Background: an optimization exercise with open tools, aiming at small area. Do not read the settings as production practice.
The RTL was checked by simulation tests, not by an equivalence proof against the original design.
The series may have gaps, and a smaller design here may also do less where the tests do not look.
Power figures rest on the tool's default switching activity, not on a simulated workload.

[design/flow/config.mk]
export PLATFORM = sky130hd
export DESIGN_NAME = fc_top
export DESIGN_NICKNAME = fc_top
export VERILOG_FILES = /design/flow/design.v
export SDC_FILE = /design/flow/constraint.sdc
export NUM_CORES = 4
export LEC_CHECK = 0
export CAP_MARGIN = 20
export CORE_MARGIN = 2
export CORE_UTILIZATION = 55
export PLACE_DENSITY = 0.7
export SLEW_MARGIN = 20
[design/flow/constraint.sdc]
create_clock -name core_clock -period 22.0 [get_ports {CLK}]
set_input_delay 4.4000 -clock core_clock [delete_from_list [all_inputs] [get_ports {CLK}]]
set_output_delay 4.4000 -clock core_clock [all_outputs]
set_load 0.01 [all_outputs]
[design/flow/design.v]
module clk_counter_fc
  (
    input clk,
    input rstn,
    input start,
    input done,
    output reg [31:0] clk_counter
  );
  reg inc_d;
  wire [32:0] carry;
  assign carry[0] = inc_d;
  genvar i;
  generate
    for (i = 0; i < 32; i = i + 1) begin : g_inc
      assign carry[i+1] = carry[i] & clk_counter[i];
    end
  endgenerate
  always @(posedge clk or negedge rstn) begin
    if (!rstn) begin
      inc_d       <= 1'b0;
      clk_counter <= 32'd0;
    end
    else begin
      inc_d       <= start && !done;
      clk_counter <= clk_counter ^ carry[31:0];
    end
  end
endmodule
module fc_apb
  (
    input wire PCLK,
    input wire PRESETB,
    input wire [31:0] PADDR,
    input wire PSEL,
    input wire PENABLE,
    input wire PWRITE,
    input wire [31:0] PWDATA,
    output wire [31:0] PRDATA,
    input wire [31:0] clk_counter,
    input wire [31:0] max_index,
    input wire [0:0] fc_done,
    output wire [0:0] fc_start,
    output reg [2:0] COMMAND,
    input wire F_writedone,
    input wire B_writedone,
    input wire cal_done,
    output wire [31:0] num_input_words,
    output wire [31:0] num_output_words
  );
  reg [6:0] nin;
  reg [4:0] nout;
  reg [2:0] rsel;       
  reg [6:0] cap;        
  assign num_input_words  = {25'd0, nin};
  assign num_output_words = {27'd0, nout};
  assign fc_start = (COMMAND != 3'b000);
  wire setup  = PSEL & ~PENABLE;
  wire enable = PSEL & PENABLE;
  wire [13:0] a = PADDR[15:2];
  wire rd_setup = ~PWRITE & setup;
  always @(posedge PCLK, negedge PRESETB) begin
    if (PRESETB == 1'b0)
      rsel <= 3'd7;
    else if (rd_setup && a < 14'd7)
      rsel <= a[2:0];
    else
      rsel <= 3'd7;
  end
  always @(posedge PCLK) begin
    case (a[2:0])
      3'd1: cap <= {4'd0, cal_done, B_writedone, F_writedone};
      3'd3: cap <= {6'd0, fc_done};
      default: cap <= max_index[6:0];
    endcase
  end
  reg [31:0] rdata;
  always @(*) begin
    case (rsel)
      3'd0: rdata = {28'd0, fc_start, COMMAND};
      3'd1, 3'd3, 3'd4: rdata = {25'd0, cap};
      3'd2: rdata = clk_counter;
      3'd5: rdata = num_input_words;
      3'd6: rdata = num_output_words;
      default: rdata = 32'd0;
    endcase
  end
  assign PRDATA = (~PWRITE & enable) ? rdata : 32'h0;
  always @(posedge PCLK, negedge PRESETB) begin
    if (PRESETB == 1'b0) begin
      COMMAND  <= 3'b000;
      nin      <= 7'd64;
      nout     <= 5'd16;
    end
    else if (PWRITE & enable) begin
      case (a)
        14'd0: COMMAND <= PWDATA[2:0];
        14'd5: nin  <= PWDATA[6:0];
        14'd6: nout <= PWDATA[4:0];
        default: ;
      endcase
    end
  end
endmodule
module fc_module
  #(
    parameter integer C_S00_AXIS_TDATA_WIDTH = 32
  )
  (
    input wire clk,
    input wire rstn,
    output wire S_AXIS_TREADY,
    input wire [C_S00_AXIS_TDATA_WIDTH-1 : 0] S_AXIS_TDATA,
    input wire [(C_S00_AXIS_TDATA_WIDTH/8)-1 : 0] S_AXIS_TKEEP,
    input wire S_AXIS_TUSER,
    input wire S_AXIS_TLAST,
    input wire S_AXIS_TVALID,
    input wire M_AXIS_TREADY,
    output wire M_AXIS_TUSER,
    output wire [C_S00_AXIS_TDATA_WIDTH-1 : 0] M_AXIS_TDATA,
    output wire [(C_S00_AXIS_TDATA_WIDTH/8)-1 : 0] M_AXIS_TKEEP,
    output wire M_AXIS_TLAST,
    output wire M_AXIS_TVALID,
    input fc_start,
    output reg fc_done,
    input wire [2:0] COMMAND,
    input wire [31:0] num_input_words,
    input wire [31:0] num_output_words,
    output reg F_writedone,
    output reg B_writedone,
    output wire [31:0] max_index,
    output reg cal_done
  );
  localparam S_IDLE      = 3'd0;
  localparam S_LOAD_FEAT = 3'd1;
  localparam S_LOAD_BIAS = 3'd2;
  localparam S_CALC_W    = 3'd3;
  localparam S_SEND_RES  = 3'd4;
  localparam S_WAIT_CMD  = 3'd5;
  reg [2:0] state;
  reg [2:0] prev_command;
  reg s_ready_reg;
  reg m_axis_tvalid;
  reg m_axis_tlast;
  reg [6:0] cnt;         
  reg [6:0] neuron_idx;  
  reg [23:0] acc_n;      
  reg [6:0] cur_max;
  reg [6:0] max_idx;
  reg [31:0] feat0 [0:7];          
  reg [31:0] ring1 [0:7];           
  reg [31:0] ring2 [0:15];          
  reg [31:0] ring3 [0:31];          
  reg [2:0] rot1;
  reg [3:0] rot2;
  reg [4:0] rot3;
  reg [31:0] buf_bias    [0:15];
  reg [6:0]  buf_res     [0:63];    
  wire [6:0] nin  = num_input_words[6:0];
  wire [4:0] nout = num_output_words[4:0];
  assign S_AXIS_TREADY = s_ready_reg;
  assign M_AXIS_TVALID = m_axis_tvalid;
  assign M_AXIS_TLAST  = m_axis_tlast;
  assign M_AXIS_TUSER  = 1'b0;
  assign M_AXIS_TKEEP  = 4'hF;
  assign max_index     = {25'd0, max_idx};
  wire s_fire = S_AXIS_TVALID & s_ready_reg;
  wire last_in_word = (cnt == nin - 7'd1);
  wire sending = (state == S_SEND_RES);
  wire send_fire = sending & m_axis_tvalid & M_AXIS_TREADY;
  wire [7:0] f_sel = 8'd1 << cnt[2:0];
  reg [31:0] fw0;
  integer q;
  always @(*) begin
    fw0 = 32'd0;
    for (q = 0; q < 8; q = q + 1)
      fw0 = fw0 | (feat0[q] & {32{f_sel[q]}});
  end
  wire in_g0 = (cnt[5:3] == 3'd0);
  wire in_r1 = (cnt[5:3] == 3'd1);
  wire in_r2 = (cnt[5:4] == 2'd1);
  wire in_r3 = cnt[5];
  wire [31:0] fw = in_r3 ? ring3[0] : in_r2 ? ring2[0] : in_r1 ? ring1[0] : fw0;
  wire use_acc = (cnt != 7'd0);    
  wire [23:0] sum_n;               
  fc_dot u_dot (
    .w       (S_AXIS_TDATA),
    .f       (fw),
    .acc_n   (acc_n),
    .use_acc (use_acc),
    .last    (last_in_word),
    .bias    (bias_byte),
    .sum_n   (sum_n)
  );
  wire [23:0] biased = ~sum_n;
  wire [63:0] b_sel = 64'd1 << neuron_idx[5:0];
  reg [7:0] bias_byte;
  always @(*) begin
    bias_byte = 8'd0;
    for (q = 0; q < 64; q = q + 1)
      bias_byte = bias_byte | (buf_bias[q/4][8*(q%4) +: 8] & {8{b_sel[q]}});
  end
  wire [6:0] final_val = biased[23] ? 7'd0 : (|biased[22:13]) ? 7'd127 : biased[12:6];
  wire feat_we = (state == S_LOAD_FEAT) & s_fire;
  wire bias_we = (state == S_LOAD_BIAS) & s_fire;
  wire res_we  = (state == S_CALC_W) & s_fire & last_in_word;
  integer j, b;
  always @(posedge clk) begin
    if (feat_we && in_g0) feat0[cnt[2:0]] <= S_AXIS_TDATA;
    if (bias_we) buf_bias[cnt[3:0]] <= S_AXIS_TDATA;
    for (j = 0; j < 16; j = j + 1)
      for (b = 0; b < 4; b = b + 1)
        if (res_we && neuron_idx[5:2] == j &&
            (neuron_idx[1:0] == b || neuron_idx[1:0] == 2'd0))
          buf_res[4*j+b] <= (neuron_idx[1:0] == b) ? final_val : 7'd0;
  end
  wire [15:0] r_sel = {15'd0, sending} << cnt[3:0];
  reg [27:0] rw;
  always @(*) begin
    rw = 28'd0;
    for (q = 0; q < 16; q = q + 1)
      rw = rw | ({buf_res[4*q+3], buf_res[4*q+2], buf_res[4*q+1], buf_res[4*q]} & {28{r_sel[q]}});
  end
  assign M_AXIS_TDATA = {1'b0, rw[27:21], 1'b0, rw[20:14], 1'b0, rw[13:7], 1'b0, rw[6:0]};
  wire feat_busy = (state == S_LOAD_FEAT) || (state == S_CALC_W);
  wire calc_fire = (state == S_CALC_W) & s_fire;
  wire load1 = feat_we & in_r1;
  wire load2 = feat_we & in_r2;
  wire load3 = feat_we & in_r3;
  wire step1 = load1 | (calc_fire & in_r1) | (rot1 != 3'd0 & ~(feat_busy & in_r1));
  wire step2 = load2 | (calc_fire & in_r2) | (rot2 != 4'd0 & ~(feat_busy & in_r2));
  wire step3 = load3 | (calc_fire & in_r3) | (rot3 != 5'd0 & ~(feat_busy & in_r3));
  integer p;
  always @(posedge clk) begin
    if (step1) begin
      rot1 <= rot1 + 3'd1;
      for (p = 0; p < 7; p = p + 1) ring1[p] <= ring1[p+1];
      ring1[7] <= load1 ? S_AXIS_TDATA : ring1[0];
    end
    if (step2) begin
      rot2 <= rot2 + 4'd1;
      for (p = 0; p < 15; p = p + 1) ring2[p] <= ring2[p+1];
      ring2[15] <= load2 ? S_AXIS_TDATA : ring2[0];
    end
    if (step3) begin
      rot3 <= rot3 + 5'd1;
      for (p = 0; p < 31; p = p + 1) ring3[p] <= ring3[p+1];
      ring3[31] <= load3 ? S_AXIS_TDATA : ring3[0];
    end
  end
  wire phase_start = fc_start && ((state == S_IDLE) ||
                     (state == S_WAIT_CMD && COMMAND != prev_command));
  always @(posedge clk) begin
    if (state == S_CALC_W && s_fire)
      acc_n <= sum_n;
  end
  always @(posedge clk) begin
    if (phase_start && COMMAND == 3'b100)
      neuron_idx <= 7'd0;
    else if (state == S_CALC_W && s_fire && last_in_word) begin
      neuron_idx <= neuron_idx + 7'd1;
      if (neuron_idx == 7'd0 || final_val > cur_max)
        cur_max <= final_val;
    end
  end
  wire [6:0] cnt_inc = {cnt[6] | (&cnt[5:0]), cnt[5:0] + 6'd1};
  always @(posedge clk) begin
    if (phase_start)
      cnt <= 7'd0;
    else if (s_fire && (state == S_LOAD_FEAT || state == S_LOAD_BIAS))
      cnt <= cnt_inc;
    else if (s_fire && state == S_CALC_W)
      cnt <= last_in_word ? 7'd0 : cnt_inc;
    else if (send_fire)
      cnt <= cnt_inc;
  end
  always @(posedge clk or negedge rstn) begin
    if (!rstn) begin
      state         <= S_IDLE;
      s_ready_reg   <= 1'b0;
      m_axis_tvalid <= 1'b0;
      m_axis_tlast  <= 1'b0;
      F_writedone   <= 1'b0;
      B_writedone   <= 1'b0;
      cal_done      <= 1'b0;
      fc_done       <= 1'b0;
      prev_command  <= 3'b000;
      max_idx       <= 7'd0;
    end
    else begin
      if (m_axis_tvalid && M_AXIS_TREADY) begin
        m_axis_tvalid <= 1'b0;
        m_axis_tlast  <= 1'b0;
      end
      case (state)
        S_IDLE: begin
          s_ready_reg   <= 1'b0;
          m_axis_tvalid <= 1'b0;
          m_axis_tlast  <= 1'b0;
          F_writedone   <= 1'b0;
          B_writedone   <= 1'b0;
          cal_done      <= 1'b0;
          fc_done       <= 1'b0;
          if (fc_start) begin
            prev_command <= COMMAND;
            max_idx      <= 7'd0;
            case (COMMAND)
              3'b001: begin state <= S_LOAD_FEAT; s_ready_reg <= 1'b1; end
              3'b010: begin state <= S_LOAD_BIAS; s_ready_reg <= 1'b1; end
              3'b100: begin state <= S_CALC_W;    s_ready_reg <= 1'b1; end
              3'b101: begin state <= S_SEND_RES; end
              default: state <= S_IDLE;
            endcase
          end
        end
        S_LOAD_FEAT: begin
          if (s_fire && (S_AXIS_TLAST || last_in_word)) begin
            s_ready_reg <= 1'b0;
            F_writedone <= 1'b1;
            state       <= S_WAIT_CMD;
          end
        end
        S_LOAD_BIAS: begin
          if (s_fire && (S_AXIS_TLAST || cnt == {2'b0, nout} - 7'd1)) begin
            s_ready_reg <= 1'b0;
            B_writedone <= 1'b1;
            state       <= S_WAIT_CMD;
          end
        end
        S_CALC_W: begin
          if (s_fire) begin
            if (last_in_word) begin
              if (neuron_idx == 7'd0)
                max_idx <= 7'd0;
              else if (final_val > cur_max)
                max_idx <= neuron_idx;
            end
            if (S_AXIS_TLAST) begin
              s_ready_reg <= 1'b0;
              cal_done    <= 1'b1;
              state       <= S_WAIT_CMD;
            end
          end
        end
        S_SEND_RES: begin
          if (!m_axis_tvalid || M_AXIS_TREADY) begin
            m_axis_tvalid <= 1'b1;
            if (M_AXIS_TREADY && m_axis_tvalid) begin
              if (cnt == {2'b0, nout} - 7'd1) begin
                m_axis_tvalid <= 1'b0;
                m_axis_tlast  <= 1'b0;
                fc_done       <= 1'b1;
                state         <= S_WAIT_CMD;
              end
              else if (cnt == {2'b0, nout} - 7'd2) begin
                m_axis_tlast <= 1'b1;
              end
            end
          end
        end
        S_WAIT_CMD: begin
          if (fc_start == 1'b0) begin
            state        <= S_IDLE;
            prev_command <= 3'b000;
          end
          else if (COMMAND != prev_command) begin
            prev_command <= COMMAND;
            case (COMMAND)
              3'b001: begin state <= S_LOAD_FEAT; s_ready_reg <= 1'b1; F_writedone <= 1'b0; end
              3'b010: begin state <= S_LOAD_BIAS; s_ready_reg <= 1'b1; B_writedone <= 1'b0; end
              3'b100: begin state <= S_CALC_W;    s_ready_reg <= 1'b1; cal_done <= 1'b0; end
              3'b101: begin state <= S_SEND_RES;  fc_done <= 1'b0; end
              default: state <= S_IDLE;
            endcase
          end
        end
        default: state <= S_IDLE;
      endcase
    end
  end
endmodule
module fc_dot (
  input wire [31:0] w,
  input wire [31:0] f,
  input wire [23:0] acc_n,
  input wire use_acc,
  input wire last,
  input wire [7:0] bias,
  output wire [23:0] sum_n
);
  wire t0;
  wire t1;
  wire t2;
  wire t3;
  wire t4;
  wire t5;
  wire t6;
  wire t7;
  wire t8;
  wire t9;
  wire t10;
  wire t11;
  wire t12;
  wire t13;
  wire t14;
  wire t15;
  wire t16;
  wire t17;
  wire t18;
  wire t19;
  wire t20;
  wire t21;
  wire t22;
  wire t23;
  wire t24;
  wire t25;
  wire t26;
  wire t27;
  wire t28;
  wire t29;
  wire t30;
  wire t31;
  wire t32;
  wire t33;
  wire t34;
  wire t35;
  wire t36;
  wire t37;
  wire t38;
  wire t39;
  wire t40;
  wire t41;
  wire t42;
  wire t43;
  wire t44;
  wire t45;
  wire t46;
  wire t47;
  wire t48;
  wire t49;
  wire t50;
  wire t51;
  wire t52;
  wire t53;
  wire t54;
  wire t55;
  wire t56;
  wire t57;
  wire t58;
  wire t59;
  wire t60;
  wire t61;
  wire t62;
  wire t63;
  wire t64;
  wire t65;
  wire t66;
  wire t67;
  wire t68;
  wire t69;
  wire t70;
  wire t71;
  wire t72;
  wire t73;
  wire t74;
  wire t75;
  wire t76;
  wire t77;
  wire t78;
  wire t79;
  wire t80;
  wire t81;
  wire t82;
  wire t83;
  wire t84;
  wire t85;
  wire t86;
  wire t87;
  wire t88;
  wire t89;
  wire t90;
  wire t91;
  wire t92;
  wire t93;
  wire t94;
  wire t95;
  wire t96;
  wire t97;
  wire t98;
  wire t99;
  wire t100;
  wire t101;
  wire t102;
  wire t103;
  wire t104;
  wire t105;
  wire t106;
  wire t107;
  wire t108;
  wire t109;
  wire t110;
  wire t111;
  wire t112;
  wire t113;
  wire t114;
  wire t115;
  wire t116;
  wire t117;
  wire t118;
  wire t119;
  wire t120;
  wire t121;
  wire t122;
  wire t123;
  wire t124;
  wire t125;
  wire t126;
  wire t127;
  wire t128;
  wire t129;
  wire t130;
  wire t131;
  wire t132;
  wire t133;
  wire t134;
  wire t135;
  wire t136;
  wire t137;
  wire t138;
  wire t139;
  wire t140;
  wire t141;
  wire t142;
  wire t143;
  wire t144;
  wire t145;
  wire t146;
  wire t147;
  wire t148;
  wire t149;
  wire t150;
  wire t151;
  wire t152;
  wire t153;
  wire t154;
  wire t155;
  wire t156;
  wire t157;
  wire t158;
  wire t159;
  wire t160;
  wire t161;
  wire t162;
  wire t163;
  wire t164;
  wire t165;
  wire t166;
  wire t167;
  wire t168;
  wire t169;
  wire t170;
  wire t171;
  wire t172;
  wire t173;
  wire t174;
  wire t175;
  wire t176;
  wire t177;
  wire t178;
  wire t179;
  wire t180;
  wire t181;
  wire t182;
  wire t183;
  wire t184;
  wire t185;
  wire t186;
  wire t187;
  wire t188;
  wire t189;
  wire t190;
  wire t191;
  wire t192;
  wire t193;
  wire t194;
  wire t195;
  wire t196;
  wire t197;
  wire t198;
  wire t199;
  wire t200;
  wire t201;
  wire t202;
  wire t203;
  wire t204;
  wire t205;
  wire t206;
  wire t207;
  wire t208;
  wire t209;
  wire t210;
  wire t211;
  wire t212;
  wire t213;
  wire t214;
  wire t215;
  wire t216;
  wire t217;
  wire t218;
  wire t219;
  wire t220;
  wire t221;
  wire t222;
  wire t223;
  wire t224;
  wire t225;
  wire t226;
  wire t227;
  wire t228;
  wire t229;
  wire t230;
  wire t231;
  wire t232;
  wire t233;
  wire t234;
  wire t235;
  wire t236;
  wire t237;
  wire t238;
  wire t239;
  wire t240;
  wire t241;
  wire t242;
  wire t243;
  wire t244;
  wire t245;
  wire t246;
  wire t247;
  wire t248;
  wire t249;
  wire t250;
  wire t251;
  wire t252;
  wire t253;
  wire t254;
  wire t255;
  wire t256;
  wire t257;
  wire t258;
  wire t259;
  wire t260;
  wire t261;
  wire t262;
  wire t263;
  wire t264;
  wire t265;
  wire t266;
  wire t267;
  wire t268;
  wire t269;
  wire t270;
  wire t271;
  wire t272;
  wire t273;
  wire t274;
  wire t275;
  wire t276;
  wire t277;
  wire t278;
  wire t279;
  wire t280;
  wire t281;
  wire t282;
  wire t283;
  wire t284;
  wire t285;
  wire t286;
  wire t287;
  wire t288;
  wire t289;
  wire t290;
  wire t291;
  wire t292;
  wire t293;
  wire t294;
  wire t295;
  wire t296;
  wire t297;
  wire t298;
  wire t299;
  wire t300;
  wire t301;
  wire t302;
  wire t303;
  wire t304;
  wire t305;
  wire t306;
  wire t307;
  wire t308;
  wire t309;
  wire t310;
  wire t311;
  wire t312;
  wire t313;
  wire t314;
  wire t315;
  wire t316;
  wire t317;
  wire t318;
  wire t319;
  wire t320;
  wire t321;
  wire t322;
  wire t323;
  wire t324;
  wire t325;
  wire t326;
  wire t327;
  wire t328;
  wire t329;
  wire t330;
  wire t331;
  wire t332;
  wire t333;
  wire t334;
  wire t335;
  wire t336;
  wire t337;
  wire t338;
  wire t339;
  wire t340;
  wire t341;
  wire t342;
  wire t343;
  wire t344;
  wire t345;
  wire t346;
  wire t347;
  wire t348;
  wire t349;
  wire t350;
  wire t351;
  wire t352;
  wire t353;
  wire t354;
  wire t355;
  wire t356;
  wire t357;
  wire t358;
  wire t359;
  wire t360;
  wire t361;
  wire t362;
  wire t363;
  wire t364;
  wire t365;
  wire t366;
  wire t367;
  wire t368;
  wire t369;
  wire t370;
  wire t371;
  wire t372;
  wire t373;
  wire t374;
  wire t375;
  wire t376;
  wire t377;
  wire t378;
  wire t379;
  wire t380;
  wire t381;
  wire t382;
  wire t383;
  wire t384;
  wire t385;
  wire t386;
  wire t387;
  wire t388;
  wire t389;
  wire t390;
  wire t391;
  wire t392;
  wire t393;
  wire t394;
  wire t395;
  wire t396;
  wire t397;
  wire t398;
  wire t399;
  wire t400;
  wire t401;
  wire t402;
  wire t403;
  wire t404;
  wire t405;
  wire t406;
  wire t407;
  wire t408;
  wire t409;
  wire t410;
  wire t411;
  wire t412;
  wire t413;
  wire t414;
  wire t415;
  wire t416;
  wire t417;
  wire t418;
  wire t419;
  wire t420;
  wire t421;
  wire t422;
  wire t423;
  wire t424;
  wire t425;
  wire t426;
  wire t427;
  wire t428;
  wire t429;
  wire t430;
  wire t431;
  wire t432;
  wire t433;
  wire t434;
  wire t435;
  wire t436;
  wire t437;
  wire t438;
  wire t439;
  wire t440;
  wire t441;
  wire t442;
  wire t443;
  wire t444;
  wire t445;
  wire t446;
  wire t447;
  wire t448;
  wire t449;
  wire t450;
  wire t451;
  wire t452;
  wire t453;
  wire t454;
  wire t455;
  wire t456;
  wire t457;
  wire t458;
  wire t459;
  wire t460;
  wire t461;
  wire t462;
  wire t463;
  wire t464;
  wire t465;
  wire t466;
  wire t467;
  wire t468;
  wire t469;
  wire t470;
  wire t471;
  wire t472;
  wire t473;
  wire t474;
  wire t475;
  wire t476;
  wire t477;
  wire t478;
  wire t479;
  wire t480;
  wire t481;
  wire t482;
  wire t483;
  wire t484;
  wire t485;
  wire t486;
  wire t487;
  wire t488;
  wire t489;
  wire t490;
  wire t491;
  wire t492;
  wire t493;
  wire t494;
  wire t495;
  wire t496;
  wire t497;
  wire t498;
  wire t499;
  wire t500;
  wire t501;
  wire t502;
  wire t503;
  wire t504;
  wire t505;
  wire t506;
  wire t507;
  wire t508;
  wire t509;
  wire t510;
  wire t511;
  wire t512;
  wire t513;
  wire t514;
  wire t515;
  wire t516;
  wire t517;
  wire t518;
  wire t519;
  wire t520;
  wire t521;
  wire t522;
  wire t523;
  wire t524;
  wire t525;
  wire t526;
  wire t527;
  wire t528;
  wire t529;
  wire t530;
  wire t531;
  wire t532;
  wire t533;
  wire t534;
  wire t535;
  wire t536;
  wire t537;
  wire t538;
  wire t539;
  wire t540;
  wire t541;
  wire t542;
  wire t543;
  wire t544;
  wire t545;
  wire t546;
  wire t547;
  wire t548;
  wire t549;
  wire t550;
  wire t551;
  wire t552;
  wire t553;
  wire t554;
  wire t555;
  wire t556;
  wire t557;
  wire t558;
  wire t559;
  wire t560;
  wire t561;
  wire t562;
  wire t563;
  wire t564;
  wire t565;
  wire t566;
  wire t567;
  wire t568;
  wire t569;
  wire t570;
  wire t571;
  wire t572;
  wire t573;
  wire t574;
  wire t575;
  wire t576;
  wire t577;
  wire t578;
  wire t579;
  wire t580;
  wire t581;
  wire t582;
  wire t583;
  wire t584;
  wire t585;
  wire t586;
  wire t587;
  wire t588;
  wire t589;
  wire t590;
  wire t591;
  wire t592;
  wire t593;
  wire t594;
  wire t595;
  wire t596;
  wire t597;
  wire t598;
  wire t599;
  wire t600;
  wire t601;
  wire t602;
  wire t603;
  wire t604;
  wire t605;
  wire t606;
  wire t607;
  wire t608;
  wire t609;
  wire t610;
  wire t611;
  wire t612;
  wire t613;
  wire t614;
  wire t615;
  wire t616;
  wire t617;
  wire t618;
  wire t619;
  wire t620;
  wire t621;
  wire t622;
  wire t623;
  wire t624;
  wire t625;
  wire t626;
  wire t627;
  wire t628;
  wire t629;
  wire t630;
  wire t631;
  wire t632;
  wire t633;
  wire t634;
  wire t635;
  wire t636;
  wire t637;
  wire t638;
  wire t639;
  wire t640;
  wire t641;
  wire t642;
  wire t643;
  wire t644;
  wire t645;
  wire t646;
  wire t647;
  wire t648;
  wire t649;
  wire t650;
  wire t651;
  wire t652;
  wire t653;
  wire t654;
  wire t655;
  wire t656;
  wire t657;
  wire t658;
  wire t659;
  wire t660;
  wire t661;
  wire t662;
  wire t663;
  wire t664;
  wire t665;
  wire t666;
  wire t667;
  wire t668;
  wire t669;
  wire t670;
  wire t671;
  wire t672;
  wire t673;
  wire t674;
  wire t675;
  wire t676;
  wire t677;
  wire t678;
  wire t679;
  wire t680;
  wire t681;
  wire t682;
  wire t683;
  wire t684;
  wire t685;
  wire t686;
  wire t687;
  wire t688;
  wire t689;
  wire t690;
  wire t691;
  wire t692;
  wire t693;
  wire t694;
  wire t695;
  wire t696;
  wire t697;
  wire t698;
  wire t699;
  wire t700;
  wire t701;
  wire t702;
  wire t703;
  wire t704;
  wire t705;
  wire t706;
  wire t707;
  wire t708;
  wire t709;
  wire t710;
  wire t711;
  wire t712;
  wire t713;
  wire t714;
  wire t715;
  wire t716;
  wire t717;
  wire t718;
  wire t719;
  wire t720;
  wire t721;
  wire t722;
  wire t723;
  wire t724;
  wire t725;
  wire t726;
  wire t727;
  wire t728;
  wire t729;
  wire t730;
  wire t731;
  wire t732;
  wire t733;
  wire t734;
  wire t735;
  wire t736;
  wire t737;
  wire t738;
  wire t739;
  wire t740;
  wire t741;
  wire t742;
  wire t743;
  wire t744;
  wire t745;
  wire t746;
  wire t747;
  wire t748;
  wire t749;
  wire t750;
  wire t751;
  wire t752;
  wire t753;
  wire t754;
  wire t755;
  wire t756;
  wire t757;
  wire t758;
  wire t759;
  wire t760;
  wire t761;
  wire t762;
  wire t763;
  wire t764;
  wire t765;
  wire t766;
  wire t767;
  wire t768;
  wire t769;
  wire t770;
  wire t771;
  wire t772;
  wire t773;
  wire t774;
  wire t775;
  wire t776;
  wire t777;
  wire t778;
  wire t779;
  wire t780;
  wire t781;
  wire t782;
  wire t783;
  wire t784;
  wire t785;
  wire t786;
  wire t787;
  wire t788;
  wire t789;
  wire t790;
  wire t791;
  wire t792;
  wire t793;
  wire t794;
  wire t795;
  wire t796;
  wire t797;
  wire t798;
  wire t799;
  wire t800;
  wire t801;
  wire t802;
  wire t803;
  wire t804;
  wire t805;
  wire t806;
  wire t807;
  wire t808;
  wire t809;
  wire t810;
  wire t811;
  wire t812;
  wire t813;
  wire t814;
  wire t815;
  wire t816;
  wire t817;
  wire t818;
  wire t819;
  wire t820;
  wire t821;
  wire t822;
  wire t823;
  wire t824;
  wire t825;
  wire t826;
  wire t827;
  wire t828;
  wire t829;
  wire t830;
  wire t831;
  wire t832;
  wire t833;
  wire t834;
  wire t835;
  wire t836;
  wire t837;
  wire t838;
  wire t839;
  wire t840;
  wire t841;
  wire t842;
  wire t843;
  wire t844;
  wire t845;
  wire t846;
  wire t847;
  wire t848;
  wire t849;
  wire t850;
  wire t851;
  wire t852;
  wire t853;
  wire t854;
  wire t855;
  wire t856;
  wire t857;
  wire t858;
  wire t859;
  wire t860;
  wire t861;
  wire t862;
  wire t863;
  wire t864;
  wire t865;
  wire t866;
  wire t867;
  wire t868;
  wire t869;
  wire t870;
  wire t871;
  wire t872;
  wire t873;
  wire t874;
  wire t875;
  wire t876;
  wire t877;
  wire t878;
  wire t879;
  wire t880;
  wire t881;
  wire t882;
  wire t883;
  wire t884;
  wire t885;
  wire t886;
  wire t887;
  wire t888;
  wire t889;
  wire t890;
  wire t891;
  wire t892;
  wire t893;
  assign t0 = ~(w[0] & f[0]);
  assign t1 = ~(w[0] & f[1]);
  assign t2 = ~(w[0] & f[2]);
  assign t3 = ~(w[0] & f[3]);
  assign t4 = ~(w[0] & f[4]);
  assign t5 = ~(w[0] & f[5]);
  assign t6 = ~(w[0] & f[6]);
  assign t7 = (w[0] & f[7]);
  assign t8 = ~(w[1] & f[0]);
  assign t9 = ~(w[1] & f[1]);
  assign t10 = ~(w[1] & f[2]);
  assign t11 = ~(w[1] & f[3]);
  assign t12 = ~(w[1] & f[4]);
  assign t13 = ~(w[1] & f[5]);
  assign t14 = ~(w[1] & f[6]);
  assign t15 = (w[1] & f[7]);
  assign t16 = ~(w[2] & f[0]);
  assign t17 = ~(w[2] & f[1]);
  assign t18 = ~(w[2] & f[2]);
  assign t19 = ~(w[2] & f[3]);
  assign t20 = ~(w[2] & f[4]);
  assign t21 = ~(w[2] & f[5]);
  assign t22 = ~(w[2] & f[6]);
  assign t23 = (w[2] & f[7]);
  assign t24 = ~(w[3] & f[0]);
  assign t25 = ~(w[3] & f[1]);
  assign t26 = ~(w[3] & f[2]);
  assign t27 = ~(w[3] & f[3]);
  assign t28 = ~(w[3] & f[4]);
  assign t29 = ~(w[3] & f[5]);
  assign t30 = ~(w[3] & f[6]);
  assign t31 = (w[3] & f[7]);
  assign t32 = ~(w[4] & f[0]);
  assign t33 = ~(w[4] & f[1]);
  assign t34 = ~(w[4] & f[2]);
  assign t35 = ~(w[4] & f[3]);
  assign t36 = ~(w[4] & f[4]);
  assign t37 = ~(w[4] & f[5]);
  assign t38 = ~(w[4] & f[6]);
  assign t39 = (w[4] & f[7]);
  assign t40 = ~(w[5] & f[0]);
  assign t41 = ~(w[5] & f[1]);
  assign t42 = ~(w[5] & f[2]);
  assign t43 = ~(w[5] & f[3]);
  assign t44 = ~(w[5] & f[4]);
  assign t45 = ~(w[5] & f[5]);
  assign t46 = ~(w[5] & f[6]);
  assign t47 = (w[5] & f[7]);
  assign t48 = ~(w[6] & f[0]);
  assign t49 = ~(w[6] & f[1]);
  assign t50 = ~(w[6] & f[2]);
  assign t51 = ~(w[6] & f[3]);
  assign t52 = ~(w[6] & f[4]);
  assign t53 = ~(w[6] & f[5]);
  assign t54 = ~(w[6] & f[6]);
  assign t55 = (w[6] & f[7]);
  assign t56 = (w[7] & f[0]);
  assign t57 = (w[7] & f[1]);
  assign t58 = (w[7] & f[2]);
  assign t59 = (w[7] & f[3]);
  assign t60 = (w[7] & f[4]);
  assign t61 = (w[7] & f[5]);
  assign t62 = (w[7] & f[6]);
  assign t63 = ~(w[7] & f[7]);
  assign t64 = ~(w[8] & f[8]);
  assign t65 = ~(w[8] & f[9]);
  assign t66 = ~(w[8] & f[10]);
  assign t67 = ~(w[8] & f[11]);
  assign t68 = ~(w[8] & f[12]);
  assign t69 = ~(w[8] & f[13]);
  assign t70 = ~(w[8] & f[14]);
  assign t71 = (w[8] & f[15]);
  assign t72 = ~(w[9] & f[8]);
  assign t73 = ~(w[9] & f[9]);
  assign t74 = ~(w[9] & f[10]);
  assign t75 = ~(w[9] & f[11]);
  assign t76 = ~(w[9] & f[12]);
  assign t77 = ~(w[9] & f[13]);
  assign t78 = ~(w[9] & f[14]);
  assign t79 = (w[9] & f[15]);
  assign t80 = ~(w[10] & f[8]);
  assign t81 = ~(w[10] & f[9]);
  assign t82 = ~(w[10] & f[10]);
  assign t83 = ~(w[10] & f[11]);
  assign t84 = ~(w[10] & f[12]);
  assign t85 = ~(w[10] & f[13]);
  assign t86 = ~(w[10] & f[14]);
  assign t87 = (w[10] & f[15]);
  assign t88 = ~(w[11] & f[8]);
  assign t89 = ~(w[11] & f[9]);
  assign t90 = ~(w[11] & f[10]);
  assign t91 = ~(w[11] & f[11]);
  assign t92 = ~(w[11] & f[12]);
  assign t93 = ~(w[11] & f[13]);
  assign t94 = ~(w[11] & f[14]);
  assign t95 = (w[11] & f[15]);
  assign t96 = ~(w[12] & f[8]);
  assign t97 = ~(w[12] & f[9]);
  assign t98 = ~(w[12] & f[10]);
  assign t99 = ~(w[12] & f[11]);
  assign t100 = ~(w[12] & f[12]);
  assign t101 = ~(w[12] & f[13]);
  assign t102 = ~(w[12] & f[14]);
  assign t103 = (w[12] & f[15]);
  assign t104 = ~(w[13] & f[8]);
  assign t105 = ~(w[13] & f[9]);
  assign t106 = ~(w[13] & f[10]);
  assign t107 = ~(w[13] & f[11]);
  assign t108 = ~(w[13] & f[12]);
  assign t109 = ~(w[13] & f[13]);
  assign t110 = ~(w[13] & f[14]);
  assign t111 = (w[13] & f[15]);
  assign t112 = ~(w[14] & f[8]);
  assign t113 = ~(w[14] & f[9]);
  assign t114 = ~(w[14] & f[10]);
  assign t115 = ~(w[14] & f[11]);
  assign t116 = ~(w[14] & f[12]);
  assign t117 = ~(w[14] & f[13]);
  assign t118 = ~(w[14] & f[14]);
  assign t119 = (w[14] & f[15]);
  assign t120 = (w[15] & f[8]);
  assign t121 = (w[15] & f[9]);
  assign t122 = (w[15] & f[10]);
  assign t123 = (w[15] & f[11]);
  assign t124 = (w[15] & f[12]);
  assign t125 = (w[15] & f[13]);
  assign t126 = (w[15] & f[14]);
  assign t127 = ~(w[15] & f[15]);
  assign t128 = ~(w[16] & f[16]);
  assign t129 = ~(w[16] & f[17]);
  assign t130 = ~(w[16] & f[18]);
  assign t131 = ~(w[16] & f[19]);
  assign t132 = ~(w[16] & f[20]);
  assign t133 = ~(w[16] & f[21]);
  assign t134 = ~(w[16] & f[22]);
  assign t135 = (w[16] & f[23]);
  assign t136 = ~(w[17] & f[16]);
  assign t137 = ~(w[17] & f[17]);
  assign t138 = ~(w[17] & f[18]);
  assign t139 = ~(w[17] & f[19]);
  assign t140 = ~(w[17] & f[20]);
  assign t141 = ~(w[17] & f[21]);
  assign t142 = ~(w[17] & f[22]);
  assign t143 = (w[17] & f[23]);
  assign t144 = ~(w[18] & f[16]);
  assign t145 = ~(w[18] & f[17]);
  assign t146 = ~(w[18] & f[18]);
  assign t147 = ~(w[18] & f[19]);
  assign t148 = ~(w[18] & f[20]);
  assign t149 = ~(w[18] & f[21]);
  assign t150 = ~(w[18] & f[22]);
  assign t151 = (w[18] & f[23]);
  assign t152 = ~(w[19] & f[16]);
  assign t153 = ~(w[19] & f[17]);
  assign t154 = ~(w[19] & f[18]);
  assign t155 = ~(w[19] & f[19]);
  assign t156 = ~(w[19] & f[20]);
  assign t157 = ~(w[19] & f[21]);
  assign t158 = ~(w[19] & f[22]);
  assign t159 = (w[19] & f[23]);
  assign t160 = ~(w[20] & f[16]);
  assign t161 = ~(w[20] & f[17]);
  assign t162 = ~(w[20] & f[18]);
  assign t163 = ~(w[20] & f[19]);
  assign t164 = ~(w[20] & f[20]);
  assign t165 = ~(w[20] & f[21]);
  assign t166 = ~(w[20] & f[22]);
  assign t167 = (w[20] & f[23]);
  assign t168 = ~(w[21] & f[16]);
  assign t169 = ~(w[21] & f[17]);
  assign t170 = ~(w[21] & f[18]);
  assign t171 = ~(w[21] & f[19]);
  assign t172 = ~(w[21] & f[20]);
  assign t173 = ~(w[21] & f[21]);
  assign t174 = ~(w[21] & f[22]);
  assign t175 = (w[21] & f[23]);
  assign t176 = ~(w[22] & f[16]);
  assign t177 = ~(w[22] & f[17]);
  assign t178 = ~(w[22] & f[18]);
  assign t179 = ~(w[22] & f[19]);
  assign t180 = ~(w[22] & f[20]);
  assign t181 = ~(w[22] & f[21]);
  assign t182 = ~(w[22] & f[22]);
  assign t183 = (w[22] & f[23]);
  assign t184 = (w[23] & f[16]);
  assign t185 = (w[23] & f[17]);
  assign t186 = (w[23] & f[18]);
  assign t187 = (w[23] & f[19]);
  assign t188 = (w[23] & f[20]);
  assign t189 = (w[23] & f[21]);
  assign t190 = (w[23] & f[22]);
  assign t191 = ~(w[23] & f[23]);
  assign t192 = ~(w[24] & f[24]);
  assign t193 = ~(w[24] & f[25]);
  assign t194 = ~(w[24] & f[26]);
  assign t195 = ~(w[24] & f[27]);
  assign t196 = ~(w[24] & f[28]);
  assign t197 = ~(w[24] & f[29]);
  assign t198 = ~(w[24] & f[30]);
  assign t199 = (w[24] & f[31]);
  assign t200 = ~(w[25] & f[24]);
  assign t201 = ~(w[25] & f[25]);
  assign t202 = ~(w[25] & f[26]);
  assign t203 = ~(w[25] & f[27]);
  assign t204 = ~(w[25] & f[28]);
  assign t205 = ~(w[25] & f[29]);
  assign t206 = ~(w[25] & f[30]);
  assign t207 = (w[25] & f[31]);
  assign t208 = ~(w[26] & f[24]);
  assign t209 = ~(w[26] & f[25]);
  assign t210 = ~(w[26] & f[26]);
  assign t211 = ~(w[26] & f[27]);
  assign t212 = ~(w[26] & f[28]);
  assign t213 = ~(w[26] & f[29]);
  assign t214 = ~(w[26] & f[30]);
  assign t215 = (w[26] & f[31]);
  assign t216 = ~(w[27] & f[24]);
  assign t217 = ~(w[27] & f[25]);
  assign t218 = ~(w[27] & f[26]);
  assign t219 = ~(w[27] & f[27]);
  assign t220 = ~(w[27] & f[28]);
  assign t221 = ~(w[27] & f[29]);
  assign t222 = ~(w[27] & f[30]);
  assign t223 = (w[27] & f[31]);
  assign t224 = ~(w[28] & f[24]);
  assign t225 = ~(w[28] & f[25]);
  assign t226 = ~(w[28] & f[26]);
  assign t227 = ~(w[28] & f[27]);
  assign t228 = ~(w[28] & f[28]);
  assign t229 = ~(w[28] & f[29]);
  assign t230 = ~(w[28] & f[30]);
  assign t231 = (w[28] & f[31]);
  assign t232 = ~(w[29] & f[24]);
  assign t233 = ~(w[29] & f[25]);
  assign t234 = ~(w[29] & f[26]);
  assign t235 = ~(w[29] & f[27]);
  assign t236 = ~(w[29] & f[28]);
  assign t237 = ~(w[29] & f[29]);
  assign t238 = ~(w[29] & f[30]);
  assign t239 = (w[29] & f[31]);
  assign t240 = ~(w[30] & f[24]);
  assign t241 = ~(w[30] & f[25]);
  assign t242 = ~(w[30] & f[26]);
  assign t243 = ~(w[30] & f[27]);
  assign t244 = ~(w[30] & f[28]);
  assign t245 = ~(w[30] & f[29]);
  assign t246 = ~(w[30] & f[30]);
  assign t247 = (w[30] & f[31]);
  assign t248 = (w[31] & f[24]);
  assign t249 = (w[31] & f[25]);
  assign t250 = (w[31] & f[26]);
  assign t251 = (w[31] & f[27]);
  assign t252 = (w[31] & f[28]);
  assign t253 = (w[31] & f[29]);
  assign t254 = (w[31] & f[30]);
  assign t255 = ~(w[31] & f[31]);
  assign t256 = (~use_acc | acc_n[0]);
  assign t257 = (~use_acc | acc_n[1]);
  assign t258 = (~use_acc | acc_n[2]);
  assign t259 = (~use_acc | acc_n[3]);
  assign t260 = (~use_acc | acc_n[4]);
  assign t261 = (~use_acc | acc_n[5]);
  assign t262 = (~use_acc | acc_n[6]);
  assign t263 = (~use_acc | acc_n[7]);
  assign t264 = (~use_acc | acc_n[8]);
  assign t265 = (~use_acc | acc_n[9]);
  assign t266 = (~use_acc | acc_n[10]);
  assign t267 = (~use_acc | acc_n[11]);
  assign t268 = (~use_acc | acc_n[12]);
  assign t269 = (~use_acc | acc_n[13]);
  assign t270 = (~use_acc | acc_n[14]);
  assign t271 = (~use_acc | acc_n[15]);
  assign t272 = (~use_acc | acc_n[16]);
  assign t273 = (~use_acc | acc_n[17]);
  assign t274 = (~use_acc | acc_n[18]);
  assign t275 = (~use_acc | acc_n[19]);
  assign t276 = (~use_acc | acc_n[20]);
  assign t277 = (~use_acc | acc_n[21]);
  assign t278 = (~use_acc | acc_n[22]);
  assign t279 = (~use_acc | acc_n[23]);
  assign t280 = ~(last & bias[0]);
  assign t281 = ~(last & bias[1]);
  assign t282 = ~(last & bias[2]);
  assign t283 = ~(last & bias[3]);
  assign t284 = ~(last & bias[4]);
  assign t285 = ~(last & bias[5]);
  assign t286 = ~(last & bias[6]);
  assign t287 = (last & bias[7]);
  assign {t289, t288} = {1'b0, t6} + {1'b0, t13} + {1'b0, t20};
  assign {t291, t290} = {1'b0, t7} + {1'b0, t14} + {1'b0, t21};
  assign {t293, t292} = {1'b0, t28} + {1'b0, t35} + {1'b0, t42};
  assign {t295, t294} = {1'b0, t49} + {1'b0, t56} + {1'b0, t71};
  assign {t297, t296} = {1'b0, t78} + {1'b0, t85};
  assign {t299, t298} = {1'b0, t15} + {1'b0, t22} + {1'b0, t29};
  assign {t301, t300} = {1'b0, t36} + {1'b0, t43} + {1'b0, t50};
  assign {t303, t302} = {1'b0, t57} + {1'b0, t79} + {1'b0, t86};
  assign {t305, t304} = {1'b0, t23} + {1'b0, t30};
  assign {t307, t306} = {1'b0, t4} + {1'b0, t11} + {1'b0, t18};
  assign {t309, t308} = {1'b0, t25} + {1'b0, t32};
  assign {t311, t310} = {1'b0, t5} + {1'b0, t12} + {1'b0, t19};
  assign {t313, t312} = {1'b0, t26} + {1'b0, t33} + {1'b0, t40};
  assign {t315, t314} = {1'b0, t69} + {1'b0, t76} + {1'b0, t83};
  assign {t317, t316} = {1'b0, t90} + {1'b0, t97} + {1'b0, t104};
  assign {t319, t318} = {1'b0, t133} + {1'b0, t140};
  assign {t321, t320} = {1'b0, t27} + {1'b0, t34} + {1'b0, t41};
  assign {t323, t322} = {1'b0, t48} + {1'b0, t70} + {1'b0, t77};
  assign {t325, t324} = {1'b0, t84} + {1'b0, t91} + {1'b0, t98};
  assign {t327, t326} = {1'b0, t105} + {1'b0, t112} + {1'b0, t134};
  assign {t329, t328} = {1'b0, t141} + {1'b0, t148} + {1'b0, t155};
  assign {t331, t330} = {1'b0, t162} + {1'b0, t169} + {1'b0, t176};
  assign {t333, t332} = {1'b0, t198} + {1'b0, t205} + {1'b0, t212};
  assign {t335, t334} = {1'b0, t92} + {1'b0, t99} + {1'b0, t106};
  assign {t337, t336} = {1'b0, t113} + {1'b0, t120} + {1'b0, t135};
  assign {t339, t338} = {1'b0, t142} + {1'b0, t149} + {1'b0, t156};
  assign {t341, t340} = {1'b0, t163} + {1'b0, t170} + {1'b0, t177};
  assign {t343, t342} = {1'b0, t184} + {1'b0, t199} + {1'b0, t206};
  assign {t345, t344} = {1'b0, t213} + {1'b0, t220} + {1'b0, t227};
  assign {t347, t346} = {1'b0, t234} + {1'b0, t241} + {1'b0, t248};
  assign {t349, t348} = {1'b0, t263} + {1'b0, t281} + {1'b0, t290};
  assign {t351, t350} = {1'b0, t93} + {1'b0, t100} + {1'b0, t107};
  assign {t353, t352} = {1'b0, t114} + {1'b0, t121} + {1'b0, t143};
  assign {t355, t354} = {1'b0, t150} + {1'b0, t157} + {1'b0, t164};
  assign {t357, t356} = {1'b0, t171} + {1'b0, t178} + {1'b0, t185};
  assign {t359, t358} = {1'b0, t207} + {1'b0, t214} + {1'b0, t221};
  assign {t361, t360} = {1'b0, t228} + {1'b0, t235} + {1'b0, t242};
  assign {t363, t362} = {1'b0, t249} + {1'b0, t264} + {1'b0, t282};
  assign {t365, t364} = {1'b0, t298} + {1'b0, t300} + {1'b0, t302};
  assign {t367, t366} = {1'b0, t291} + {1'b0, t293};
  assign {t369, t368} = {1'b0, t37} + {1'b0, t44} + {1'b0, t51};
  assign {t371, t370} = {1'b0, t58} + {1'b0, t87} + {1'b0, t94};
  assign {t373, t372} = {1'b0, t101} + {1'b0, t108} + {1'b0, t115};
  assign {t375, t374} = {1'b0, t122} + {1'b0, t151} + {1'b0, t158};
  assign {t377, t376} = {1'b0, t165} + {1'b0, t172} + {1'b0, t179};
  assign {t379, t378} = {1'b0, t186} + {1'b0, t215} + {1'b0, t222};
  assign {t381, t380} = {1'b0, t229} + {1'b0, t236} + {1'b0, t243};
  assign {t383, t382} = {1'b0, t250} + {1'b0, t265} + {1'b0, t283};
  assign {t385, t384} = {1'b0, t304} + {1'b0, t299} + {1'b0, t301};
  assign {t387, t386} = {1'b0, t31} + {1'b0, t38} + {1'b0, t45};
  assign {t389, t388} = {1'b0, t52} + {1'b0, t59} + {1'b0, t95};
  assign {t391, t390} = {1'b0, t102} + {1'b0, t109} + {1'b0, t116};
  assign {t393, t392} = {1'b0, t123} + {1'b0, t159} + {1'b0, t166};
  assign {t395, t394} = {1'b0, t173} + {1'b0, t180} + {1'b0, t187};
  assign {t397, t396} = {1'b0, t223} + {1'b0, t230} + {1'b0, t237};
  assign {t399, t398} = {1'b0, t244} + {1'b0, t251} + {1'b0, t266};
  assign {t401, t400} = {1'b0, t39} + {1'b0, t46} + {1'b0, t53};
  assign {t403, t402} = {1'b0, t60} + {1'b0, t103} + {1'b0, t110};
  assign {t405, t404} = {1'b0, t117} + {1'b0, t124} + {1'b0, t167};
  assign {t407, t406} = {1'b0, t2} + {1'b0, t9};
  assign {t409, t408} = {1'b0, t3} + {1'b0, t10} + {1'b0, t17};
  assign {t411, t410} = {1'b0, t24} + {1'b0, t67} + {1'b0, t74};
  assign {t413, t412} = {1'b0, t81} + {1'b0, t88} + {1'b0, t131};
  assign {t415, t414} = {1'b0, t68} + {1'b0, t75} + {1'b0, t82};
  assign {t417, t416} = {1'b0, t89} + {1'b0, t96} + {1'b0, t132};
  assign {t419, t418} = {1'b0, t139} + {1'b0, t146} + {1'b0, t153};
  assign {t421, t420} = {1'b0, t160} + {1'b0, t196} + {1'b0, t203};
  assign {t423, t422} = {1'b0, t210} + {1'b0, t217};
  assign {t425, t424} = {1'b0, t147} + {1'b0, t154} + {1'b0, t161};
  assign {t427, t426} = {1'b0, t168} + {1'b0, t197} + {1'b0, t204};
  assign {t429, t428} = {1'b0, t211} + {1'b0, t218} + {1'b0, t225};
  assign {t431, t430} = {1'b0, t232} + {1'b0, t261} + {1'b0, 1'b1};
  assign {t433, t432} = {1'b0, t310} + {1'b0, t312} + {1'b0, t314};
  assign {t435, t434} = {1'b0, t316} + {1'b0, t318};
  assign {t437, t436} = {1'b0, t219} + {1'b0, t226} + {1'b0, t233};
  assign {t439, t438} = {1'b0, t240} + {1'b0, t262} + {1'b0, t280};
  assign {t441, t440} = {1'b0, t288} + {1'b0, t320} + {1'b0, t322};
  assign {t443, t442} = {1'b0, t324} + {1'b0, t326} + {1'b0, t328};
  assign {t445, t444} = {1'b0, t330} + {1'b0, t332} + {1'b0, t311};
  assign {t447, t446} = {1'b0, t313} + {1'b0, t315} + {1'b0, t317};
  assign {t449, t448} = {1'b0, t292} + {1'b0, t294} + {1'b0, t296};
  assign {t451, t450} = {1'b0, t289} + {1'b0, t334} + {1'b0, t336};
  assign {t453, t452} = {1'b0, t338} + {1'b0, t340} + {1'b0, t342};
  assign {t455, t454} = {1'b0, t344} + {1'b0, t346} + {1'b0, t348};
  assign {t457, t456} = {1'b0, t321} + {1'b0, t323} + {1'b0, t325};
  assign {t459, t458} = {1'b0, t327} + {1'b0, t329} + {1'b0, t331};
  assign {t461, t460} = {1'b0, t295} + {1'b0, t297} + {1'b0, t350};
  assign {t463, t462} = {1'b0, t352} + {1'b0, t354} + {1'b0, t356};
  assign {t465, t464} = {1'b0, t358} + {1'b0, t360} + {1'b0, t362};
  assign {t467, t466} = {1'b0, t364} + {1'b0, t366} + {1'b0, t335};
  assign {t469, t468} = {1'b0, t337} + {1'b0, t339} + {1'b0, t341};
  assign {t471, t470} = {1'b0, t343} + {1'b0, t345} + {1'b0, t347};
  assign {t473, t472} = {1'b0, t303} + {1'b0, t368} + {1'b0, t370};
  assign {t475, t474} = {1'b0, t372} + {1'b0, t374} + {1'b0, t376};
  assign {t477, t476} = {1'b0, t378} + {1'b0, t380} + {1'b0, t382};
  assign {t479, t478} = {1'b0, t384} + {1'b0, t351} + {1'b0, t353};
  assign {t481, t480} = {1'b0, t355} + {1'b0, t357} + {1'b0, t359};
  assign {t483, t482} = {1'b0, t361} + {1'b0, t363} + {1'b0, t365};
  assign {t485, t484} = {1'b0, t284} + {1'b0, 1'b1} + {1'b0, t305};
  assign {t487, t486} = {1'b0, t386} + {1'b0, t388} + {1'b0, t390};
  assign {t489, t488} = {1'b0, t392} + {1'b0, t394} + {1'b0, t396};
  assign {t491, t490} = {1'b0, t398} + {1'b0, t369} + {1'b0, t371};
  assign {t493, t492} = {1'b0, t373} + {1'b0, t375} + {1'b0, t377};
  assign {t495, t494} = {1'b0, t379} + {1'b0, t381} + {1'b0, t383};
  assign {t497, t496} = {1'b0, t174} + {1'b0, t181} + {1'b0, t188};
  assign {t499, t498} = {1'b0, t231} + {1'b0, t238} + {1'b0, t245};
  assign {t501, t500} = {1'b0, t252} + {1'b0, t267} + {1'b0, t285};
  assign {t503, t502} = {1'b0, t400} + {1'b0, t402} + {1'b0, t404};
  assign {t505, t504} = {1'b0, t387} + {1'b0, t389} + {1'b0, t391};
  assign {t507, t506} = {1'b0, t393} + {1'b0, t395} + {1'b0, t397};
  assign {t509, t508} = {1'b0, t47} + {1'b0, t54} + {1'b0, t61};
  assign {t511, t510} = {1'b0, t111} + {1'b0, t118} + {1'b0, t125};
  assign {t513, t512} = {1'b0, t175} + {1'b0, t182} + {1'b0, t189};
  assign {t515, t514} = {1'b0, t239} + {1'b0, t246} + {1'b0, t253};
  assign {t517, t516} = {1'b0, t268} + {1'b0, t286} + {1'b0, t401};
  assign {t519, t518} = {1'b0, t55} + {1'b0, t62} + {1'b0, t119};
  assign {t521, t520} = {1'b0, t126} + {1'b0, t183};
  assign {t523, t522} = {1'b0, t16} + {1'b0, t66} + {1'b0, t73};
  assign {t525, t524} = {1'b0, t80} + {1'b0, t130} + {1'b0, t137};
  assign {t527, t526} = {1'b0, t138} + {1'b0, t145} + {1'b0, t152};
  assign {t529, t528} = {1'b0, t195} + {1'b0, t202} + {1'b0, t209};
  assign {t531, t530} = {1'b0, t216} + {1'b0, t259} + {1'b0, 1'b1};
  assign {t533, t532} = {1'b0, t224} + {1'b0, t260} + {1'b0, 1'b1};
  assign {t535, t534} = {1'b0, t306} + {1'b0, t308} + {1'b0, t414};
  assign {t537, t536} = {1'b0, t416} + {1'b0, t418} + {1'b0, t420};
  assign {t539, t538} = {1'b0, t422} + {1'b0, t409};
  assign {t541, t540} = {1'b0, t307} + {1'b0, t309} + {1'b0, t424};
  assign {t543, t542} = {1'b0, t426} + {1'b0, t428} + {1'b0, t430};
  assign {t545, t544} = {1'b0, t432} + {1'b0, t434} + {1'b0, t415};
  assign {t547, t546} = {1'b0, t417} + {1'b0, t419} + {1'b0, t421};
  assign {t549, t548} = {1'b0, t319} + {1'b0, t436} + {1'b0, t438};
  assign {t551, t550} = {1'b0, t440} + {1'b0, t442} + {1'b0, t444};
  assign {t553, t552} = {1'b0, t446} + {1'b0, t425} + {1'b0, t427};
  assign {t555, t554} = {1'b0, t429} + {1'b0, t431} + {1'b0, t433};
  assign {t557, t556} = {1'b0, t333} + {1'b0, t448} + {1'b0, t450};
  assign {t559, t558} = {1'b0, t452} + {1'b0, t454} + {1'b0, t456};
  assign {t561, t560} = {1'b0, t458} + {1'b0, t437} + {1'b0, t439};
  assign {t563, t562} = {1'b0, t441} + {1'b0, t443} + {1'b0, t445};
  assign {t565, t564} = {1'b0, t349} + {1'b0, t460} + {1'b0, t462};
  assign {t567, t566} = {1'b0, t464} + {1'b0, t466} + {1'b0, t468};
  assign {t569, t568} = {1'b0, t470} + {1'b0, t449} + {1'b0, t451};
  assign {t571, t570} = {1'b0, t453} + {1'b0, t455} + {1'b0, t457};
  assign {t573, t572} = {1'b0, t367} + {1'b0, t472} + {1'b0, t474};
  assign {t575, t574} = {1'b0, t476} + {1'b0, t478} + {1'b0, t480};
  assign {t577, t576} = {1'b0, t482} + {1'b0, t461} + {1'b0, t463};
  assign {t579, t578} = {1'b0, t465} + {1'b0, t467} + {1'b0, t469};
  assign {t581, t580} = {1'b0, t385} + {1'b0, t484} + {1'b0, t486};
  assign {t583, t582} = {1'b0, t488} + {1'b0, t490} + {1'b0, t492};
  assign {t585, t584} = {1'b0, t494} + {1'b0, t473} + {1'b0, t475};
  assign {t587, t586} = {1'b0, t477} + {1'b0, t479} + {1'b0, t481};
  assign {t589, t588} = {1'b0, t399} + {1'b0, t496} + {1'b0, t498};
  assign {t591, t590} = {1'b0, t500} + {1'b0, t502} + {1'b0, t504};
  assign {t593, t592} = {1'b0, t506} + {1'b0, t485} + {1'b0, t487};
  assign {t595, t594} = {1'b0, t489} + {1'b0, t491} + {1'b0, t493};
  assign {t597, t596} = {1'b0, t403} + {1'b0, t405} + {1'b0, t508};
  assign {t599, t598} = {1'b0, t510} + {1'b0, t512} + {1'b0, t514};
  assign {t601, t600} = {1'b0, t516} + {1'b0, t497} + {1'b0, t499};
  assign {t603, t602} = {1'b0, t501} + {1'b0, t503} + {1'b0, t505};
  assign {t605, t604} = {1'b0, t190} + {1'b0, t247} + {1'b0, t254};
  assign {t607, t606} = {1'b0, t269} + {1'b0, t287} + {1'b0, 1'b1};
  assign {t609, t608} = {1'b0, t518} + {1'b0, t520} + {1'b0, t509};
  assign {t611, t610} = {1'b0, t511} + {1'b0, t513} + {1'b0, t515};
  assign {t613, t612} = {1'b0, t63} + {1'b0, t127} + {1'b0, t191};
  assign {t615, t614} = {1'b0, t255} + {1'b0, t270};
  assign {t617, t616} = {1'b0, t1} + {1'b0, t8} + {1'b0, t65};
  assign {t619, t618} = {1'b0, t72} + {1'b0, t129};
  assign {t621, t620} = {1'b0, t144} + {1'b0, t194} + {1'b0, t201};
  assign {t623, t622} = {1'b0, t208} + {1'b0, t258} + {1'b0, 1'b1};
  assign {t625, t624} = {1'b0, t406} + {1'b0, t522};
  assign {t627, t626} = {1'b0, t408} + {1'b0, t410} + {1'b0, t412};
  assign {t629, t628} = {1'b0, t407} + {1'b0, t526} + {1'b0, t528};
  assign {t631, t630} = {1'b0, t530} + {1'b0, t523} + {1'b0, t525};
  assign {t633, t632} = {1'b0, t411} + {1'b0, t413} + {1'b0, t532};
  assign {t635, t634} = {1'b0, t534} + {1'b0, t536} + {1'b0, t538};
  assign {t637, t636} = {1'b0, t527} + {1'b0, t529} + {1'b0, t531};
  assign {t639, t638} = {1'b0, t423} + {1'b0, t540} + {1'b0, t542};
  assign {t641, t640} = {1'b0, t544} + {1'b0, t546} + {1'b0, t533};
  assign {t643, t642} = {1'b0, t535} + {1'b0, t537} + {1'b0, t539};
  assign {t645, t644} = {1'b0, t435} + {1'b0, t548} + {1'b0, t550};
  assign {t647, t646} = {1'b0, t552} + {1'b0, t554} + {1'b0, t541};
  assign {t649, t648} = {1'b0, t543} + {1'b0, t545} + {1'b0, t547};
  assign {t651, t650} = {1'b0, t447} + {1'b0, t556} + {1'b0, t558};
  assign {t653, t652} = {1'b0, t560} + {1'b0, t562} + {1'b0, t549};
  assign {t655, t654} = {1'b0, t551} + {1'b0, t553} + {1'b0, t555};
  assign {t657, t656} = {1'b0, t459} + {1'b0, t564} + {1'b0, t566};
  assign {t659, t658} = {1'b0, t568} + {1'b0, t570} + {1'b0, t557};
  assign {t661, t660} = {1'b0, t559} + {1'b0, t561} + {1'b0, t563};
  assign {t663, t662} = {1'b0, t471} + {1'b0, t572} + {1'b0, t574};
  assign {t665, t664} = {1'b0, t576} + {1'b0, t578} + {1'b0, t565};
  assign {t667, t666} = {1'b0, t567} + {1'b0, t569} + {1'b0, t571};
  assign {t669, t668} = {1'b0, t483} + {1'b0, t580} + {1'b0, t582};
  assign {t671, t670} = {1'b0, t584} + {1'b0, t586} + {1'b0, t573};
  assign {t673, t672} = {1'b0, t575} + {1'b0, t577} + {1'b0, t579};
  assign {t675, t674} = {1'b0, t495} + {1'b0, t588} + {1'b0, t590};
  assign {t677, t676} = {1'b0, t592} + {1'b0, t594} + {1'b0, t581};
  assign {t679, t678} = {1'b0, t583} + {1'b0, t585} + {1'b0, t587};
  assign {t681, t680} = {1'b0, t507} + {1'b0, t596} + {1'b0, t598};
  assign {t683, t682} = {1'b0, t600} + {1'b0, t602} + {1'b0, t589};
  assign {t685, t684} = {1'b0, t591} + {1'b0, t593} + {1'b0, t595};
  assign {t687, t686} = {1'b0, t517} + {1'b0, t604} + {1'b0, t606};
  assign {t689, t688} = {1'b0, t608} + {1'b0, t610} + {1'b0, t597};
  assign {t691, t690} = {1'b0, t599} + {1'b0, t601} + {1'b0, t603};
  assign {t693, t692} = {1'b0, 1'b1} + {1'b0, t519} + {1'b0, t521};
  assign {t695, t694} = {1'b0, t612} + {1'b0, t614} + {1'b0, t605};
  assign {t697, t696} = {1'b0, t607} + {1'b0, t609} + {1'b0, t611};
  assign {t699, t698} = {1'b0, t271} + {1'b0, 1'b1};
  assign {t701, t700} = {1'b0, t0} + {1'b0, t64};
  assign {t703, t702} = {1'b0, t136} + {1'b0, t193} + {1'b0, t200};
  assign {t705, t704} = {1'b0, t257} + {1'b0, t616};
  assign {t707, t706} = {1'b0, t524} + {1'b0, t620} + {1'b0, t622};
  assign {t709, t708} = {1'b0, t624} + {1'b0, t617} + {1'b0, t619};
  assign {t711, t710} = {1'b0, t626} + {1'b0, t628} + {1'b0, t630};
  assign {t713, t712} = {1'b0, t621} + {1'b0, t623} + {1'b0, t625};
  assign {t715, t714} = {1'b0, t632} + {1'b0, t634} + {1'b0, t636};
  assign {t717, t716} = {1'b0, t627} + {1'b0, t629} + {1'b0, t631};
  assign {t719, t718} = {1'b0, t638} + {1'b0, t640} + {1'b0, t642};
  assign {t721, t720} = {1'b0, t633} + {1'b0, t635} + {1'b0, t637};
  assign {t723, t722} = {1'b0, t644} + {1'b0, t646} + {1'b0, t648};
  assign {t725, t724} = {1'b0, t639} + {1'b0, t641} + {1'b0, t643};
  assign {t727, t726} = {1'b0, t650} + {1'b0, t652} + {1'b0, t654};
  assign {t729, t728} = {1'b0, t645} + {1'b0, t647} + {1'b0, t649};
  assign {t731, t730} = {1'b0, t656} + {1'b0, t658} + {1'b0, t660};
  assign {t733, t732} = {1'b0, t651} + {1'b0, t653} + {1'b0, t655};
  assign {t735, t734} = {1'b0, t662} + {1'b0, t664} + {1'b0, t666};
  assign {t737, t736} = {1'b0, t657} + {1'b0, t659} + {1'b0, t661};
  assign {t739, t738} = {1'b0, t668} + {1'b0, t670} + {1'b0, t672};
  assign {t741, t740} = {1'b0, t663} + {1'b0, t665} + {1'b0, t667};
  assign {t743, t742} = {1'b0, t674} + {1'b0, t676} + {1'b0, t678};
  assign {t745, t744} = {1'b0, t669} + {1'b0, t671} + {1'b0, t673};
  assign {t747, t746} = {1'b0, t680} + {1'b0, t682} + {1'b0, t684};
  assign {t749, t748} = {1'b0, t675} + {1'b0, t677} + {1'b0, t679};
  assign {t751, t750} = {1'b0, t686} + {1'b0, t688} + {1'b0, t690};
  assign {t753, t752} = {1'b0, t681} + {1'b0, t683} + {1'b0, t685};
  assign {t755, t754} = {1'b0, t692} + {1'b0, t694} + {1'b0, t696};
  assign {t757, t756} = {1'b0, t687} + {1'b0, t689} + {1'b0, t691};
  assign {t759, t758} = {1'b0, t613} + {1'b0, t615} + {1'b0, t698};
  assign {t761, t760} = {1'b0, t693} + {1'b0, t695} + {1'b0, t697};
  assign {t763, t762} = {1'b0, t272} + {1'b0, 1'b1};
  assign {t765, t764} = {1'b0, t128} + {1'b0, t192};
  assign {t767, t766} = {1'b0, t618} + {1'b0, t702} + {1'b0, t704};
  assign {t769, t768} = {1'b0, t706} + {1'b0, t708} + {1'b0, t703};
  assign {t771, t770} = {1'b0, t710} + {1'b0, t712} + {1'b0, t707};
  assign {t773, t772} = {1'b0, t714} + {1'b0, t716} + {1'b0, t711};
  assign {t775, t774} = {1'b0, t718} + {1'b0, t720} + {1'b0, t715};
  assign {t777, t776} = {1'b0, t722} + {1'b0, t724} + {1'b0, t719};
  assign {t779, t778} = {1'b0, t726} + {1'b0, t728} + {1'b0, t723};
  assign {t781, t780} = {1'b0, t730} + {1'b0, t732} + {1'b0, t727};
  assign {t783, t782} = {1'b0, t734} + {1'b0, t736} + {1'b0, t731};
  assign {t785, t784} = {1'b0, t738} + {1'b0, t740} + {1'b0, t735};
  assign {t787, t786} = {1'b0, t742} + {1'b0, t744} + {1'b0, t739};
  assign {t789, t788} = {1'b0, t746} + {1'b0, t748} + {1'b0, t743};
  assign {t791, t790} = {1'b0, t750} + {1'b0, t752} + {1'b0, t747};
  assign {t793, t792} = {1'b0, t754} + {1'b0, t756} + {1'b0, t751};
  assign {t795, t794} = {1'b0, t758} + {1'b0, t760} + {1'b0, t755};
  assign {t797, t796} = {1'b0, t699} + {1'b0, t762} + {1'b0, t759};
  assign {t799, t798} = {1'b0, t256} + {1'b0, t700};
  assign {t801, t800} = {1'b0, t701} + {1'b0, t766} + {1'b0, t765};
  assign {t803, t802} = {1'b0, t705} + {1'b0, t768} + {1'b0, t767};
  assign {t805, t804} = {1'b0, t709} + {1'b0, t770} + {1'b0, t769};
  assign {t807, t806} = {1'b0, t713} + {1'b0, t772} + {1'b0, t771};
  assign {t809, t808} = {1'b0, t717} + {1'b0, t774} + {1'b0, t773};
  assign {t811, t810} = {1'b0, t721} + {1'b0, t776} + {1'b0, t775};
  assign {t813, t812} = {1'b0, t725} + {1'b0, t778} + {1'b0, t777};
  assign {t815, t814} = {1'b0, t729} + {1'b0, t780} + {1'b0, t779};
  assign {t817, t816} = {1'b0, t733} + {1'b0, t782} + {1'b0, t781};
  assign {t819, t818} = {1'b0, t737} + {1'b0, t784} + {1'b0, t783};
  assign {t821, t820} = {1'b0, t741} + {1'b0, t786} + {1'b0, t785};
  assign {t823, t822} = {1'b0, t745} + {1'b0, t788} + {1'b0, t787};
  assign {t825, t824} = {1'b0, t749} + {1'b0, t790} + {1'b0, t789};
  assign {t827, t826} = {1'b0, t753} + {1'b0, t792} + {1'b0, t791};
  assign {t829, t828} = {1'b0, t757} + {1'b0, t794} + {1'b0, t793};
  assign {t831, t830} = {1'b0, t761} + {1'b0, t796} + {1'b0, t795};
  assign {t833, t832} = {1'b0, t273} + {1'b0, t763} + {1'b0, t797};
  assign {t835, t834} = {1'b0, t274} + {1'b0, 1'b1};
  assign {t837, t836} = {1'b0, t275} + {1'b0, 1'b1};
  assign {t839, t838} = {1'b0, t276} + {1'b0, 1'b1};
  assign {t841, t840} = {1'b0, t277} + {1'b0, 1'b1};
  assign {t843, t842} = {1'b0, t278} + {1'b0, 1'b1};
  assign {t845, t844} = {1'b0, t279} + {1'b0, 1'b1};
  assign {t847, t846} = {1'b0, t764} + {1'b0, t798};
  assign {t849, t848} = {1'b0, t800} + {1'b0, t799} + {1'b0, t847};
  assign {t851, t850} = {1'b0, t802} + {1'b0, t801} + {1'b0, t849};
  assign {t853, t852} = {1'b0, t804} + {1'b0, t803} + {1'b0, t851};
  assign {t855, t854} = {1'b0, t806} + {1'b0, t805} + {1'b0, t853};
  assign {t857, t856} = {1'b0, t808} + {1'b0, t807} + {1'b0, t855};
  assign {t859, t858} = {1'b0, t810} + {1'b0, t809} + {1'b0, t857};
  assign {t861, t860} = {1'b0, t812} + {1'b0, t811} + {1'b0, t859};
  assign {t863, t862} = {1'b0, t814} + {1'b0, t813} + {1'b0, t861};
  assign {t865, t864} = {1'b0, t816} + {1'b0, t815} + {1'b0, t863};
  assign {t867, t866} = {1'b0, t818} + {1'b0, t817} + {1'b0, t865};
  assign {t869, t868} = {1'b0, t820} + {1'b0, t819} + {1'b0, t867};
  assign {t871, t870} = {1'b0, t822} + {1'b0, t821} + {1'b0, t869};
  assign {t873, t872} = {1'b0, t824} + {1'b0, t823} + {1'b0, t871};
  assign {t875, t874} = {1'b0, t826} + {1'b0, t825} + {1'b0, t873};
  assign {t877, t876} = {1'b0, t828} + {1'b0, t827} + {1'b0, t875};
  assign {t879, t878} = {1'b0, t830} + {1'b0, t829} + {1'b0, t877};
  assign {t881, t880} = {1'b0, t832} + {1'b0, t831} + {1'b0, t879};
  assign {t883, t882} = {1'b0, t834} + {1'b0, t833} + {1'b0, t881};
  assign {t885, t884} = {1'b0, t836} + {1'b0, t835} + {1'b0, t883};
  assign {t887, t886} = {1'b0, t838} + {1'b0, t837} + {1'b0, t885};
  assign {t889, t888} = {1'b0, t840} + {1'b0, t839} + {1'b0, t887};
  assign {t891, t890} = {1'b0, t842} + {1'b0, t841} + {1'b0, t889};
  assign {t893, t892} = {1'b0, t844} + {1'b0, t843} + {1'b0, t891};
  assign sum_n = {t892, t890, t888, t886, t884, t882, t880, t878, t876, t874, t872, t870, t868, t866, t864, t862, t860, t858, t856, t854, t852, t850, t848, t846};
endmodule
`timescale 1ns / 1ps
module fc_top 
  #(
    parameter integer C_S00_AXIS_TDATA_WIDTH = 32
  )
  (
    input wire CLK,
    input wire RESETN,
    output wire S_AXIS_TREADY,
    input wire [C_S00_AXIS_TDATA_WIDTH-1 : 0] S_AXIS_TDATA,
    input wire [(C_S00_AXIS_TDATA_WIDTH/8)-1 : 0] S_AXIS_TKEEP, 
    input wire S_AXIS_TUSER, 
    input wire S_AXIS_TLAST, 
    input wire S_AXIS_TVALID, 
    input wire M_AXIS_TREADY, 
    output wire M_AXIS_TUSER, 
    output wire [C_S00_AXIS_TDATA_WIDTH-1 : 0] M_AXIS_TDATA, 
    output wire [(C_S00_AXIS_TDATA_WIDTH/8)-1 : 0] M_AXIS_TKEEP, 
    output wire M_AXIS_TLAST, 
    output wire M_AXIS_TVALID, 
    input wire [31:0] PADDR, 
    input wire PENABLE, 
    input wire PSEL, 
    input wire PWRITE, 
    input wire [31:0] PWDATA, 
    output wire [31:0] PRDATA, 
    output wire PREADY, 
    output wire PSLVERR
  );
  wire fc_start;
  wire fc_done;
  wire [31:0] clk_counter;
  wire [31:0] max_index;
  assign PREADY = 1'b1;
  assign PSLVERR = 1'b0;
  wire [2:0] fc_cmd;            
  wire F_writedone;             
  wire B_writedone;             
  wire cal_done;                
  wire [31:0] num_input_words;  
  wire [31:0] num_output_words; 
  clk_counter_fc u_clk_counter(
    .clk   (CLK),
    .rstn  (RESETN),
    .start (fc_start),
    .done  (fc_done),
    .clk_counter (clk_counter)
  );
  fc_apb u_fc_apb(
    .PCLK    (CLK),
    .PRESETB (RESETN),
    .PADDR   ({16'd0,PADDR[15:0]}),
    .PSEL    (PSEL),
    .PENABLE (PENABLE),
    .PWRITE  (PWRITE),
    .PWDATA  (PWDATA),
    .PRDATA  (PRDATA),
    .fc_start    (fc_start),
    .fc_done     (fc_done),
    .clk_counter (clk_counter),
    .COMMAND          (fc_cmd),            
    .F_writedone      (F_writedone),       
    .B_writedone      (B_writedone),       
    .cal_done         (cal_done),          
    .max_index        (max_index),        
    .num_input_words  (num_input_words),   
    .num_output_words (num_output_words)   
  );
  fc_module u_fc_module(
    .clk  (CLK),
    .rstn (RESETN),
    .S_AXIS_TREADY (S_AXIS_TREADY),
    .S_AXIS_TDATA  (S_AXIS_TDATA),
    .S_AXIS_TKEEP  (S_AXIS_TKEEP),
    .S_AXIS_TUSER  (S_AXIS_TUSER),
    .S_AXIS_TLAST  (S_AXIS_TLAST),
    .S_AXIS_TVALID (S_AXIS_TVALID),
    .M_AXIS_TREADY (M_AXIS_TREADY),
    .M_AXIS_TUSER  (M_AXIS_TUSER),
    .M_AXIS_TDATA  (M_AXIS_TDATA),
    .M_AXIS_TKEEP  (M_AXIS_TKEEP),
    .M_AXIS_TLAST  (M_AXIS_TLAST),
    .M_AXIS_TVALID (M_AXIS_TVALID),
    .fc_start      (fc_start),
    .fc_done       (fc_done),
    .COMMAND          (fc_cmd),            
    .F_writedone      (F_writedone),       
    .B_writedone      (B_writedone),       
    .cal_done         (cal_done),          
    .max_index        (max_index),         
    .num_input_words  (num_input_words),   
    .num_output_words (num_output_words)   
  );
endmodule
[design/flow/flow/run.sh]
#!/bin/bash
# Layout flow: the standard flow (standard.sh) with three changes.
#  - Synthesis: the standard synthesis script, except that ABC maps the logic
#    with flow/area.abc (area-oriented mapping with don't-care optimisation)
#    instead of ORFS's abc_speed script. Registers are mapped before ABC runs,
#    so they are the standard synthesis's.
#  - Clock tree: no dummy loads, clkbuf_4 only, sink clusters of up to 8
#    flip-flops within 40 um.
#  - Port buffers: buf_1.
# make's output goes to make_finish.log; ORFS writes each step's log under orfs/logs.
set -euo pipefail
W=$(pwd)
F=$W/flow
# ORFS's synth.tcl with only the ABC script changed
sed 's|^  log_cmd abc {\*}\$abc_args$|  log_cmd abc {*}[lreplace $abc_args 1 1 $::env(FLOW_ABC_SCRIPT)]|' \
  "$FLOW_HOME/scripts/synth.tcl" > "$W/orfs_synth_area.tcl"
grep -q 'FLOW_ABC_SCRIPT' "$W/orfs_synth_area.tcl"
sed "s|source \$::env(SCRIPTS_DIR)/synth.tcl|source $W/orfs_synth_area.tcl|" \
  "$W/synth_recipe.tcl" > "$W/flow_synth.tcl"
grep -q 'orfs_synth_area.tcl' "$W/flow_synth.tcl"
export FLOW_ABC_SCRIPT=$F/area.abc
CTS="-sink_clustering_enable -repair_clock_nets -dont_use_dummy_load"
CTS="$CTS -buf_list sky130_fd_sc_hd__clkbuf_4 -sink_clustering_size 8 -sink_clustering_max_diameter 40"
bash standard.sh "SYNTH_SCRIPT=$W/flow_synth.tcl" "CTS_ARGS=$CTS" \
  "BUFFER_PORTS_ARGS=-buffer_cell sky130_fd_sc_hd__buf_1" ${FLOW_TARGETS:-finish} > make_finish.log 2>&1
[design/flow/flow/area.abc]
strash
dc2
&get -n
&st
&dch -f
&nf -a
&put
mfs2
&get -n
&st
&dch -f
&nf -a
&put
[design/flow/standard.sh]
#!/bin/bash
# synth_recipe.tcl (not shown) runs the flow's synth.tcl, then flattens the netlist and writes it again
# the make line also repeats each setting of config.mk as NAME=value (left out here)
make -C /OpenROAD-flow-scripts/flow DESIGN_CONFIG=/design/flow/config.mk WORK_HOME=/design/flow/orfs CLKGATE_MAP_FILE= SYNTH_SCRIPT=/design/flow/synth_recipe.tcl "${@:-finish}"
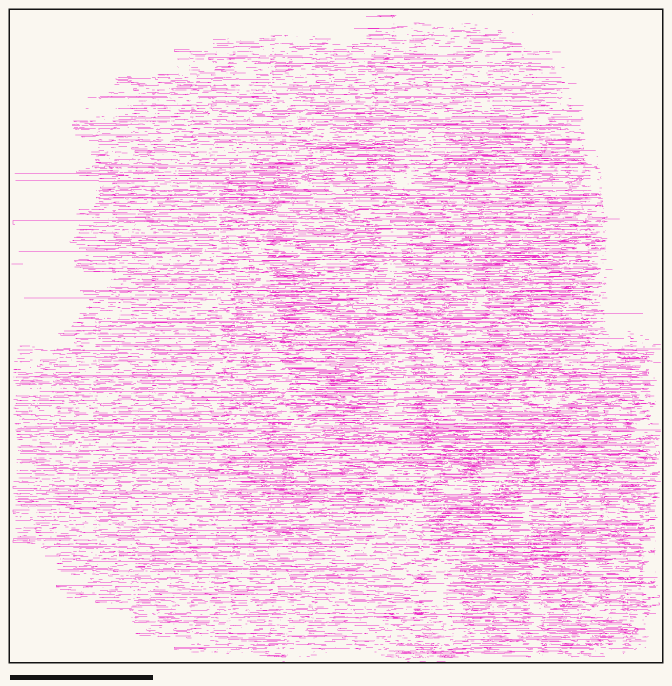
(run_1/met1.png)
Bar = 100 um.
wire length on this layer	97.7 mm
main direction	horizontal
longest straight run	128 um
share of all routed wire	40%
nets with wire on the layer	6,365
met1 Usage GRT: 0.3283
routed wire length: 245.7 mm

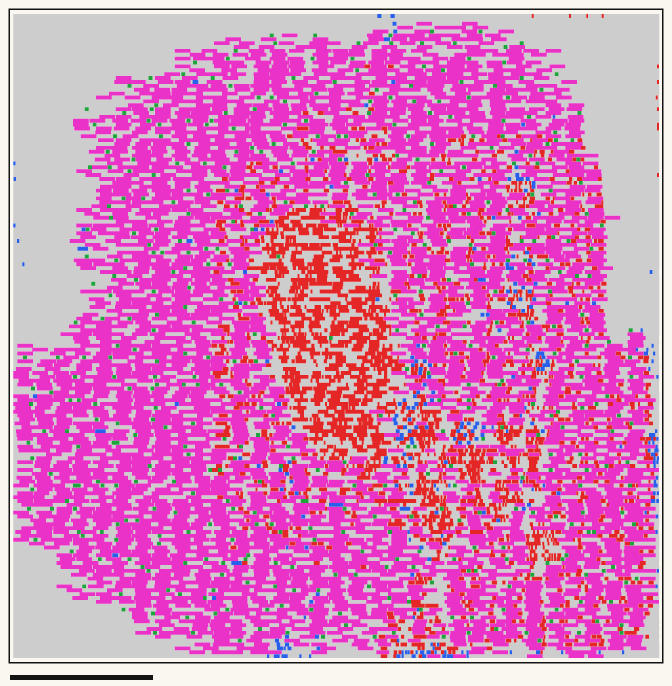
(run_1/cell_classes.png)
Bar = 100 um. Fill, decap, tap and diode cells in grey.
class	colour	cells
cells driving clock nets	green	466
all other logic	red	2,336
flops	magenta	3,143
other buffers and delay cells	blue	297

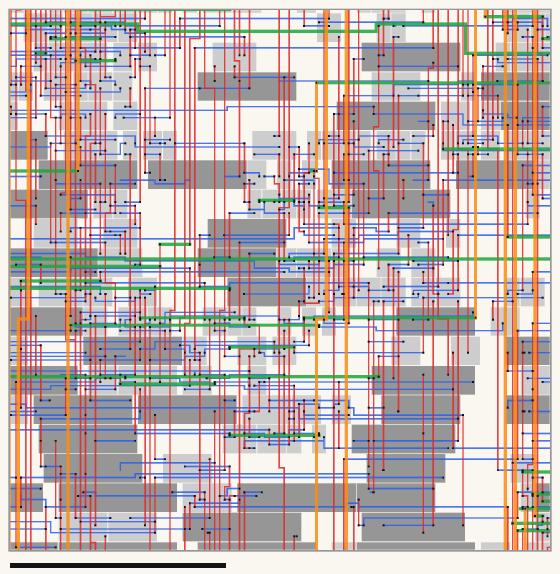
(run_1/zoom.png)
Bar = 20 um. Window x 318 to 368, y 89 to 139 um. Cells in grey, sequential cells in the stronger grey; small squares are vias.
layer	colour
met2	red
met3	green
met1	blue
met4	orange
sequential cells in the window	32
cells with their middle in the window	146
netlist names of flops here include	`u_fc_apb.cap` (7), `u_fc_module.max_idx` (4), `u_clk_counter.clk_counter` (3)
most frequent	nand2_1 (18), dfrtp_1 (16), nor2_1 (11)

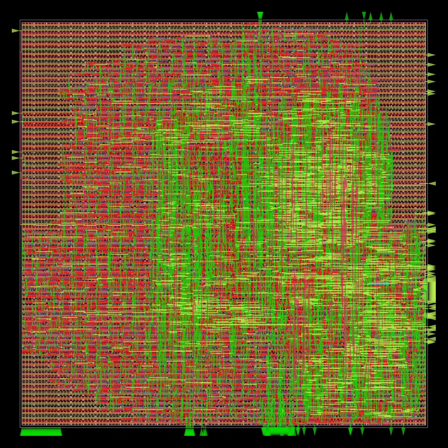
(run_1/final_routing.png)
DRT met1 WL: 97.67 mm
via count: 55,000
top sig layer: met5
DR WL/cell: 27.49 um

==> results.ini, run 1 <==
[final_layout]
finalInstanceArea_um2 = 121900
fin_util = 0.5964

[placement]
globalplace.congestion = 0.8904
port_buffers = 123
place_ws_ps = 2138

[sta]
rsz0062_at_grt = no
worst_slack_ps = 3479
fmax_ghz = 0.05399

[global_route]
antenna_found_initial = 18
grt-ovfl-total = 0

[yosys]
synth_top_area_share = 0.8115
muxShareOfSynthArea = 0.01177
synth_xor_area_frac = 0.002915
yosysWarnings = 7
synth_top_family_by_area = adder cells
yosysMostFrequentCell = edfxtp_1

[job]
cap_violations = 0

[power_and_ir_drop]
power.density_nw_per_um2 = 98.86
finalPower_w = 0.01205

[worst_setup_path]
cp-start-kind = primary input
worst-path-stages = 45
cp_max_fo = 28

[floorplan]
rows = 166

[min_path]
hp-class = flop to flop
hold_path_depth = 0

[clock_network]
hold_buffers = 0

[run_status]
outcome = complete, no violations

## run 1: worst paths after layout
kind | from | to
hold / removal | u_fc_module.ring3[9][31] | u_fc_module.ring3[8][31]
setup / recovery | S_AXIS_TDATA[1] | u_fc_module.max_idx[5]
setup reg to reg | u_fc_module.neuron_idx[5] | u_fc_module.max_idx[5]
max in group asynchronous | RESETN | u_fc_apb.nout[0]
min in group asynchronous | RESETN | u_clk_counter.clk_counter[30]
hold reg to reg | u_fc_module.ring3[9][31] | u_fc_module.ring3[8][31]
## run 1: power breakdown
group	internal (W)	switching, W	total (W)
combinational	0.00102	0.00166	0.00268
clock	0.000966	0.00175	0.00271
sequential	0.00666	0.00000128	0.00666
total	0.00865	0.00340	0.0120
## run 1: metal layers
| layer | GRT usage | wire length, um |
|---|---|---|
| met3 | 0.05722 | 26170 |
| met4 | 0.09949 | 10360 |
| met1 | 0.3283 | 97670 |
| met2 | 0.3538 | 111500 |
| met5 | 0 | 20 |
## run 1: cell type report
class,instances,area share
antenna,8,0.0001643
multi-input combinational,2193,0.1540
tap,2688,0.02759
inverter,143,0.004404
sequential,3143,0.7698
timing repair buffer,297,0.01534
clock buffer,466,0.02870
==> run 2: too many edits to list; what changed since run 1 <==
design/flow/design.v: 1970 -> 2251 lines; modules unchanged: 2
  fc_apb: edited, 75 -> 77 lines
  fc_module: edited, 277 -> 277 lines
  fc_dot: edited, 1496 -> 1775 lines
==> module fc_module as of run 2 <==
module fc_module
  #(
    parameter integer C_S00_AXIS_TDATA_WIDTH = 32
  )
  (
    input wire clk,
    input wire rstn,
    output wire S_AXIS_TREADY,
    input wire [C_S00_AXIS_TDATA_WIDTH-1 : 0] S_AXIS_TDATA,
    input wire [(C_S00_AXIS_TDATA_WIDTH/8)-1 : 0] S_AXIS_TKEEP,
    input wire S_AXIS_TUSER,
    input wire S_AXIS_TLAST,
    input wire S_AXIS_TVALID,
    input wire M_AXIS_TREADY,
    output wire M_AXIS_TUSER,
    output wire [C_S00_AXIS_TDATA_WIDTH-1 : 0] M_AXIS_TDATA,
    output wire [(C_S00_AXIS_TDATA_WIDTH/8)-1 : 0] M_AXIS_TKEEP,
    output wire M_AXIS_TLAST,
    output wire M_AXIS_TVALID,
    input fc_start,
    output reg fc_done,
    input wire [2:0] COMMAND,
    input wire [31:0] num_input_words,
    input wire [31:0] num_output_words,
    output reg F_writedone,
    output reg B_writedone,
    output wire [31:0] max_index,
    output reg cal_done
  );
  localparam S_IDLE      = 3'd0;
  localparam S_LOAD_FEAT = 3'd1;
  localparam S_LOAD_BIAS = 3'd2;
  localparam S_CALC_W    = 3'd3;
  localparam S_SEND_RES  = 3'd4;
  localparam S_WAIT_CMD  = 3'd5;
  reg [2:0] state;
  reg [2:0] prev_command;
  reg s_ready_reg;
  reg m_axis_tvalid;
  reg m_axis_tlast;
  reg [6:0] cnt;         
  reg [6:0] neuron_idx;  
  reg [23:0] acc;
  reg [6:0] cur_max;
  reg [6:0] max_idx;
  reg [31:0] feat0 [0:7];          
  reg [31:0] ring1 [0:7];           
  reg [31:0] ring2 [0:15];          
  reg [31:0] ring3 [0:31];          
  reg [2:0] rot1;
  reg [3:0] rot2;
  reg [4:0] rot3;
  reg [31:0] buf_bias    [0:15];
  reg [6:0]  buf_res     [0:63];    
  wire [6:0] nin  = num_input_words[6:0];
  wire [4:0] nout = num_output_words[4:0];
  assign S_AXIS_TREADY = s_ready_reg;
  assign M_AXIS_TVALID = m_axis_tvalid;
  assign M_AXIS_TLAST  = m_axis_tlast;
  assign M_AXIS_TUSER  = 1'b0;
  assign M_AXIS_TKEEP  = 4'hF;
  assign max_index     = {25'd0, max_idx};
  wire s_fire = S_AXIS_TVALID & s_ready_reg;
  wire last_in_word = (cnt == nin - 7'd1);
  wire sending = (state == S_SEND_RES);
  wire send_fire = sending & m_axis_tvalid & M_AXIS_TREADY;
  wire [7:0] f_sel = 8'd1 << cnt[2:0];
  reg [31:0] fw0;
  integer q;
  always @(*) begin
    fw0 = 32'd0;
    for (q = 0; q < 8; q = q + 1)
      fw0 = fw0 | (feat0[q] & {32{f_sel[q]}});
  end
  wire in_g0 = (cnt[5:3] == 3'd0);
  wire in_r1 = (cnt[5:3] == 3'd1);
  wire in_r2 = (cnt[5:4] == 2'd1);
  wire in_r3 = cnt[5];
  wire [31:0] fw = in_r3 ? ring3[0] : in_r2 ? ring2[0] : in_r1 ? ring1[0] : fw0;
  wire use_acc = (cnt != 7'd0);    
  wire [23:0] sum;                 
  fc_dot u_dot (
    .w       (S_AXIS_TDATA),
    .f       (fw),
    .acc     (acc),
    .use_acc (use_acc),
    .last    (last_in_word),
    .bias    (bias_byte),
    .sum     (sum)
  );
  wire [23:0] biased = sum;
  wire [63:0] b_sel = 64'd1 << neuron_idx[5:0];
  reg [7:0] bias_byte;
  always @(*) begin
    bias_byte = 8'd0;
    for (q = 0; q < 64; q = q + 1)
      bias_byte = bias_byte | (buf_bias[q/4][8*(q%4) +: 8] & {8{b_sel[q]}});
  end
  wire [6:0] final_val = biased[23] ? 7'd0 : (|biased[22:13]) ? 7'd127 : biased[12:6];
  wire feat_we = (state == S_LOAD_FEAT) & s_fire;
  wire bias_we = (state == S_LOAD_BIAS) & s_fire;
  wire res_we  = (state == S_CALC_W) & s_fire & last_in_word;
  integer j, b;
  always @(posedge clk) begin
    if (feat_we && in_g0) feat0[cnt[2:0]] <= S_AXIS_TDATA;
    if (bias_we) buf_bias[cnt[3:0]] <= S_AXIS_TDATA;
    for (j = 0; j < 16; j = j + 1)
      for (b = 0; b < 4; b = b + 1)
        if (res_we && neuron_idx[5:2] == j &&
            (neuron_idx[1:0] == b || neuron_idx[1:0] == 2'd0))
          buf_res[4*j+b] <= (neuron_idx[1:0] == b) ? final_val : 7'd0;
  end
  wire [15:0] r_sel = {15'd0, sending} << cnt[3:0];
  reg [27:0] rw;
  always @(*) begin
    rw = 28'd0;
    for (q = 0; q < 16; q = q + 1)
      rw = rw | ({buf_res[4*q+3], buf_res[4*q+2], buf_res[4*q+1], buf_res[4*q]} & {28{r_sel[q]}});
  end
  assign M_AXIS_TDATA = {1'b0, rw[27:21], 1'b0, rw[20:14], 1'b0, rw[13:7], 1'b0, rw[6:0]};
  wire feat_busy = (state == S_LOAD_FEAT) || (state == S_CALC_W);
  wire calc_fire = (state == S_CALC_W) & s_fire;
  wire load1 = feat_we & in_r1;
  wire load2 = feat_we & in_r2;
  wire load3 = feat_we & in_r3;
  wire step1 = load1 | (calc_fire & in_r1) | (rot1 != 3'd0 & ~(feat_busy & in_r1));
  wire step2 = load2 | (calc_fire & in_r2) | (rot2 != 4'd0 & ~(feat_busy & in_r2));
  wire step3 = load3 | (calc_fire & in_r3) | (rot3 != 5'd0 & ~(feat_busy & in_r3));
  integer p;
  always @(posedge clk) begin
    if (step1) begin
      rot1 <= rot1 + 3'd1;
      for (p = 0; p < 7; p = p + 1) ring1[p] <= ring1[p+1];
      ring1[7] <= load1 ? S_AXIS_TDATA : ring1[0];
    end
    if (step2) begin
      rot2 <= rot2 + 4'd1;
      for (p = 0; p < 15; p = p + 1) ring2[p] <= ring2[p+1];
      ring2[15] <= load2 ? S_AXIS_TDATA : ring2[0];
    end
    if (step3) begin
      rot3 <= rot3 + 5'd1;
      for (p = 0; p < 31; p = p + 1) ring3[p] <= ring3[p+1];
      ring3[31] <= load3 ? S_AXIS_TDATA : ring3[0];
    end
  end
  wire phase_start = fc_start && ((state == S_IDLE) ||
                     (state == S_WAIT_CMD && COMMAND != prev_command));
  always @(posedge clk) begin
    if (state == S_CALC_W && s_fire)
      acc <= sum;
  end
  always @(posedge clk) begin
    if (phase_start && COMMAND == 3'b100)
      neuron_idx <= 7'd0;
    else if (state == S_CALC_W && s_fire && last_in_word) begin
      neuron_idx <= neuron_idx + 7'd1;
      if (neuron_idx == 7'd0 || final_val > cur_max)
        cur_max <= final_val;
    end
  end
  wire [6:0] cnt_inc = {cnt[6] | (&cnt[5:0]), cnt[5:0] + 6'd1};
  always @(posedge clk) begin
    if (phase_start)
      cnt <= 7'd0;
    else if (s_fire && (state == S_LOAD_FEAT || state == S_LOAD_BIAS))
      cnt <= cnt_inc;
    else if (s_fire && state == S_CALC_W)
      cnt <= last_in_word ? 7'd0 : cnt_inc;
    else if (send_fire)
      cnt <= cnt_inc;
  end
  always @(posedge clk or negedge rstn) begin
    if (!rstn) begin
      state         <= S_IDLE;
      s_ready_reg   <= 1'b0;
      m_axis_tvalid <= 1'b0;
      m_axis_tlast  <= 1'b0;
      F_writedone   <= 1'b0;
      B_writedone   <= 1'b0;
      cal_done      <= 1'b0;
      fc_done       <= 1'b0;
      prev_command  <= 3'b000;
      max_idx       <= 7'd0;
    end
    else begin
      if (m_axis_tvalid && M_AXIS_TREADY) begin
        m_axis_tvalid <= 1'b0;
        m_axis_tlast  <= 1'b0;
      end
      case (state)
        S_IDLE: begin
          s_ready_reg   <= 1'b0;
          m_axis_tvalid <= 1'b0;
          m_axis_tlast  <= 1'b0;
          F_writedone   <= 1'b0;
          B_writedone   <= 1'b0;
          cal_done      <= 1'b0;
          fc_done       <= 1'b0;
          if (fc_start) begin
            prev_command <= COMMAND;
            max_idx      <= 7'd0;
            case (COMMAND)
              3'b001: begin state <= S_LOAD_FEAT; s_ready_reg <= 1'b1; end
              3'b010: begin state <= S_LOAD_BIAS; s_ready_reg <= 1'b1; end
              3'b100: begin state <= S_CALC_W;    s_ready_reg <= 1'b1; end
              3'b101: begin state <= S_SEND_RES; end
              default: state <= S_IDLE;
            endcase
          end
        end
        S_LOAD_FEAT: begin
          if (s_fire && (S_AXIS_TLAST || last_in_word)) begin
            s_ready_reg <= 1'b0;
            F_writedone <= 1'b1;
            state       <= S_WAIT_CMD;
          end
        end
        S_LOAD_BIAS: begin
          if (s_fire && (S_AXIS_TLAST || cnt == {2'b0, nout} - 7'd1)) begin
            s_ready_reg <= 1'b0;
            B_writedone <= 1'b1;
            state       <= S_WAIT_CMD;
          end
        end
        S_CALC_W: begin
          if (s_fire) begin
            if (last_in_word) begin
              if (neuron_idx == 7'd0)
                max_idx <= 7'd0;
              else if (final_val > cur_max)
                max_idx <= neuron_idx;
            end
            if (S_AXIS_TLAST) begin
              s_ready_reg <= 1'b0;
              cal_done    <= 1'b1;
              state       <= S_WAIT_CMD;
            end
          end
        end
        S_SEND_RES: begin
          if (!m_axis_tvalid || M_AXIS_TREADY) begin
            m_axis_tvalid <= 1'b1;
            if (M_AXIS_TREADY && m_axis_tvalid) begin
              if (cnt == {2'b0, nout} - 7'd1) begin
                m_axis_tvalid <= 1'b0;
                m_axis_tlast  <= 1'b0;
                fc_done       <= 1'b1;
                state         <= S_WAIT_CMD;
              end
              else if (cnt == {2'b0, nout} - 7'd2) begin
                m_axis_tlast <= 1'b1;
              end
            end
          end
        end
        S_WAIT_CMD: begin
          if (fc_start == 1'b0) begin
            state        <= S_IDLE;
            prev_command <= 3'b000;
          end
          else if (COMMAND != prev_command) begin
            prev_command <= COMMAND;
            case (COMMAND)
              3'b001: begin state <= S_LOAD_FEAT; s_ready_reg <= 1'b1; F_writedone <= 1'b0; end
              3'b010: begin state <= S_LOAD_BIAS; s_ready_reg <= 1'b1; B_writedone <= 1'b0; end
              3'b100: begin state <= S_CALC_W;    s_ready_reg <= 1'b1; cal_done <= 1'b0; end
              3'b101: begin state <= S_SEND_RES;  fc_done <= 1'b0; end
              default: state <= S_IDLE;
            endcase
          end
        end
        default: state <= S_IDLE;
      endcase
    end
  end
endmodule
--- a/design/flow/flow/run.sh
+++ b/design/flow/flow/run.sh
@@ -3,6 +3,9 @@
 #  - Synthesis: the standard synthesis script, except that ABC maps the logic
 #    with flow/area.abc (area-oriented mapping with don't-care optimisation)
-#    instead of ORFS's abc_speed script. Registers are mapped before ABC runs,
-#    so they are the standard synthesis's.
+#    instead of ORFS's abc_speed script, and Yosys's generic synth skips its
+#    quick ABC pass before full adders are extracted (that pass rewrites the
+#    adders' XORs so that the extracted adders need inverters between them).
+#    Registers are mapped before the final ABC run, so they are the standard
+#    synthesis's.
 #  - Clock tree: no dummy loads, clkbuf_4 only, sink clusters of up to 8
 #    flip-flops within 40 um.
@@ -13,7 +16,9 @@
 F=$W/flow
 # ORFS's synth.tcl with only the ABC script changed
-sed 's|^  log_cmd abc {\*}\$abc_args$|  log_cmd abc {*}[lreplace $abc_args 1 1 $::env(FLOW_ABC_SCRIPT)]|' \
+sed -e 's|^  log_cmd abc {\*}\$abc_args$|  log_cmd abc {*}[lreplace $abc_args 1 1 $::env(FLOW_ABC_SCRIPT)]|' \
+  -e 's|^  synth -top \$::env(DESIGN_NAME) -run fine: {\*}\$synth_full_args$|  synth -top $::env(DESIGN_NAME) -run fine: -noabc {*}$synth_full_args|' \
   "$FLOW_HOME/scripts/synth.tcl" > "$W/orfs_synth_area.tcl"
 grep -q 'FLOW_ABC_SCRIPT' "$W/orfs_synth_area.tcl"
+grep -q 'run fine: -noabc' "$W/orfs_synth_area.tcl"
 sed "s|source \$::env(SCRIPTS_DIR)/synth.tcl|source $W/orfs_synth_area.tcl|" \
   "$W/synth_recipe.tcl" > "$W/flow_synth.tcl"
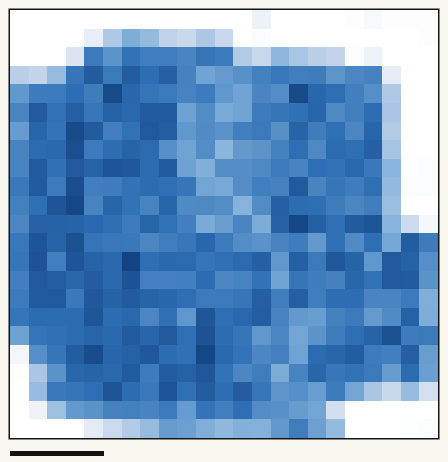
(run_2/density.png)
Bar = 100 um. 23 x 23 tiles, from white (low) to dark blue (high), 0 to 100% covered.
tiles over 75% full	28%
fullest tile	92%
emptiest ninth of the die	north-east
densest ninth of the die	west
nearly empty tiles	14%
Core Util, Final: 0.5994
Core Footprint: 204,600 um^2
Initial Util: 0.5528

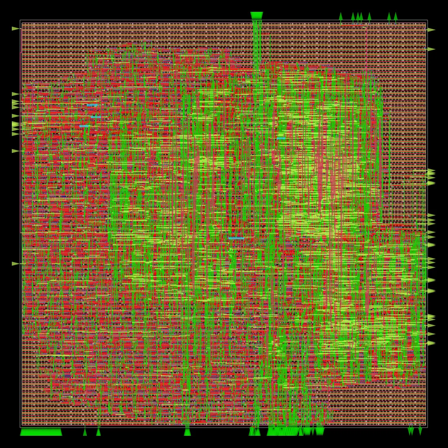
(run_2/final_routing.png)
Met2 Wirelength: 115.7 mm
via count: 55,970
GRT Total Usage: 0.2410
DRT met1 WL: 99.13 mm

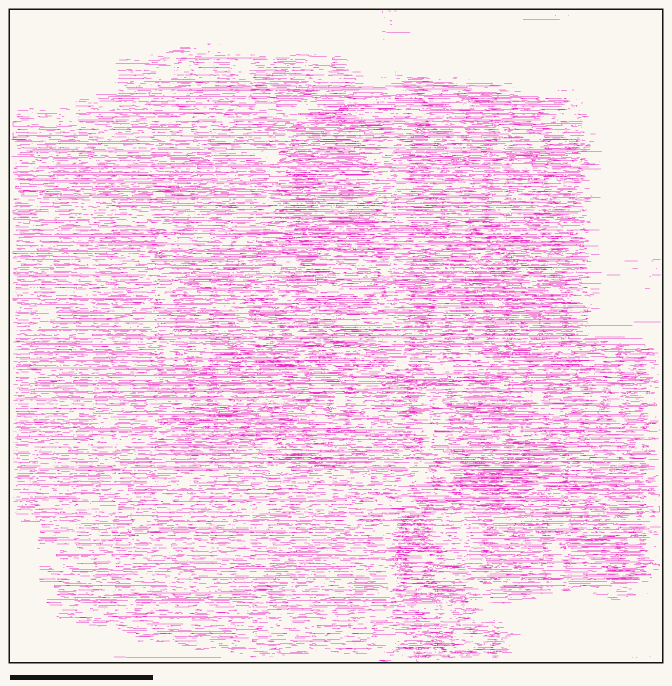
(run_2/met1.png)
Bar = 100 um.
main direction	horizontal
nets with wire on the layer	6,424
wire length on this layer	99.1 mm

==> run 2 against run 1 <==
Against the previous run:
- clock skew is 60 ps lower
- register-to-register slack improved by 1500 ps
- largest power group unchanged
- critical path type unchanged
- largest cell class unchanged
- hold slack gained 25 ps
- clock-buffer cell count decreased by 3
- clock power about the same
- sequential share of layout area is 0.47 points lower
==> results.ini, run 2 <==
[worst_setup_path]
cp-start-kind = primary input  ; unchanged
timing.rr.start = u_fc_module.cnt[0]  ; was u_fc_module.neuron_idx[5]

[global_route]
met1_usage = 0.3367  ; was 0.3283
met3_usage = 0.05316  ; was 0.05722
grt_use_met2 = 0.3646  ; was 0.3538
antenna_found_initial = 22  ; was 18
top_usage_layer = met2  ; unchanged
grt-ovfl-total = 0  ; unchanged

[drt]
highest_layer = met5  ; unchanged
routedWlPerCell_um = 28.28  ; was 27.49 um

[run_status]
outcome = complete, no violations  ; unchanged

[yosys]
yosysWarnings = 7  ; unchanged
synth_top_family_by_area = adder cells  ; unchanged
synth_xor_area_frac = 0.002666  ; was 0.002915
muxShareOfSynthArea = 0.01205  ; was 0.01177
synth_top_area_share = 0.8101  ; was 0.8115

[power_and_ir_drop]
p_clk_w = 0.00270  ; was 0.00271 W
power_leader = sequential cells  ; unchanged
p_seq_frac = 0.616  ; was 0.553
power_frac_clock = 0.253  ; was 0.225
switching_power_w = 0.002616  ; was 0.003404 W
p_comb_w = 0.00140  ; was 0.00268 W

[min_path]
hold_start = u_fc_module.ring3[15][15]  ; was u_fc_module.ring3[9][31]
hold_path_depth = 0  ; unchanged
min_to = u_fc_module.ring3[14][15]  ; was u_fc_module.ring3[8][31]

[placement]
globalplace.congestion = 0.8863  ; was 0.8904
place_ws_ps = 3541  ; was 2138 ps
port_buffers = 123  ; unchanged

[sta]
worst_slack_ps = 4816  ; was 3479 ps
rsz0062_at_grt = no  ; unchanged
fmax_ghz = 0.05819  ; was 0.05399 GHz

[floorplan]
rows = 166  ; unchanged

[job]
cap_violations = 0  ; unchanged

==> run 2: cell count changes after synthesis, sizes merged, moves of 28 or more <==
cell,before,now
nand3,102,73
nor2,250,151
o21ai,24,52
a22oi,190,220
nor3,29,90
nor2b,13,213
clkinv,143,115
and2,229,60
a222oi,218,188
o22ai,68,2
==> run 2: area by class of cell <==
cell class                      count  area [um^2]  area share
Timing Repair Buffer              353         2387     0.01947
Multi-Input combinational cell   2204        19110      0.1559
Sequential cell                  3143        93820      0.7650
Antenna cell                       17        42.54   0.0003469
Tap cell                         2688         3363     0.02742
Clock buffer                      463         3476     0.02834
Inverter                          115        431.7    0.003520
==> run 2: how the worst max path moves through the flow <==
stage	start	endpoint	slack (ps)	depth (start not counted)
6_report	S_AXIS_TDATA[1]	u_fc_module.max_idx[4]	4820	41
5_1_grt	S_AXIS_TDATA[1]	u_fc_module.max_idx[4]	4380	41
4_1_cts	S_AXIS_TDATA[1]	u_fc_module.max_idx[4]	5050	41
3_5_place_dp	S_AXIS_TDATA[1]	u_fc_module.max_idx[4]	3540	41
3_3_place_gp	S_AXIS_TDATA[1]	u_fc_module.max_idx[4]	3600	41
2_1_floorplan	S_AXIS_TVALID	u_fc_module.ring2[0][0]	-9230	2
==> inputs of run 3 (changes only) <==
--- a/design/flow/config.mk
+++ b/design/flow/config.mk
@@ -8,5 +8,6 @@
 export CAP_MARGIN = 20
 export CORE_MARGIN = 2
 export CORE_UTILIZATION = 55
+export GPL_TIMING_DRIVEN = 0
 export PLACE_DENSITY = 0.7
 export SLEW_MARGIN = 20
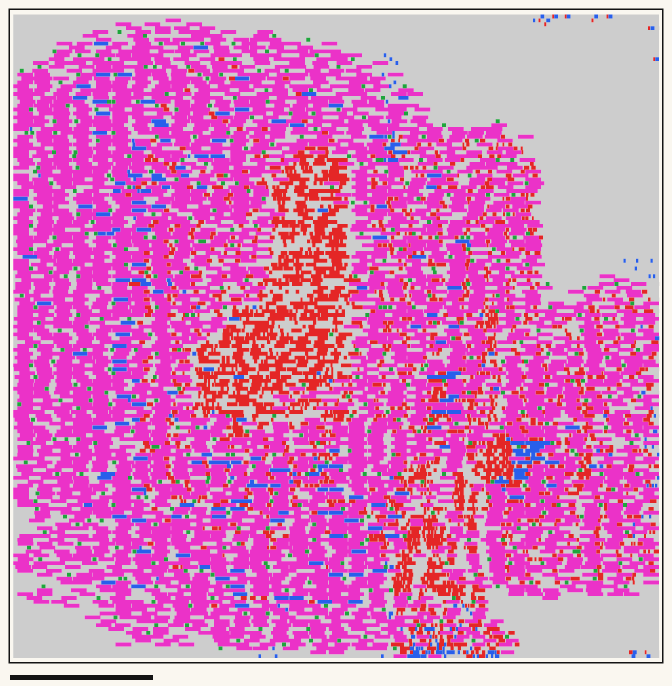
(run_3/cell_classes.png)
Bar = 100 um. Fill, decap, tap and diode cells in grey.
class	colour	cells
flops	magenta	3,143
cells driving clock nets	green	461
all other logic	red	2,319
other buffers and delay cells	blue	349
fin area: 126,000 um^2
sequential share of cell area: 0.7449
Core Util, Final: 0.6157
FP Rows: 166

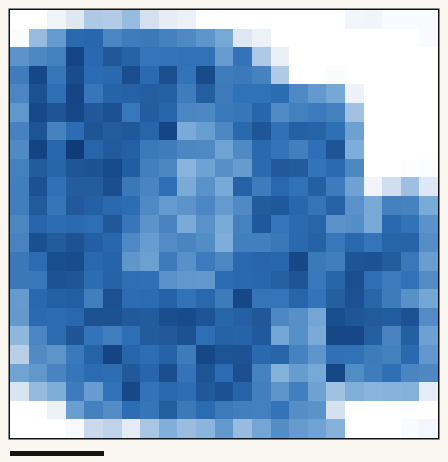
(run_3/density.png)
Bar = 100 um. 23 x 23 tiles, from white (low) to dark blue (high), 0 to 100% covered.
emptiest ninth of the die	north-east
fullest tile	95%
mean over tiles	59%
tiles over 75% full	36%

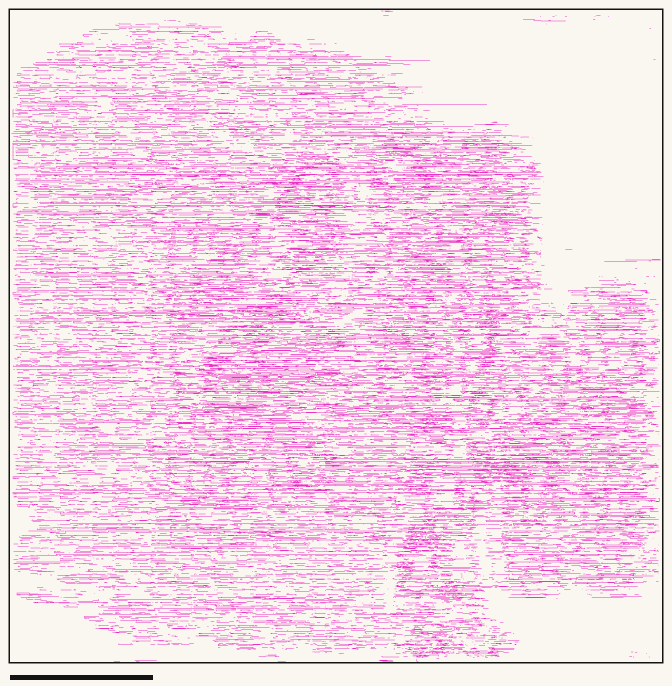
(run_3/met1.png)
Bar = 100 um.
nets with wire on the layer	6,419
share of all routed wire	39%
main direction	horizontal
routed wire length: 254.6 mm
met1 Usage GRT: 0.3353
via count: 56,110

==> run 3 against run 2 <==
Against the previous run:
- first-iteration DRC count is 1.1% higher
- sequential power hardly changed
- synthesized area stayed put
- register-to-register slack worse by 1600 ps
- combinational power is 16% lower
- critical path depth is 5 higher
- clock power hardly changed
- final area is 2.7% higher
- critical path type is now flop to flop
- total power is 2.0% lower
==> results.ini, run 3 <==
[global_route]
grtUsageTotal = 0.2419  ; was 0.2410
antenna_found_initial = 22  ; unchanged
grt-ovfl-total = 0  ; unchanged

[yosys]
yosysWarnings = 7  ; unchanged
postSynthCellCount = 5464  ; unchanged
synth_xor_area_frac = 0.002666  ; unchanged
synth_top_family_by_area = adder cells  ; unchanged
synth_common_cells = edfxtp_1 (3,051), fa_1 (269), nand2_1 (222)  ; unchanged
yosysMostFrequentCell = edfxtp_1  ; unchanged
muxShareOfSynthArea = 0.01205  ; unchanged
synth_top_area_share = 0.8101  ; unchanged

[worst_setup_path]
cp_max_fo = 26  ; was 35
cpMostUsedCell = fa_1  ; unchanged
cp-start-kind = flop  ; was primary input
rr_endpoint = u_fc_module.max_idx[4]  ; unchanged
cp.required_ps = 23350  ; was 23,280 ps
endpoint = u_fc_module.max_idx[4]  ; unchanged
timing.rr.start = u_fc_module.cnt[3]  ; was u_fc_module.cnt[0]
cp-startpoint = u_fc_module.cnt[3]  ; was S_AXIS_TDATA[1]
worst-path-stages = 46  ; was 41
critical_path.top_delay_family = adder cells  ; unchanged
cp.buffers_inverters = 3  ; unchanged

[min_path]
hold_start = u_fc_module.ring3[4][25]  ; was u_fc_module.ring3[15][15]
min_to = u_fc_module.ring3[3][25]  ; was u_fc_module.ring3[14][15]
hold_path_depth = 0  ; unchanged
hp-class = flop to flop  ; unchanged

[power_and_ir_drop]
switching_share = 0.2319  ; was 0.2450
combPwrFrac = 0.112  ; was 0.131
power_frac_clock = 0.259  ; was 0.253
power.density_nw_per_um2 = 83.04  ; was 87.05 nW/um^2
p_seq_frac = 0.629  ; was 0.616
p_int_w = 0.008034  ; was 0.008059 W
finalPower_w = 0.01046  ; was 0.01068 W
switching_power_w = 0.002425  ; was 0.002616 W

[clock_network]
hold_buffers = 0  ; unchanged
cts_buffer_depth = 4  ; unchanged
ctsResizeCount = 0  ; unchanged
root_buffer = clkbuf_4  ; unchanged

[floorplan]
core_area_um2 = 204600  ; unchanged
start_util = 0.5528  ; unchanged
dieArea_um2 = 209300  ; unchanged

[sta]
rsz0062_at_grt = no  ; unchanged
fmax_ghz = 0.05569  ; was 0.05819 GHz
fin_tns_setup_ps = 0  ; unchanged
worst_slack_ps = 4045  ; was 4816 ps

[drt]
drt-pass1-iter-count = 11  ; was 10
drt_iter0_markers = 8527  ; was 8,436
routedWlPerCell_um = 28.36  ; was 28.28 um

[placement]
place_ws_ps = 3390  ; was 3541 ps
globalplace.congestion = 0.8820  ; was 0.8863
port_buffers = 123  ; unchanged
place_hpwl_mm = 162.5  ; was 149.1 mm

[run_status]
outcome = complete, no violations  ; unchanged

[job]
cap_violations = 0  ; unchanged

## run 3: final cells by class
| class | instances | area (um^2) |
|---|---|---|
| flip-flops and latches | 3143 | 93830 |
| fillers | 13740 | 78620 |
| multi-input cells | 2204 | 19590 |
| repair buffers | 338 | 5162 |
| clock buffers | 461 | 3461 |
| well taps | 2688 | 3363 |
| inverters | 115 | 432.9 |
| plain buffers | 11 | 82.58 |
| diodes | 18 | 45.04 |
## run 3: metrics by stage
step	hold WS [ps]	instances	utilization	instance area, um^2
floorplan	340.2	5473	-	113200
global placement	357.2	8284	0.5718	117000
CTS	290.4	8959	0.6154	125900
finish	332.1	8978	0.6157	126000
detailed placement	370.5	8498	0.5985	122400
global route	280.8	8969	0.6156	125900
## run 3: power by group through the flow
stage,clock network [W],registers (W),logic (W)
after detailed placement,0,0.00671,0.00117
after CTS,0.00280,0.00657,0.00117
final,0.00271,0.00657,0.00118
after floorplan,0,0.00671,0.000699
after global routing,0.00303,0.00657,0.00127
after global placement,0,0.00671,0.00111
## run 3: layer usage
metal  vias up  part of all wire  track usage
met5         -           0.00031            0
met4        14             0.049       0.1113
met3       717             0.097      0.05282
met2      3288              0.46       0.3722
met1     28520              0.39       0.3353
li1      23570                 -            -
==> inputs of run 4 (changes only) <==
--- a/design/flow/config.mk
+++ b/design/flow/config.mk
@@ -7,7 +7,6 @@
 export LEC_CHECK = 0
 export CAP_MARGIN = 20
 export CORE_MARGIN = 2
-export CORE_UTILIZATION = 55
-export GPL_TIMING_DRIVEN = 0
-export PLACE_DENSITY = 0.7
+export CORE_UTILIZATION = 62
+export PLACE_DENSITY = 0.78
 export SLEW_MARGIN = 20
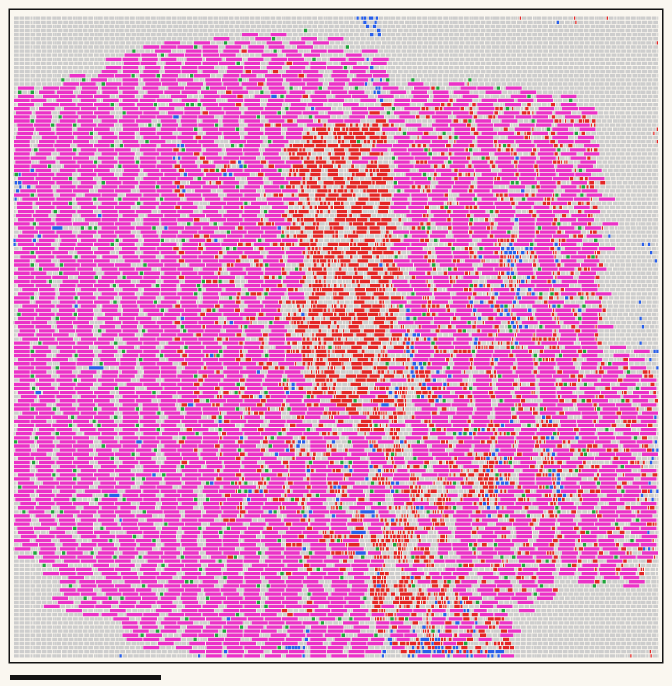
(run_4/cell_classes.png)
Bar = 100 um. Fill, decap, tap and diode cells in grey.
class	colour	cells
all other logic	red	2,319
flops	magenta	3,143
other buffers and delay cells	blue	343
cells driving clock nets	green	459

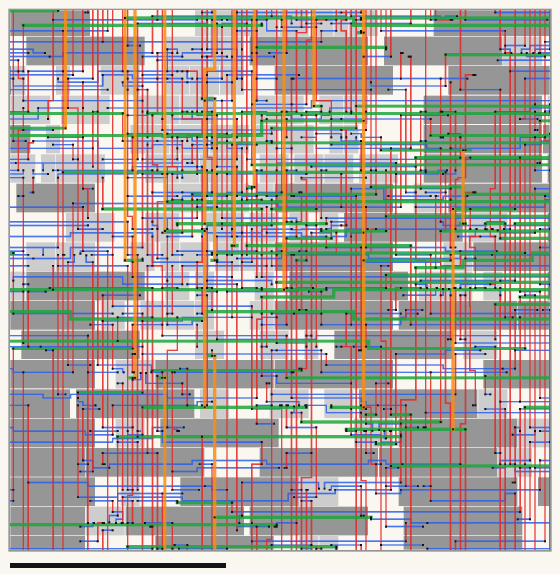
(run_4/zoom.png)
Bar = 20 um. Window x 298 to 348, y 83 to 133 um. Cells in grey, sequential cells in the stronger grey; small squares are vias.

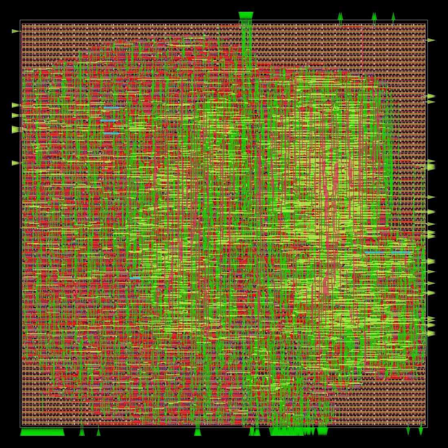
(run_4/final_routing.png)
GRT Total Usage: 0.2735
DR WL/cell: 29.64 um
routed wire length: 256.4 mm
wire length on met3: 30.01 mm
Met2 Wirelength: 118.6 mm

==> run 4 against run 3 <==
Against the previous run:
- die area is 11% lower
- wire length is 0.67% higher
- fmax is 4.2% higher
- still clean
- final area is 3.1% lower
==> results.ini, run 4 <==
[yosys]
yosysMostFrequentCell = edfxtp_1  ; unchanged
synth_top_family_by_area = adder cells  ; unchanged
synth_xor_area_frac = 0.002666  ; unchanged

[sta]
holdWs_ps = 376.4  ; was 332.1 ps
worst_slack_ps = 4771  ; was 4045 ps
rsz0062_at_grt = no  ; unchanged

[placement]
place_ws_ps = 3631  ; was 3390 ps
dp_cells = 8171  ; was 8,498
placed_area_um2 = 118500  ; was 122,400 um^2
port_buffers = 123  ; unchanged

[run_status]
outcome = complete, no violations  ; unchanged

[global_route]
grt_use_met2 = 0.4161  ; was 0.3722
antenna_found_initial = 20  ; was 22
grt-ovfl-total = 0  ; unchanged

[final_layout]
seq_share = 0.7685  ; was 0.7449
nMultiInputCombCells = 2204  ; unchanged
regArea_um2 = 93820  ; was 93,830 um^2
multi_input_area_um2 = 19130  ; was 19,590 um^2
nonClkBufAreaFrac = 0.01851  ; was 0.04164
antenna_cells = 14  ; was 18
multi_input_area_share = 0.1567  ; was 0.1555
fin_cells = 8648  ; was 8,978

[power_and_ir_drop]
power_frac_clock = 0.255  ; was 0.259
switching_share = 0.2427  ; was 0.2319
p_int_w = 0.008044  ; was 0.008034 W
power.density_nw_per_um2 = 87.00  ; was 83.04 nW/um^2

[worst_setup_path]
cpMostUsedCell = fa_1  ; unchanged
timing.rr.start = u_fc_module.cnt[0]  ; was u_fc_module.cnt[3]
cp_max_fo = 35  ; was 26

[drt]
drt_iter0_markers = 9069  ; was 8,527
highest_layer = met5  ; unchanged

[floorplan]
dieArea_um2 = 185800  ; was 209,300 um^2
core_area_um2 = 180900  ; was 204,600 um^2

[min_path]
hold_start = u_fc_module.ring3[14][14]  ; was u_fc_module.ring3[4][25]
min_to = u_fc_module.ring3[13][14]  ; was u_fc_module.ring3[3][25]

[job]
cap_violations = 0  ; unchanged

[clock_network]
root_buffer = clkbuf_4  ; unchanged
ctsResizeCount = 0  ; unchanged

run 4: power by group through the flow:
| stage | registers, W | logic [W] | clock network (W) |
|---|---|---|---|
| 2_1_floorplan | 0.00671 | 0.000699 | 0 |
| 3_3_place_gp | 0.00671 | 0.00130 | 0 |
| 3_5_place_dp | 0.00671 | 0.00132 | 0 |
| 4_1_cts | 0.00658 | 0.00133 | 0.00276 |
| 5_1_grt | 0.00658 | 0.00141 | 0.00300 |
| 6_report | 0.00658 | 0.00133 | 0.00271 |
run 4: worst max-delay path by stage:
stage / startpoint / end / slack [ps]
3_5_place_dp: S_AXIS_TDATA[3] / u_fc_module.max_idx[4] / 3630
5_1_grt: S_AXIS_TDATA[3] / u_fc_module.max_idx[4] / 4400
3_3_place_gp: S_AXIS_TDATA[3] / u_fc_module.max_idx[4] / 3720
4_1_cts: S_AXIS_TDATA[3] / u_fc_module.max_idx[4] / 5090
6_report: S_AXIS_TDATA[3] / u_fc_module.max_idx[4] / 4770
2_1_floorplan: S_AXIS_TVALID / u_fc_module.ring2[0][0] / -9230

[static timing again, ports no longer ideal]
The results above use ideal ports. As a check the final layouts listed here were re-extracted and re-timed, cells and wires unchanged.
Step 1 assumes that a clkbuf_16 drives the clock port and a buf_2 every other input.
Step 2 times the ports against the registers' clock, not the clock port: input delays grow and output delays shrink by t, the midpoint of the rising clock arrivals with the driver on.
Three values: ideal, step 1, step 2; two values: the first two.
| run | t, ns | setup WS [ns] | worst setup path after step 2 | worst register clock-pin slew, ns |
|---|---|---|---|---|
| run 1 | 1.444 | 3.479 / 3.482 / 2.038 | input to register | 0.10 / 0.10 |
| run 2 | 1.463 | 4.816 / 4.805 / 3.342 | input to register | 0.10 / 0.10 |
| run 3 | 1.491 | 4.045 / 4.045 / 3.236 | input to register | 0.10 / 0.10 |
| run 4 | 1.469 | 4.771 / 4.808 / 3.339 | input to register | 0.11 / 0.11 |
After both steps setup and hold are still met in every run listed. For run 2, which loses most, drivers alone change the setup slack by -0.011 ns; drivers and shift together by -1.474 ns.
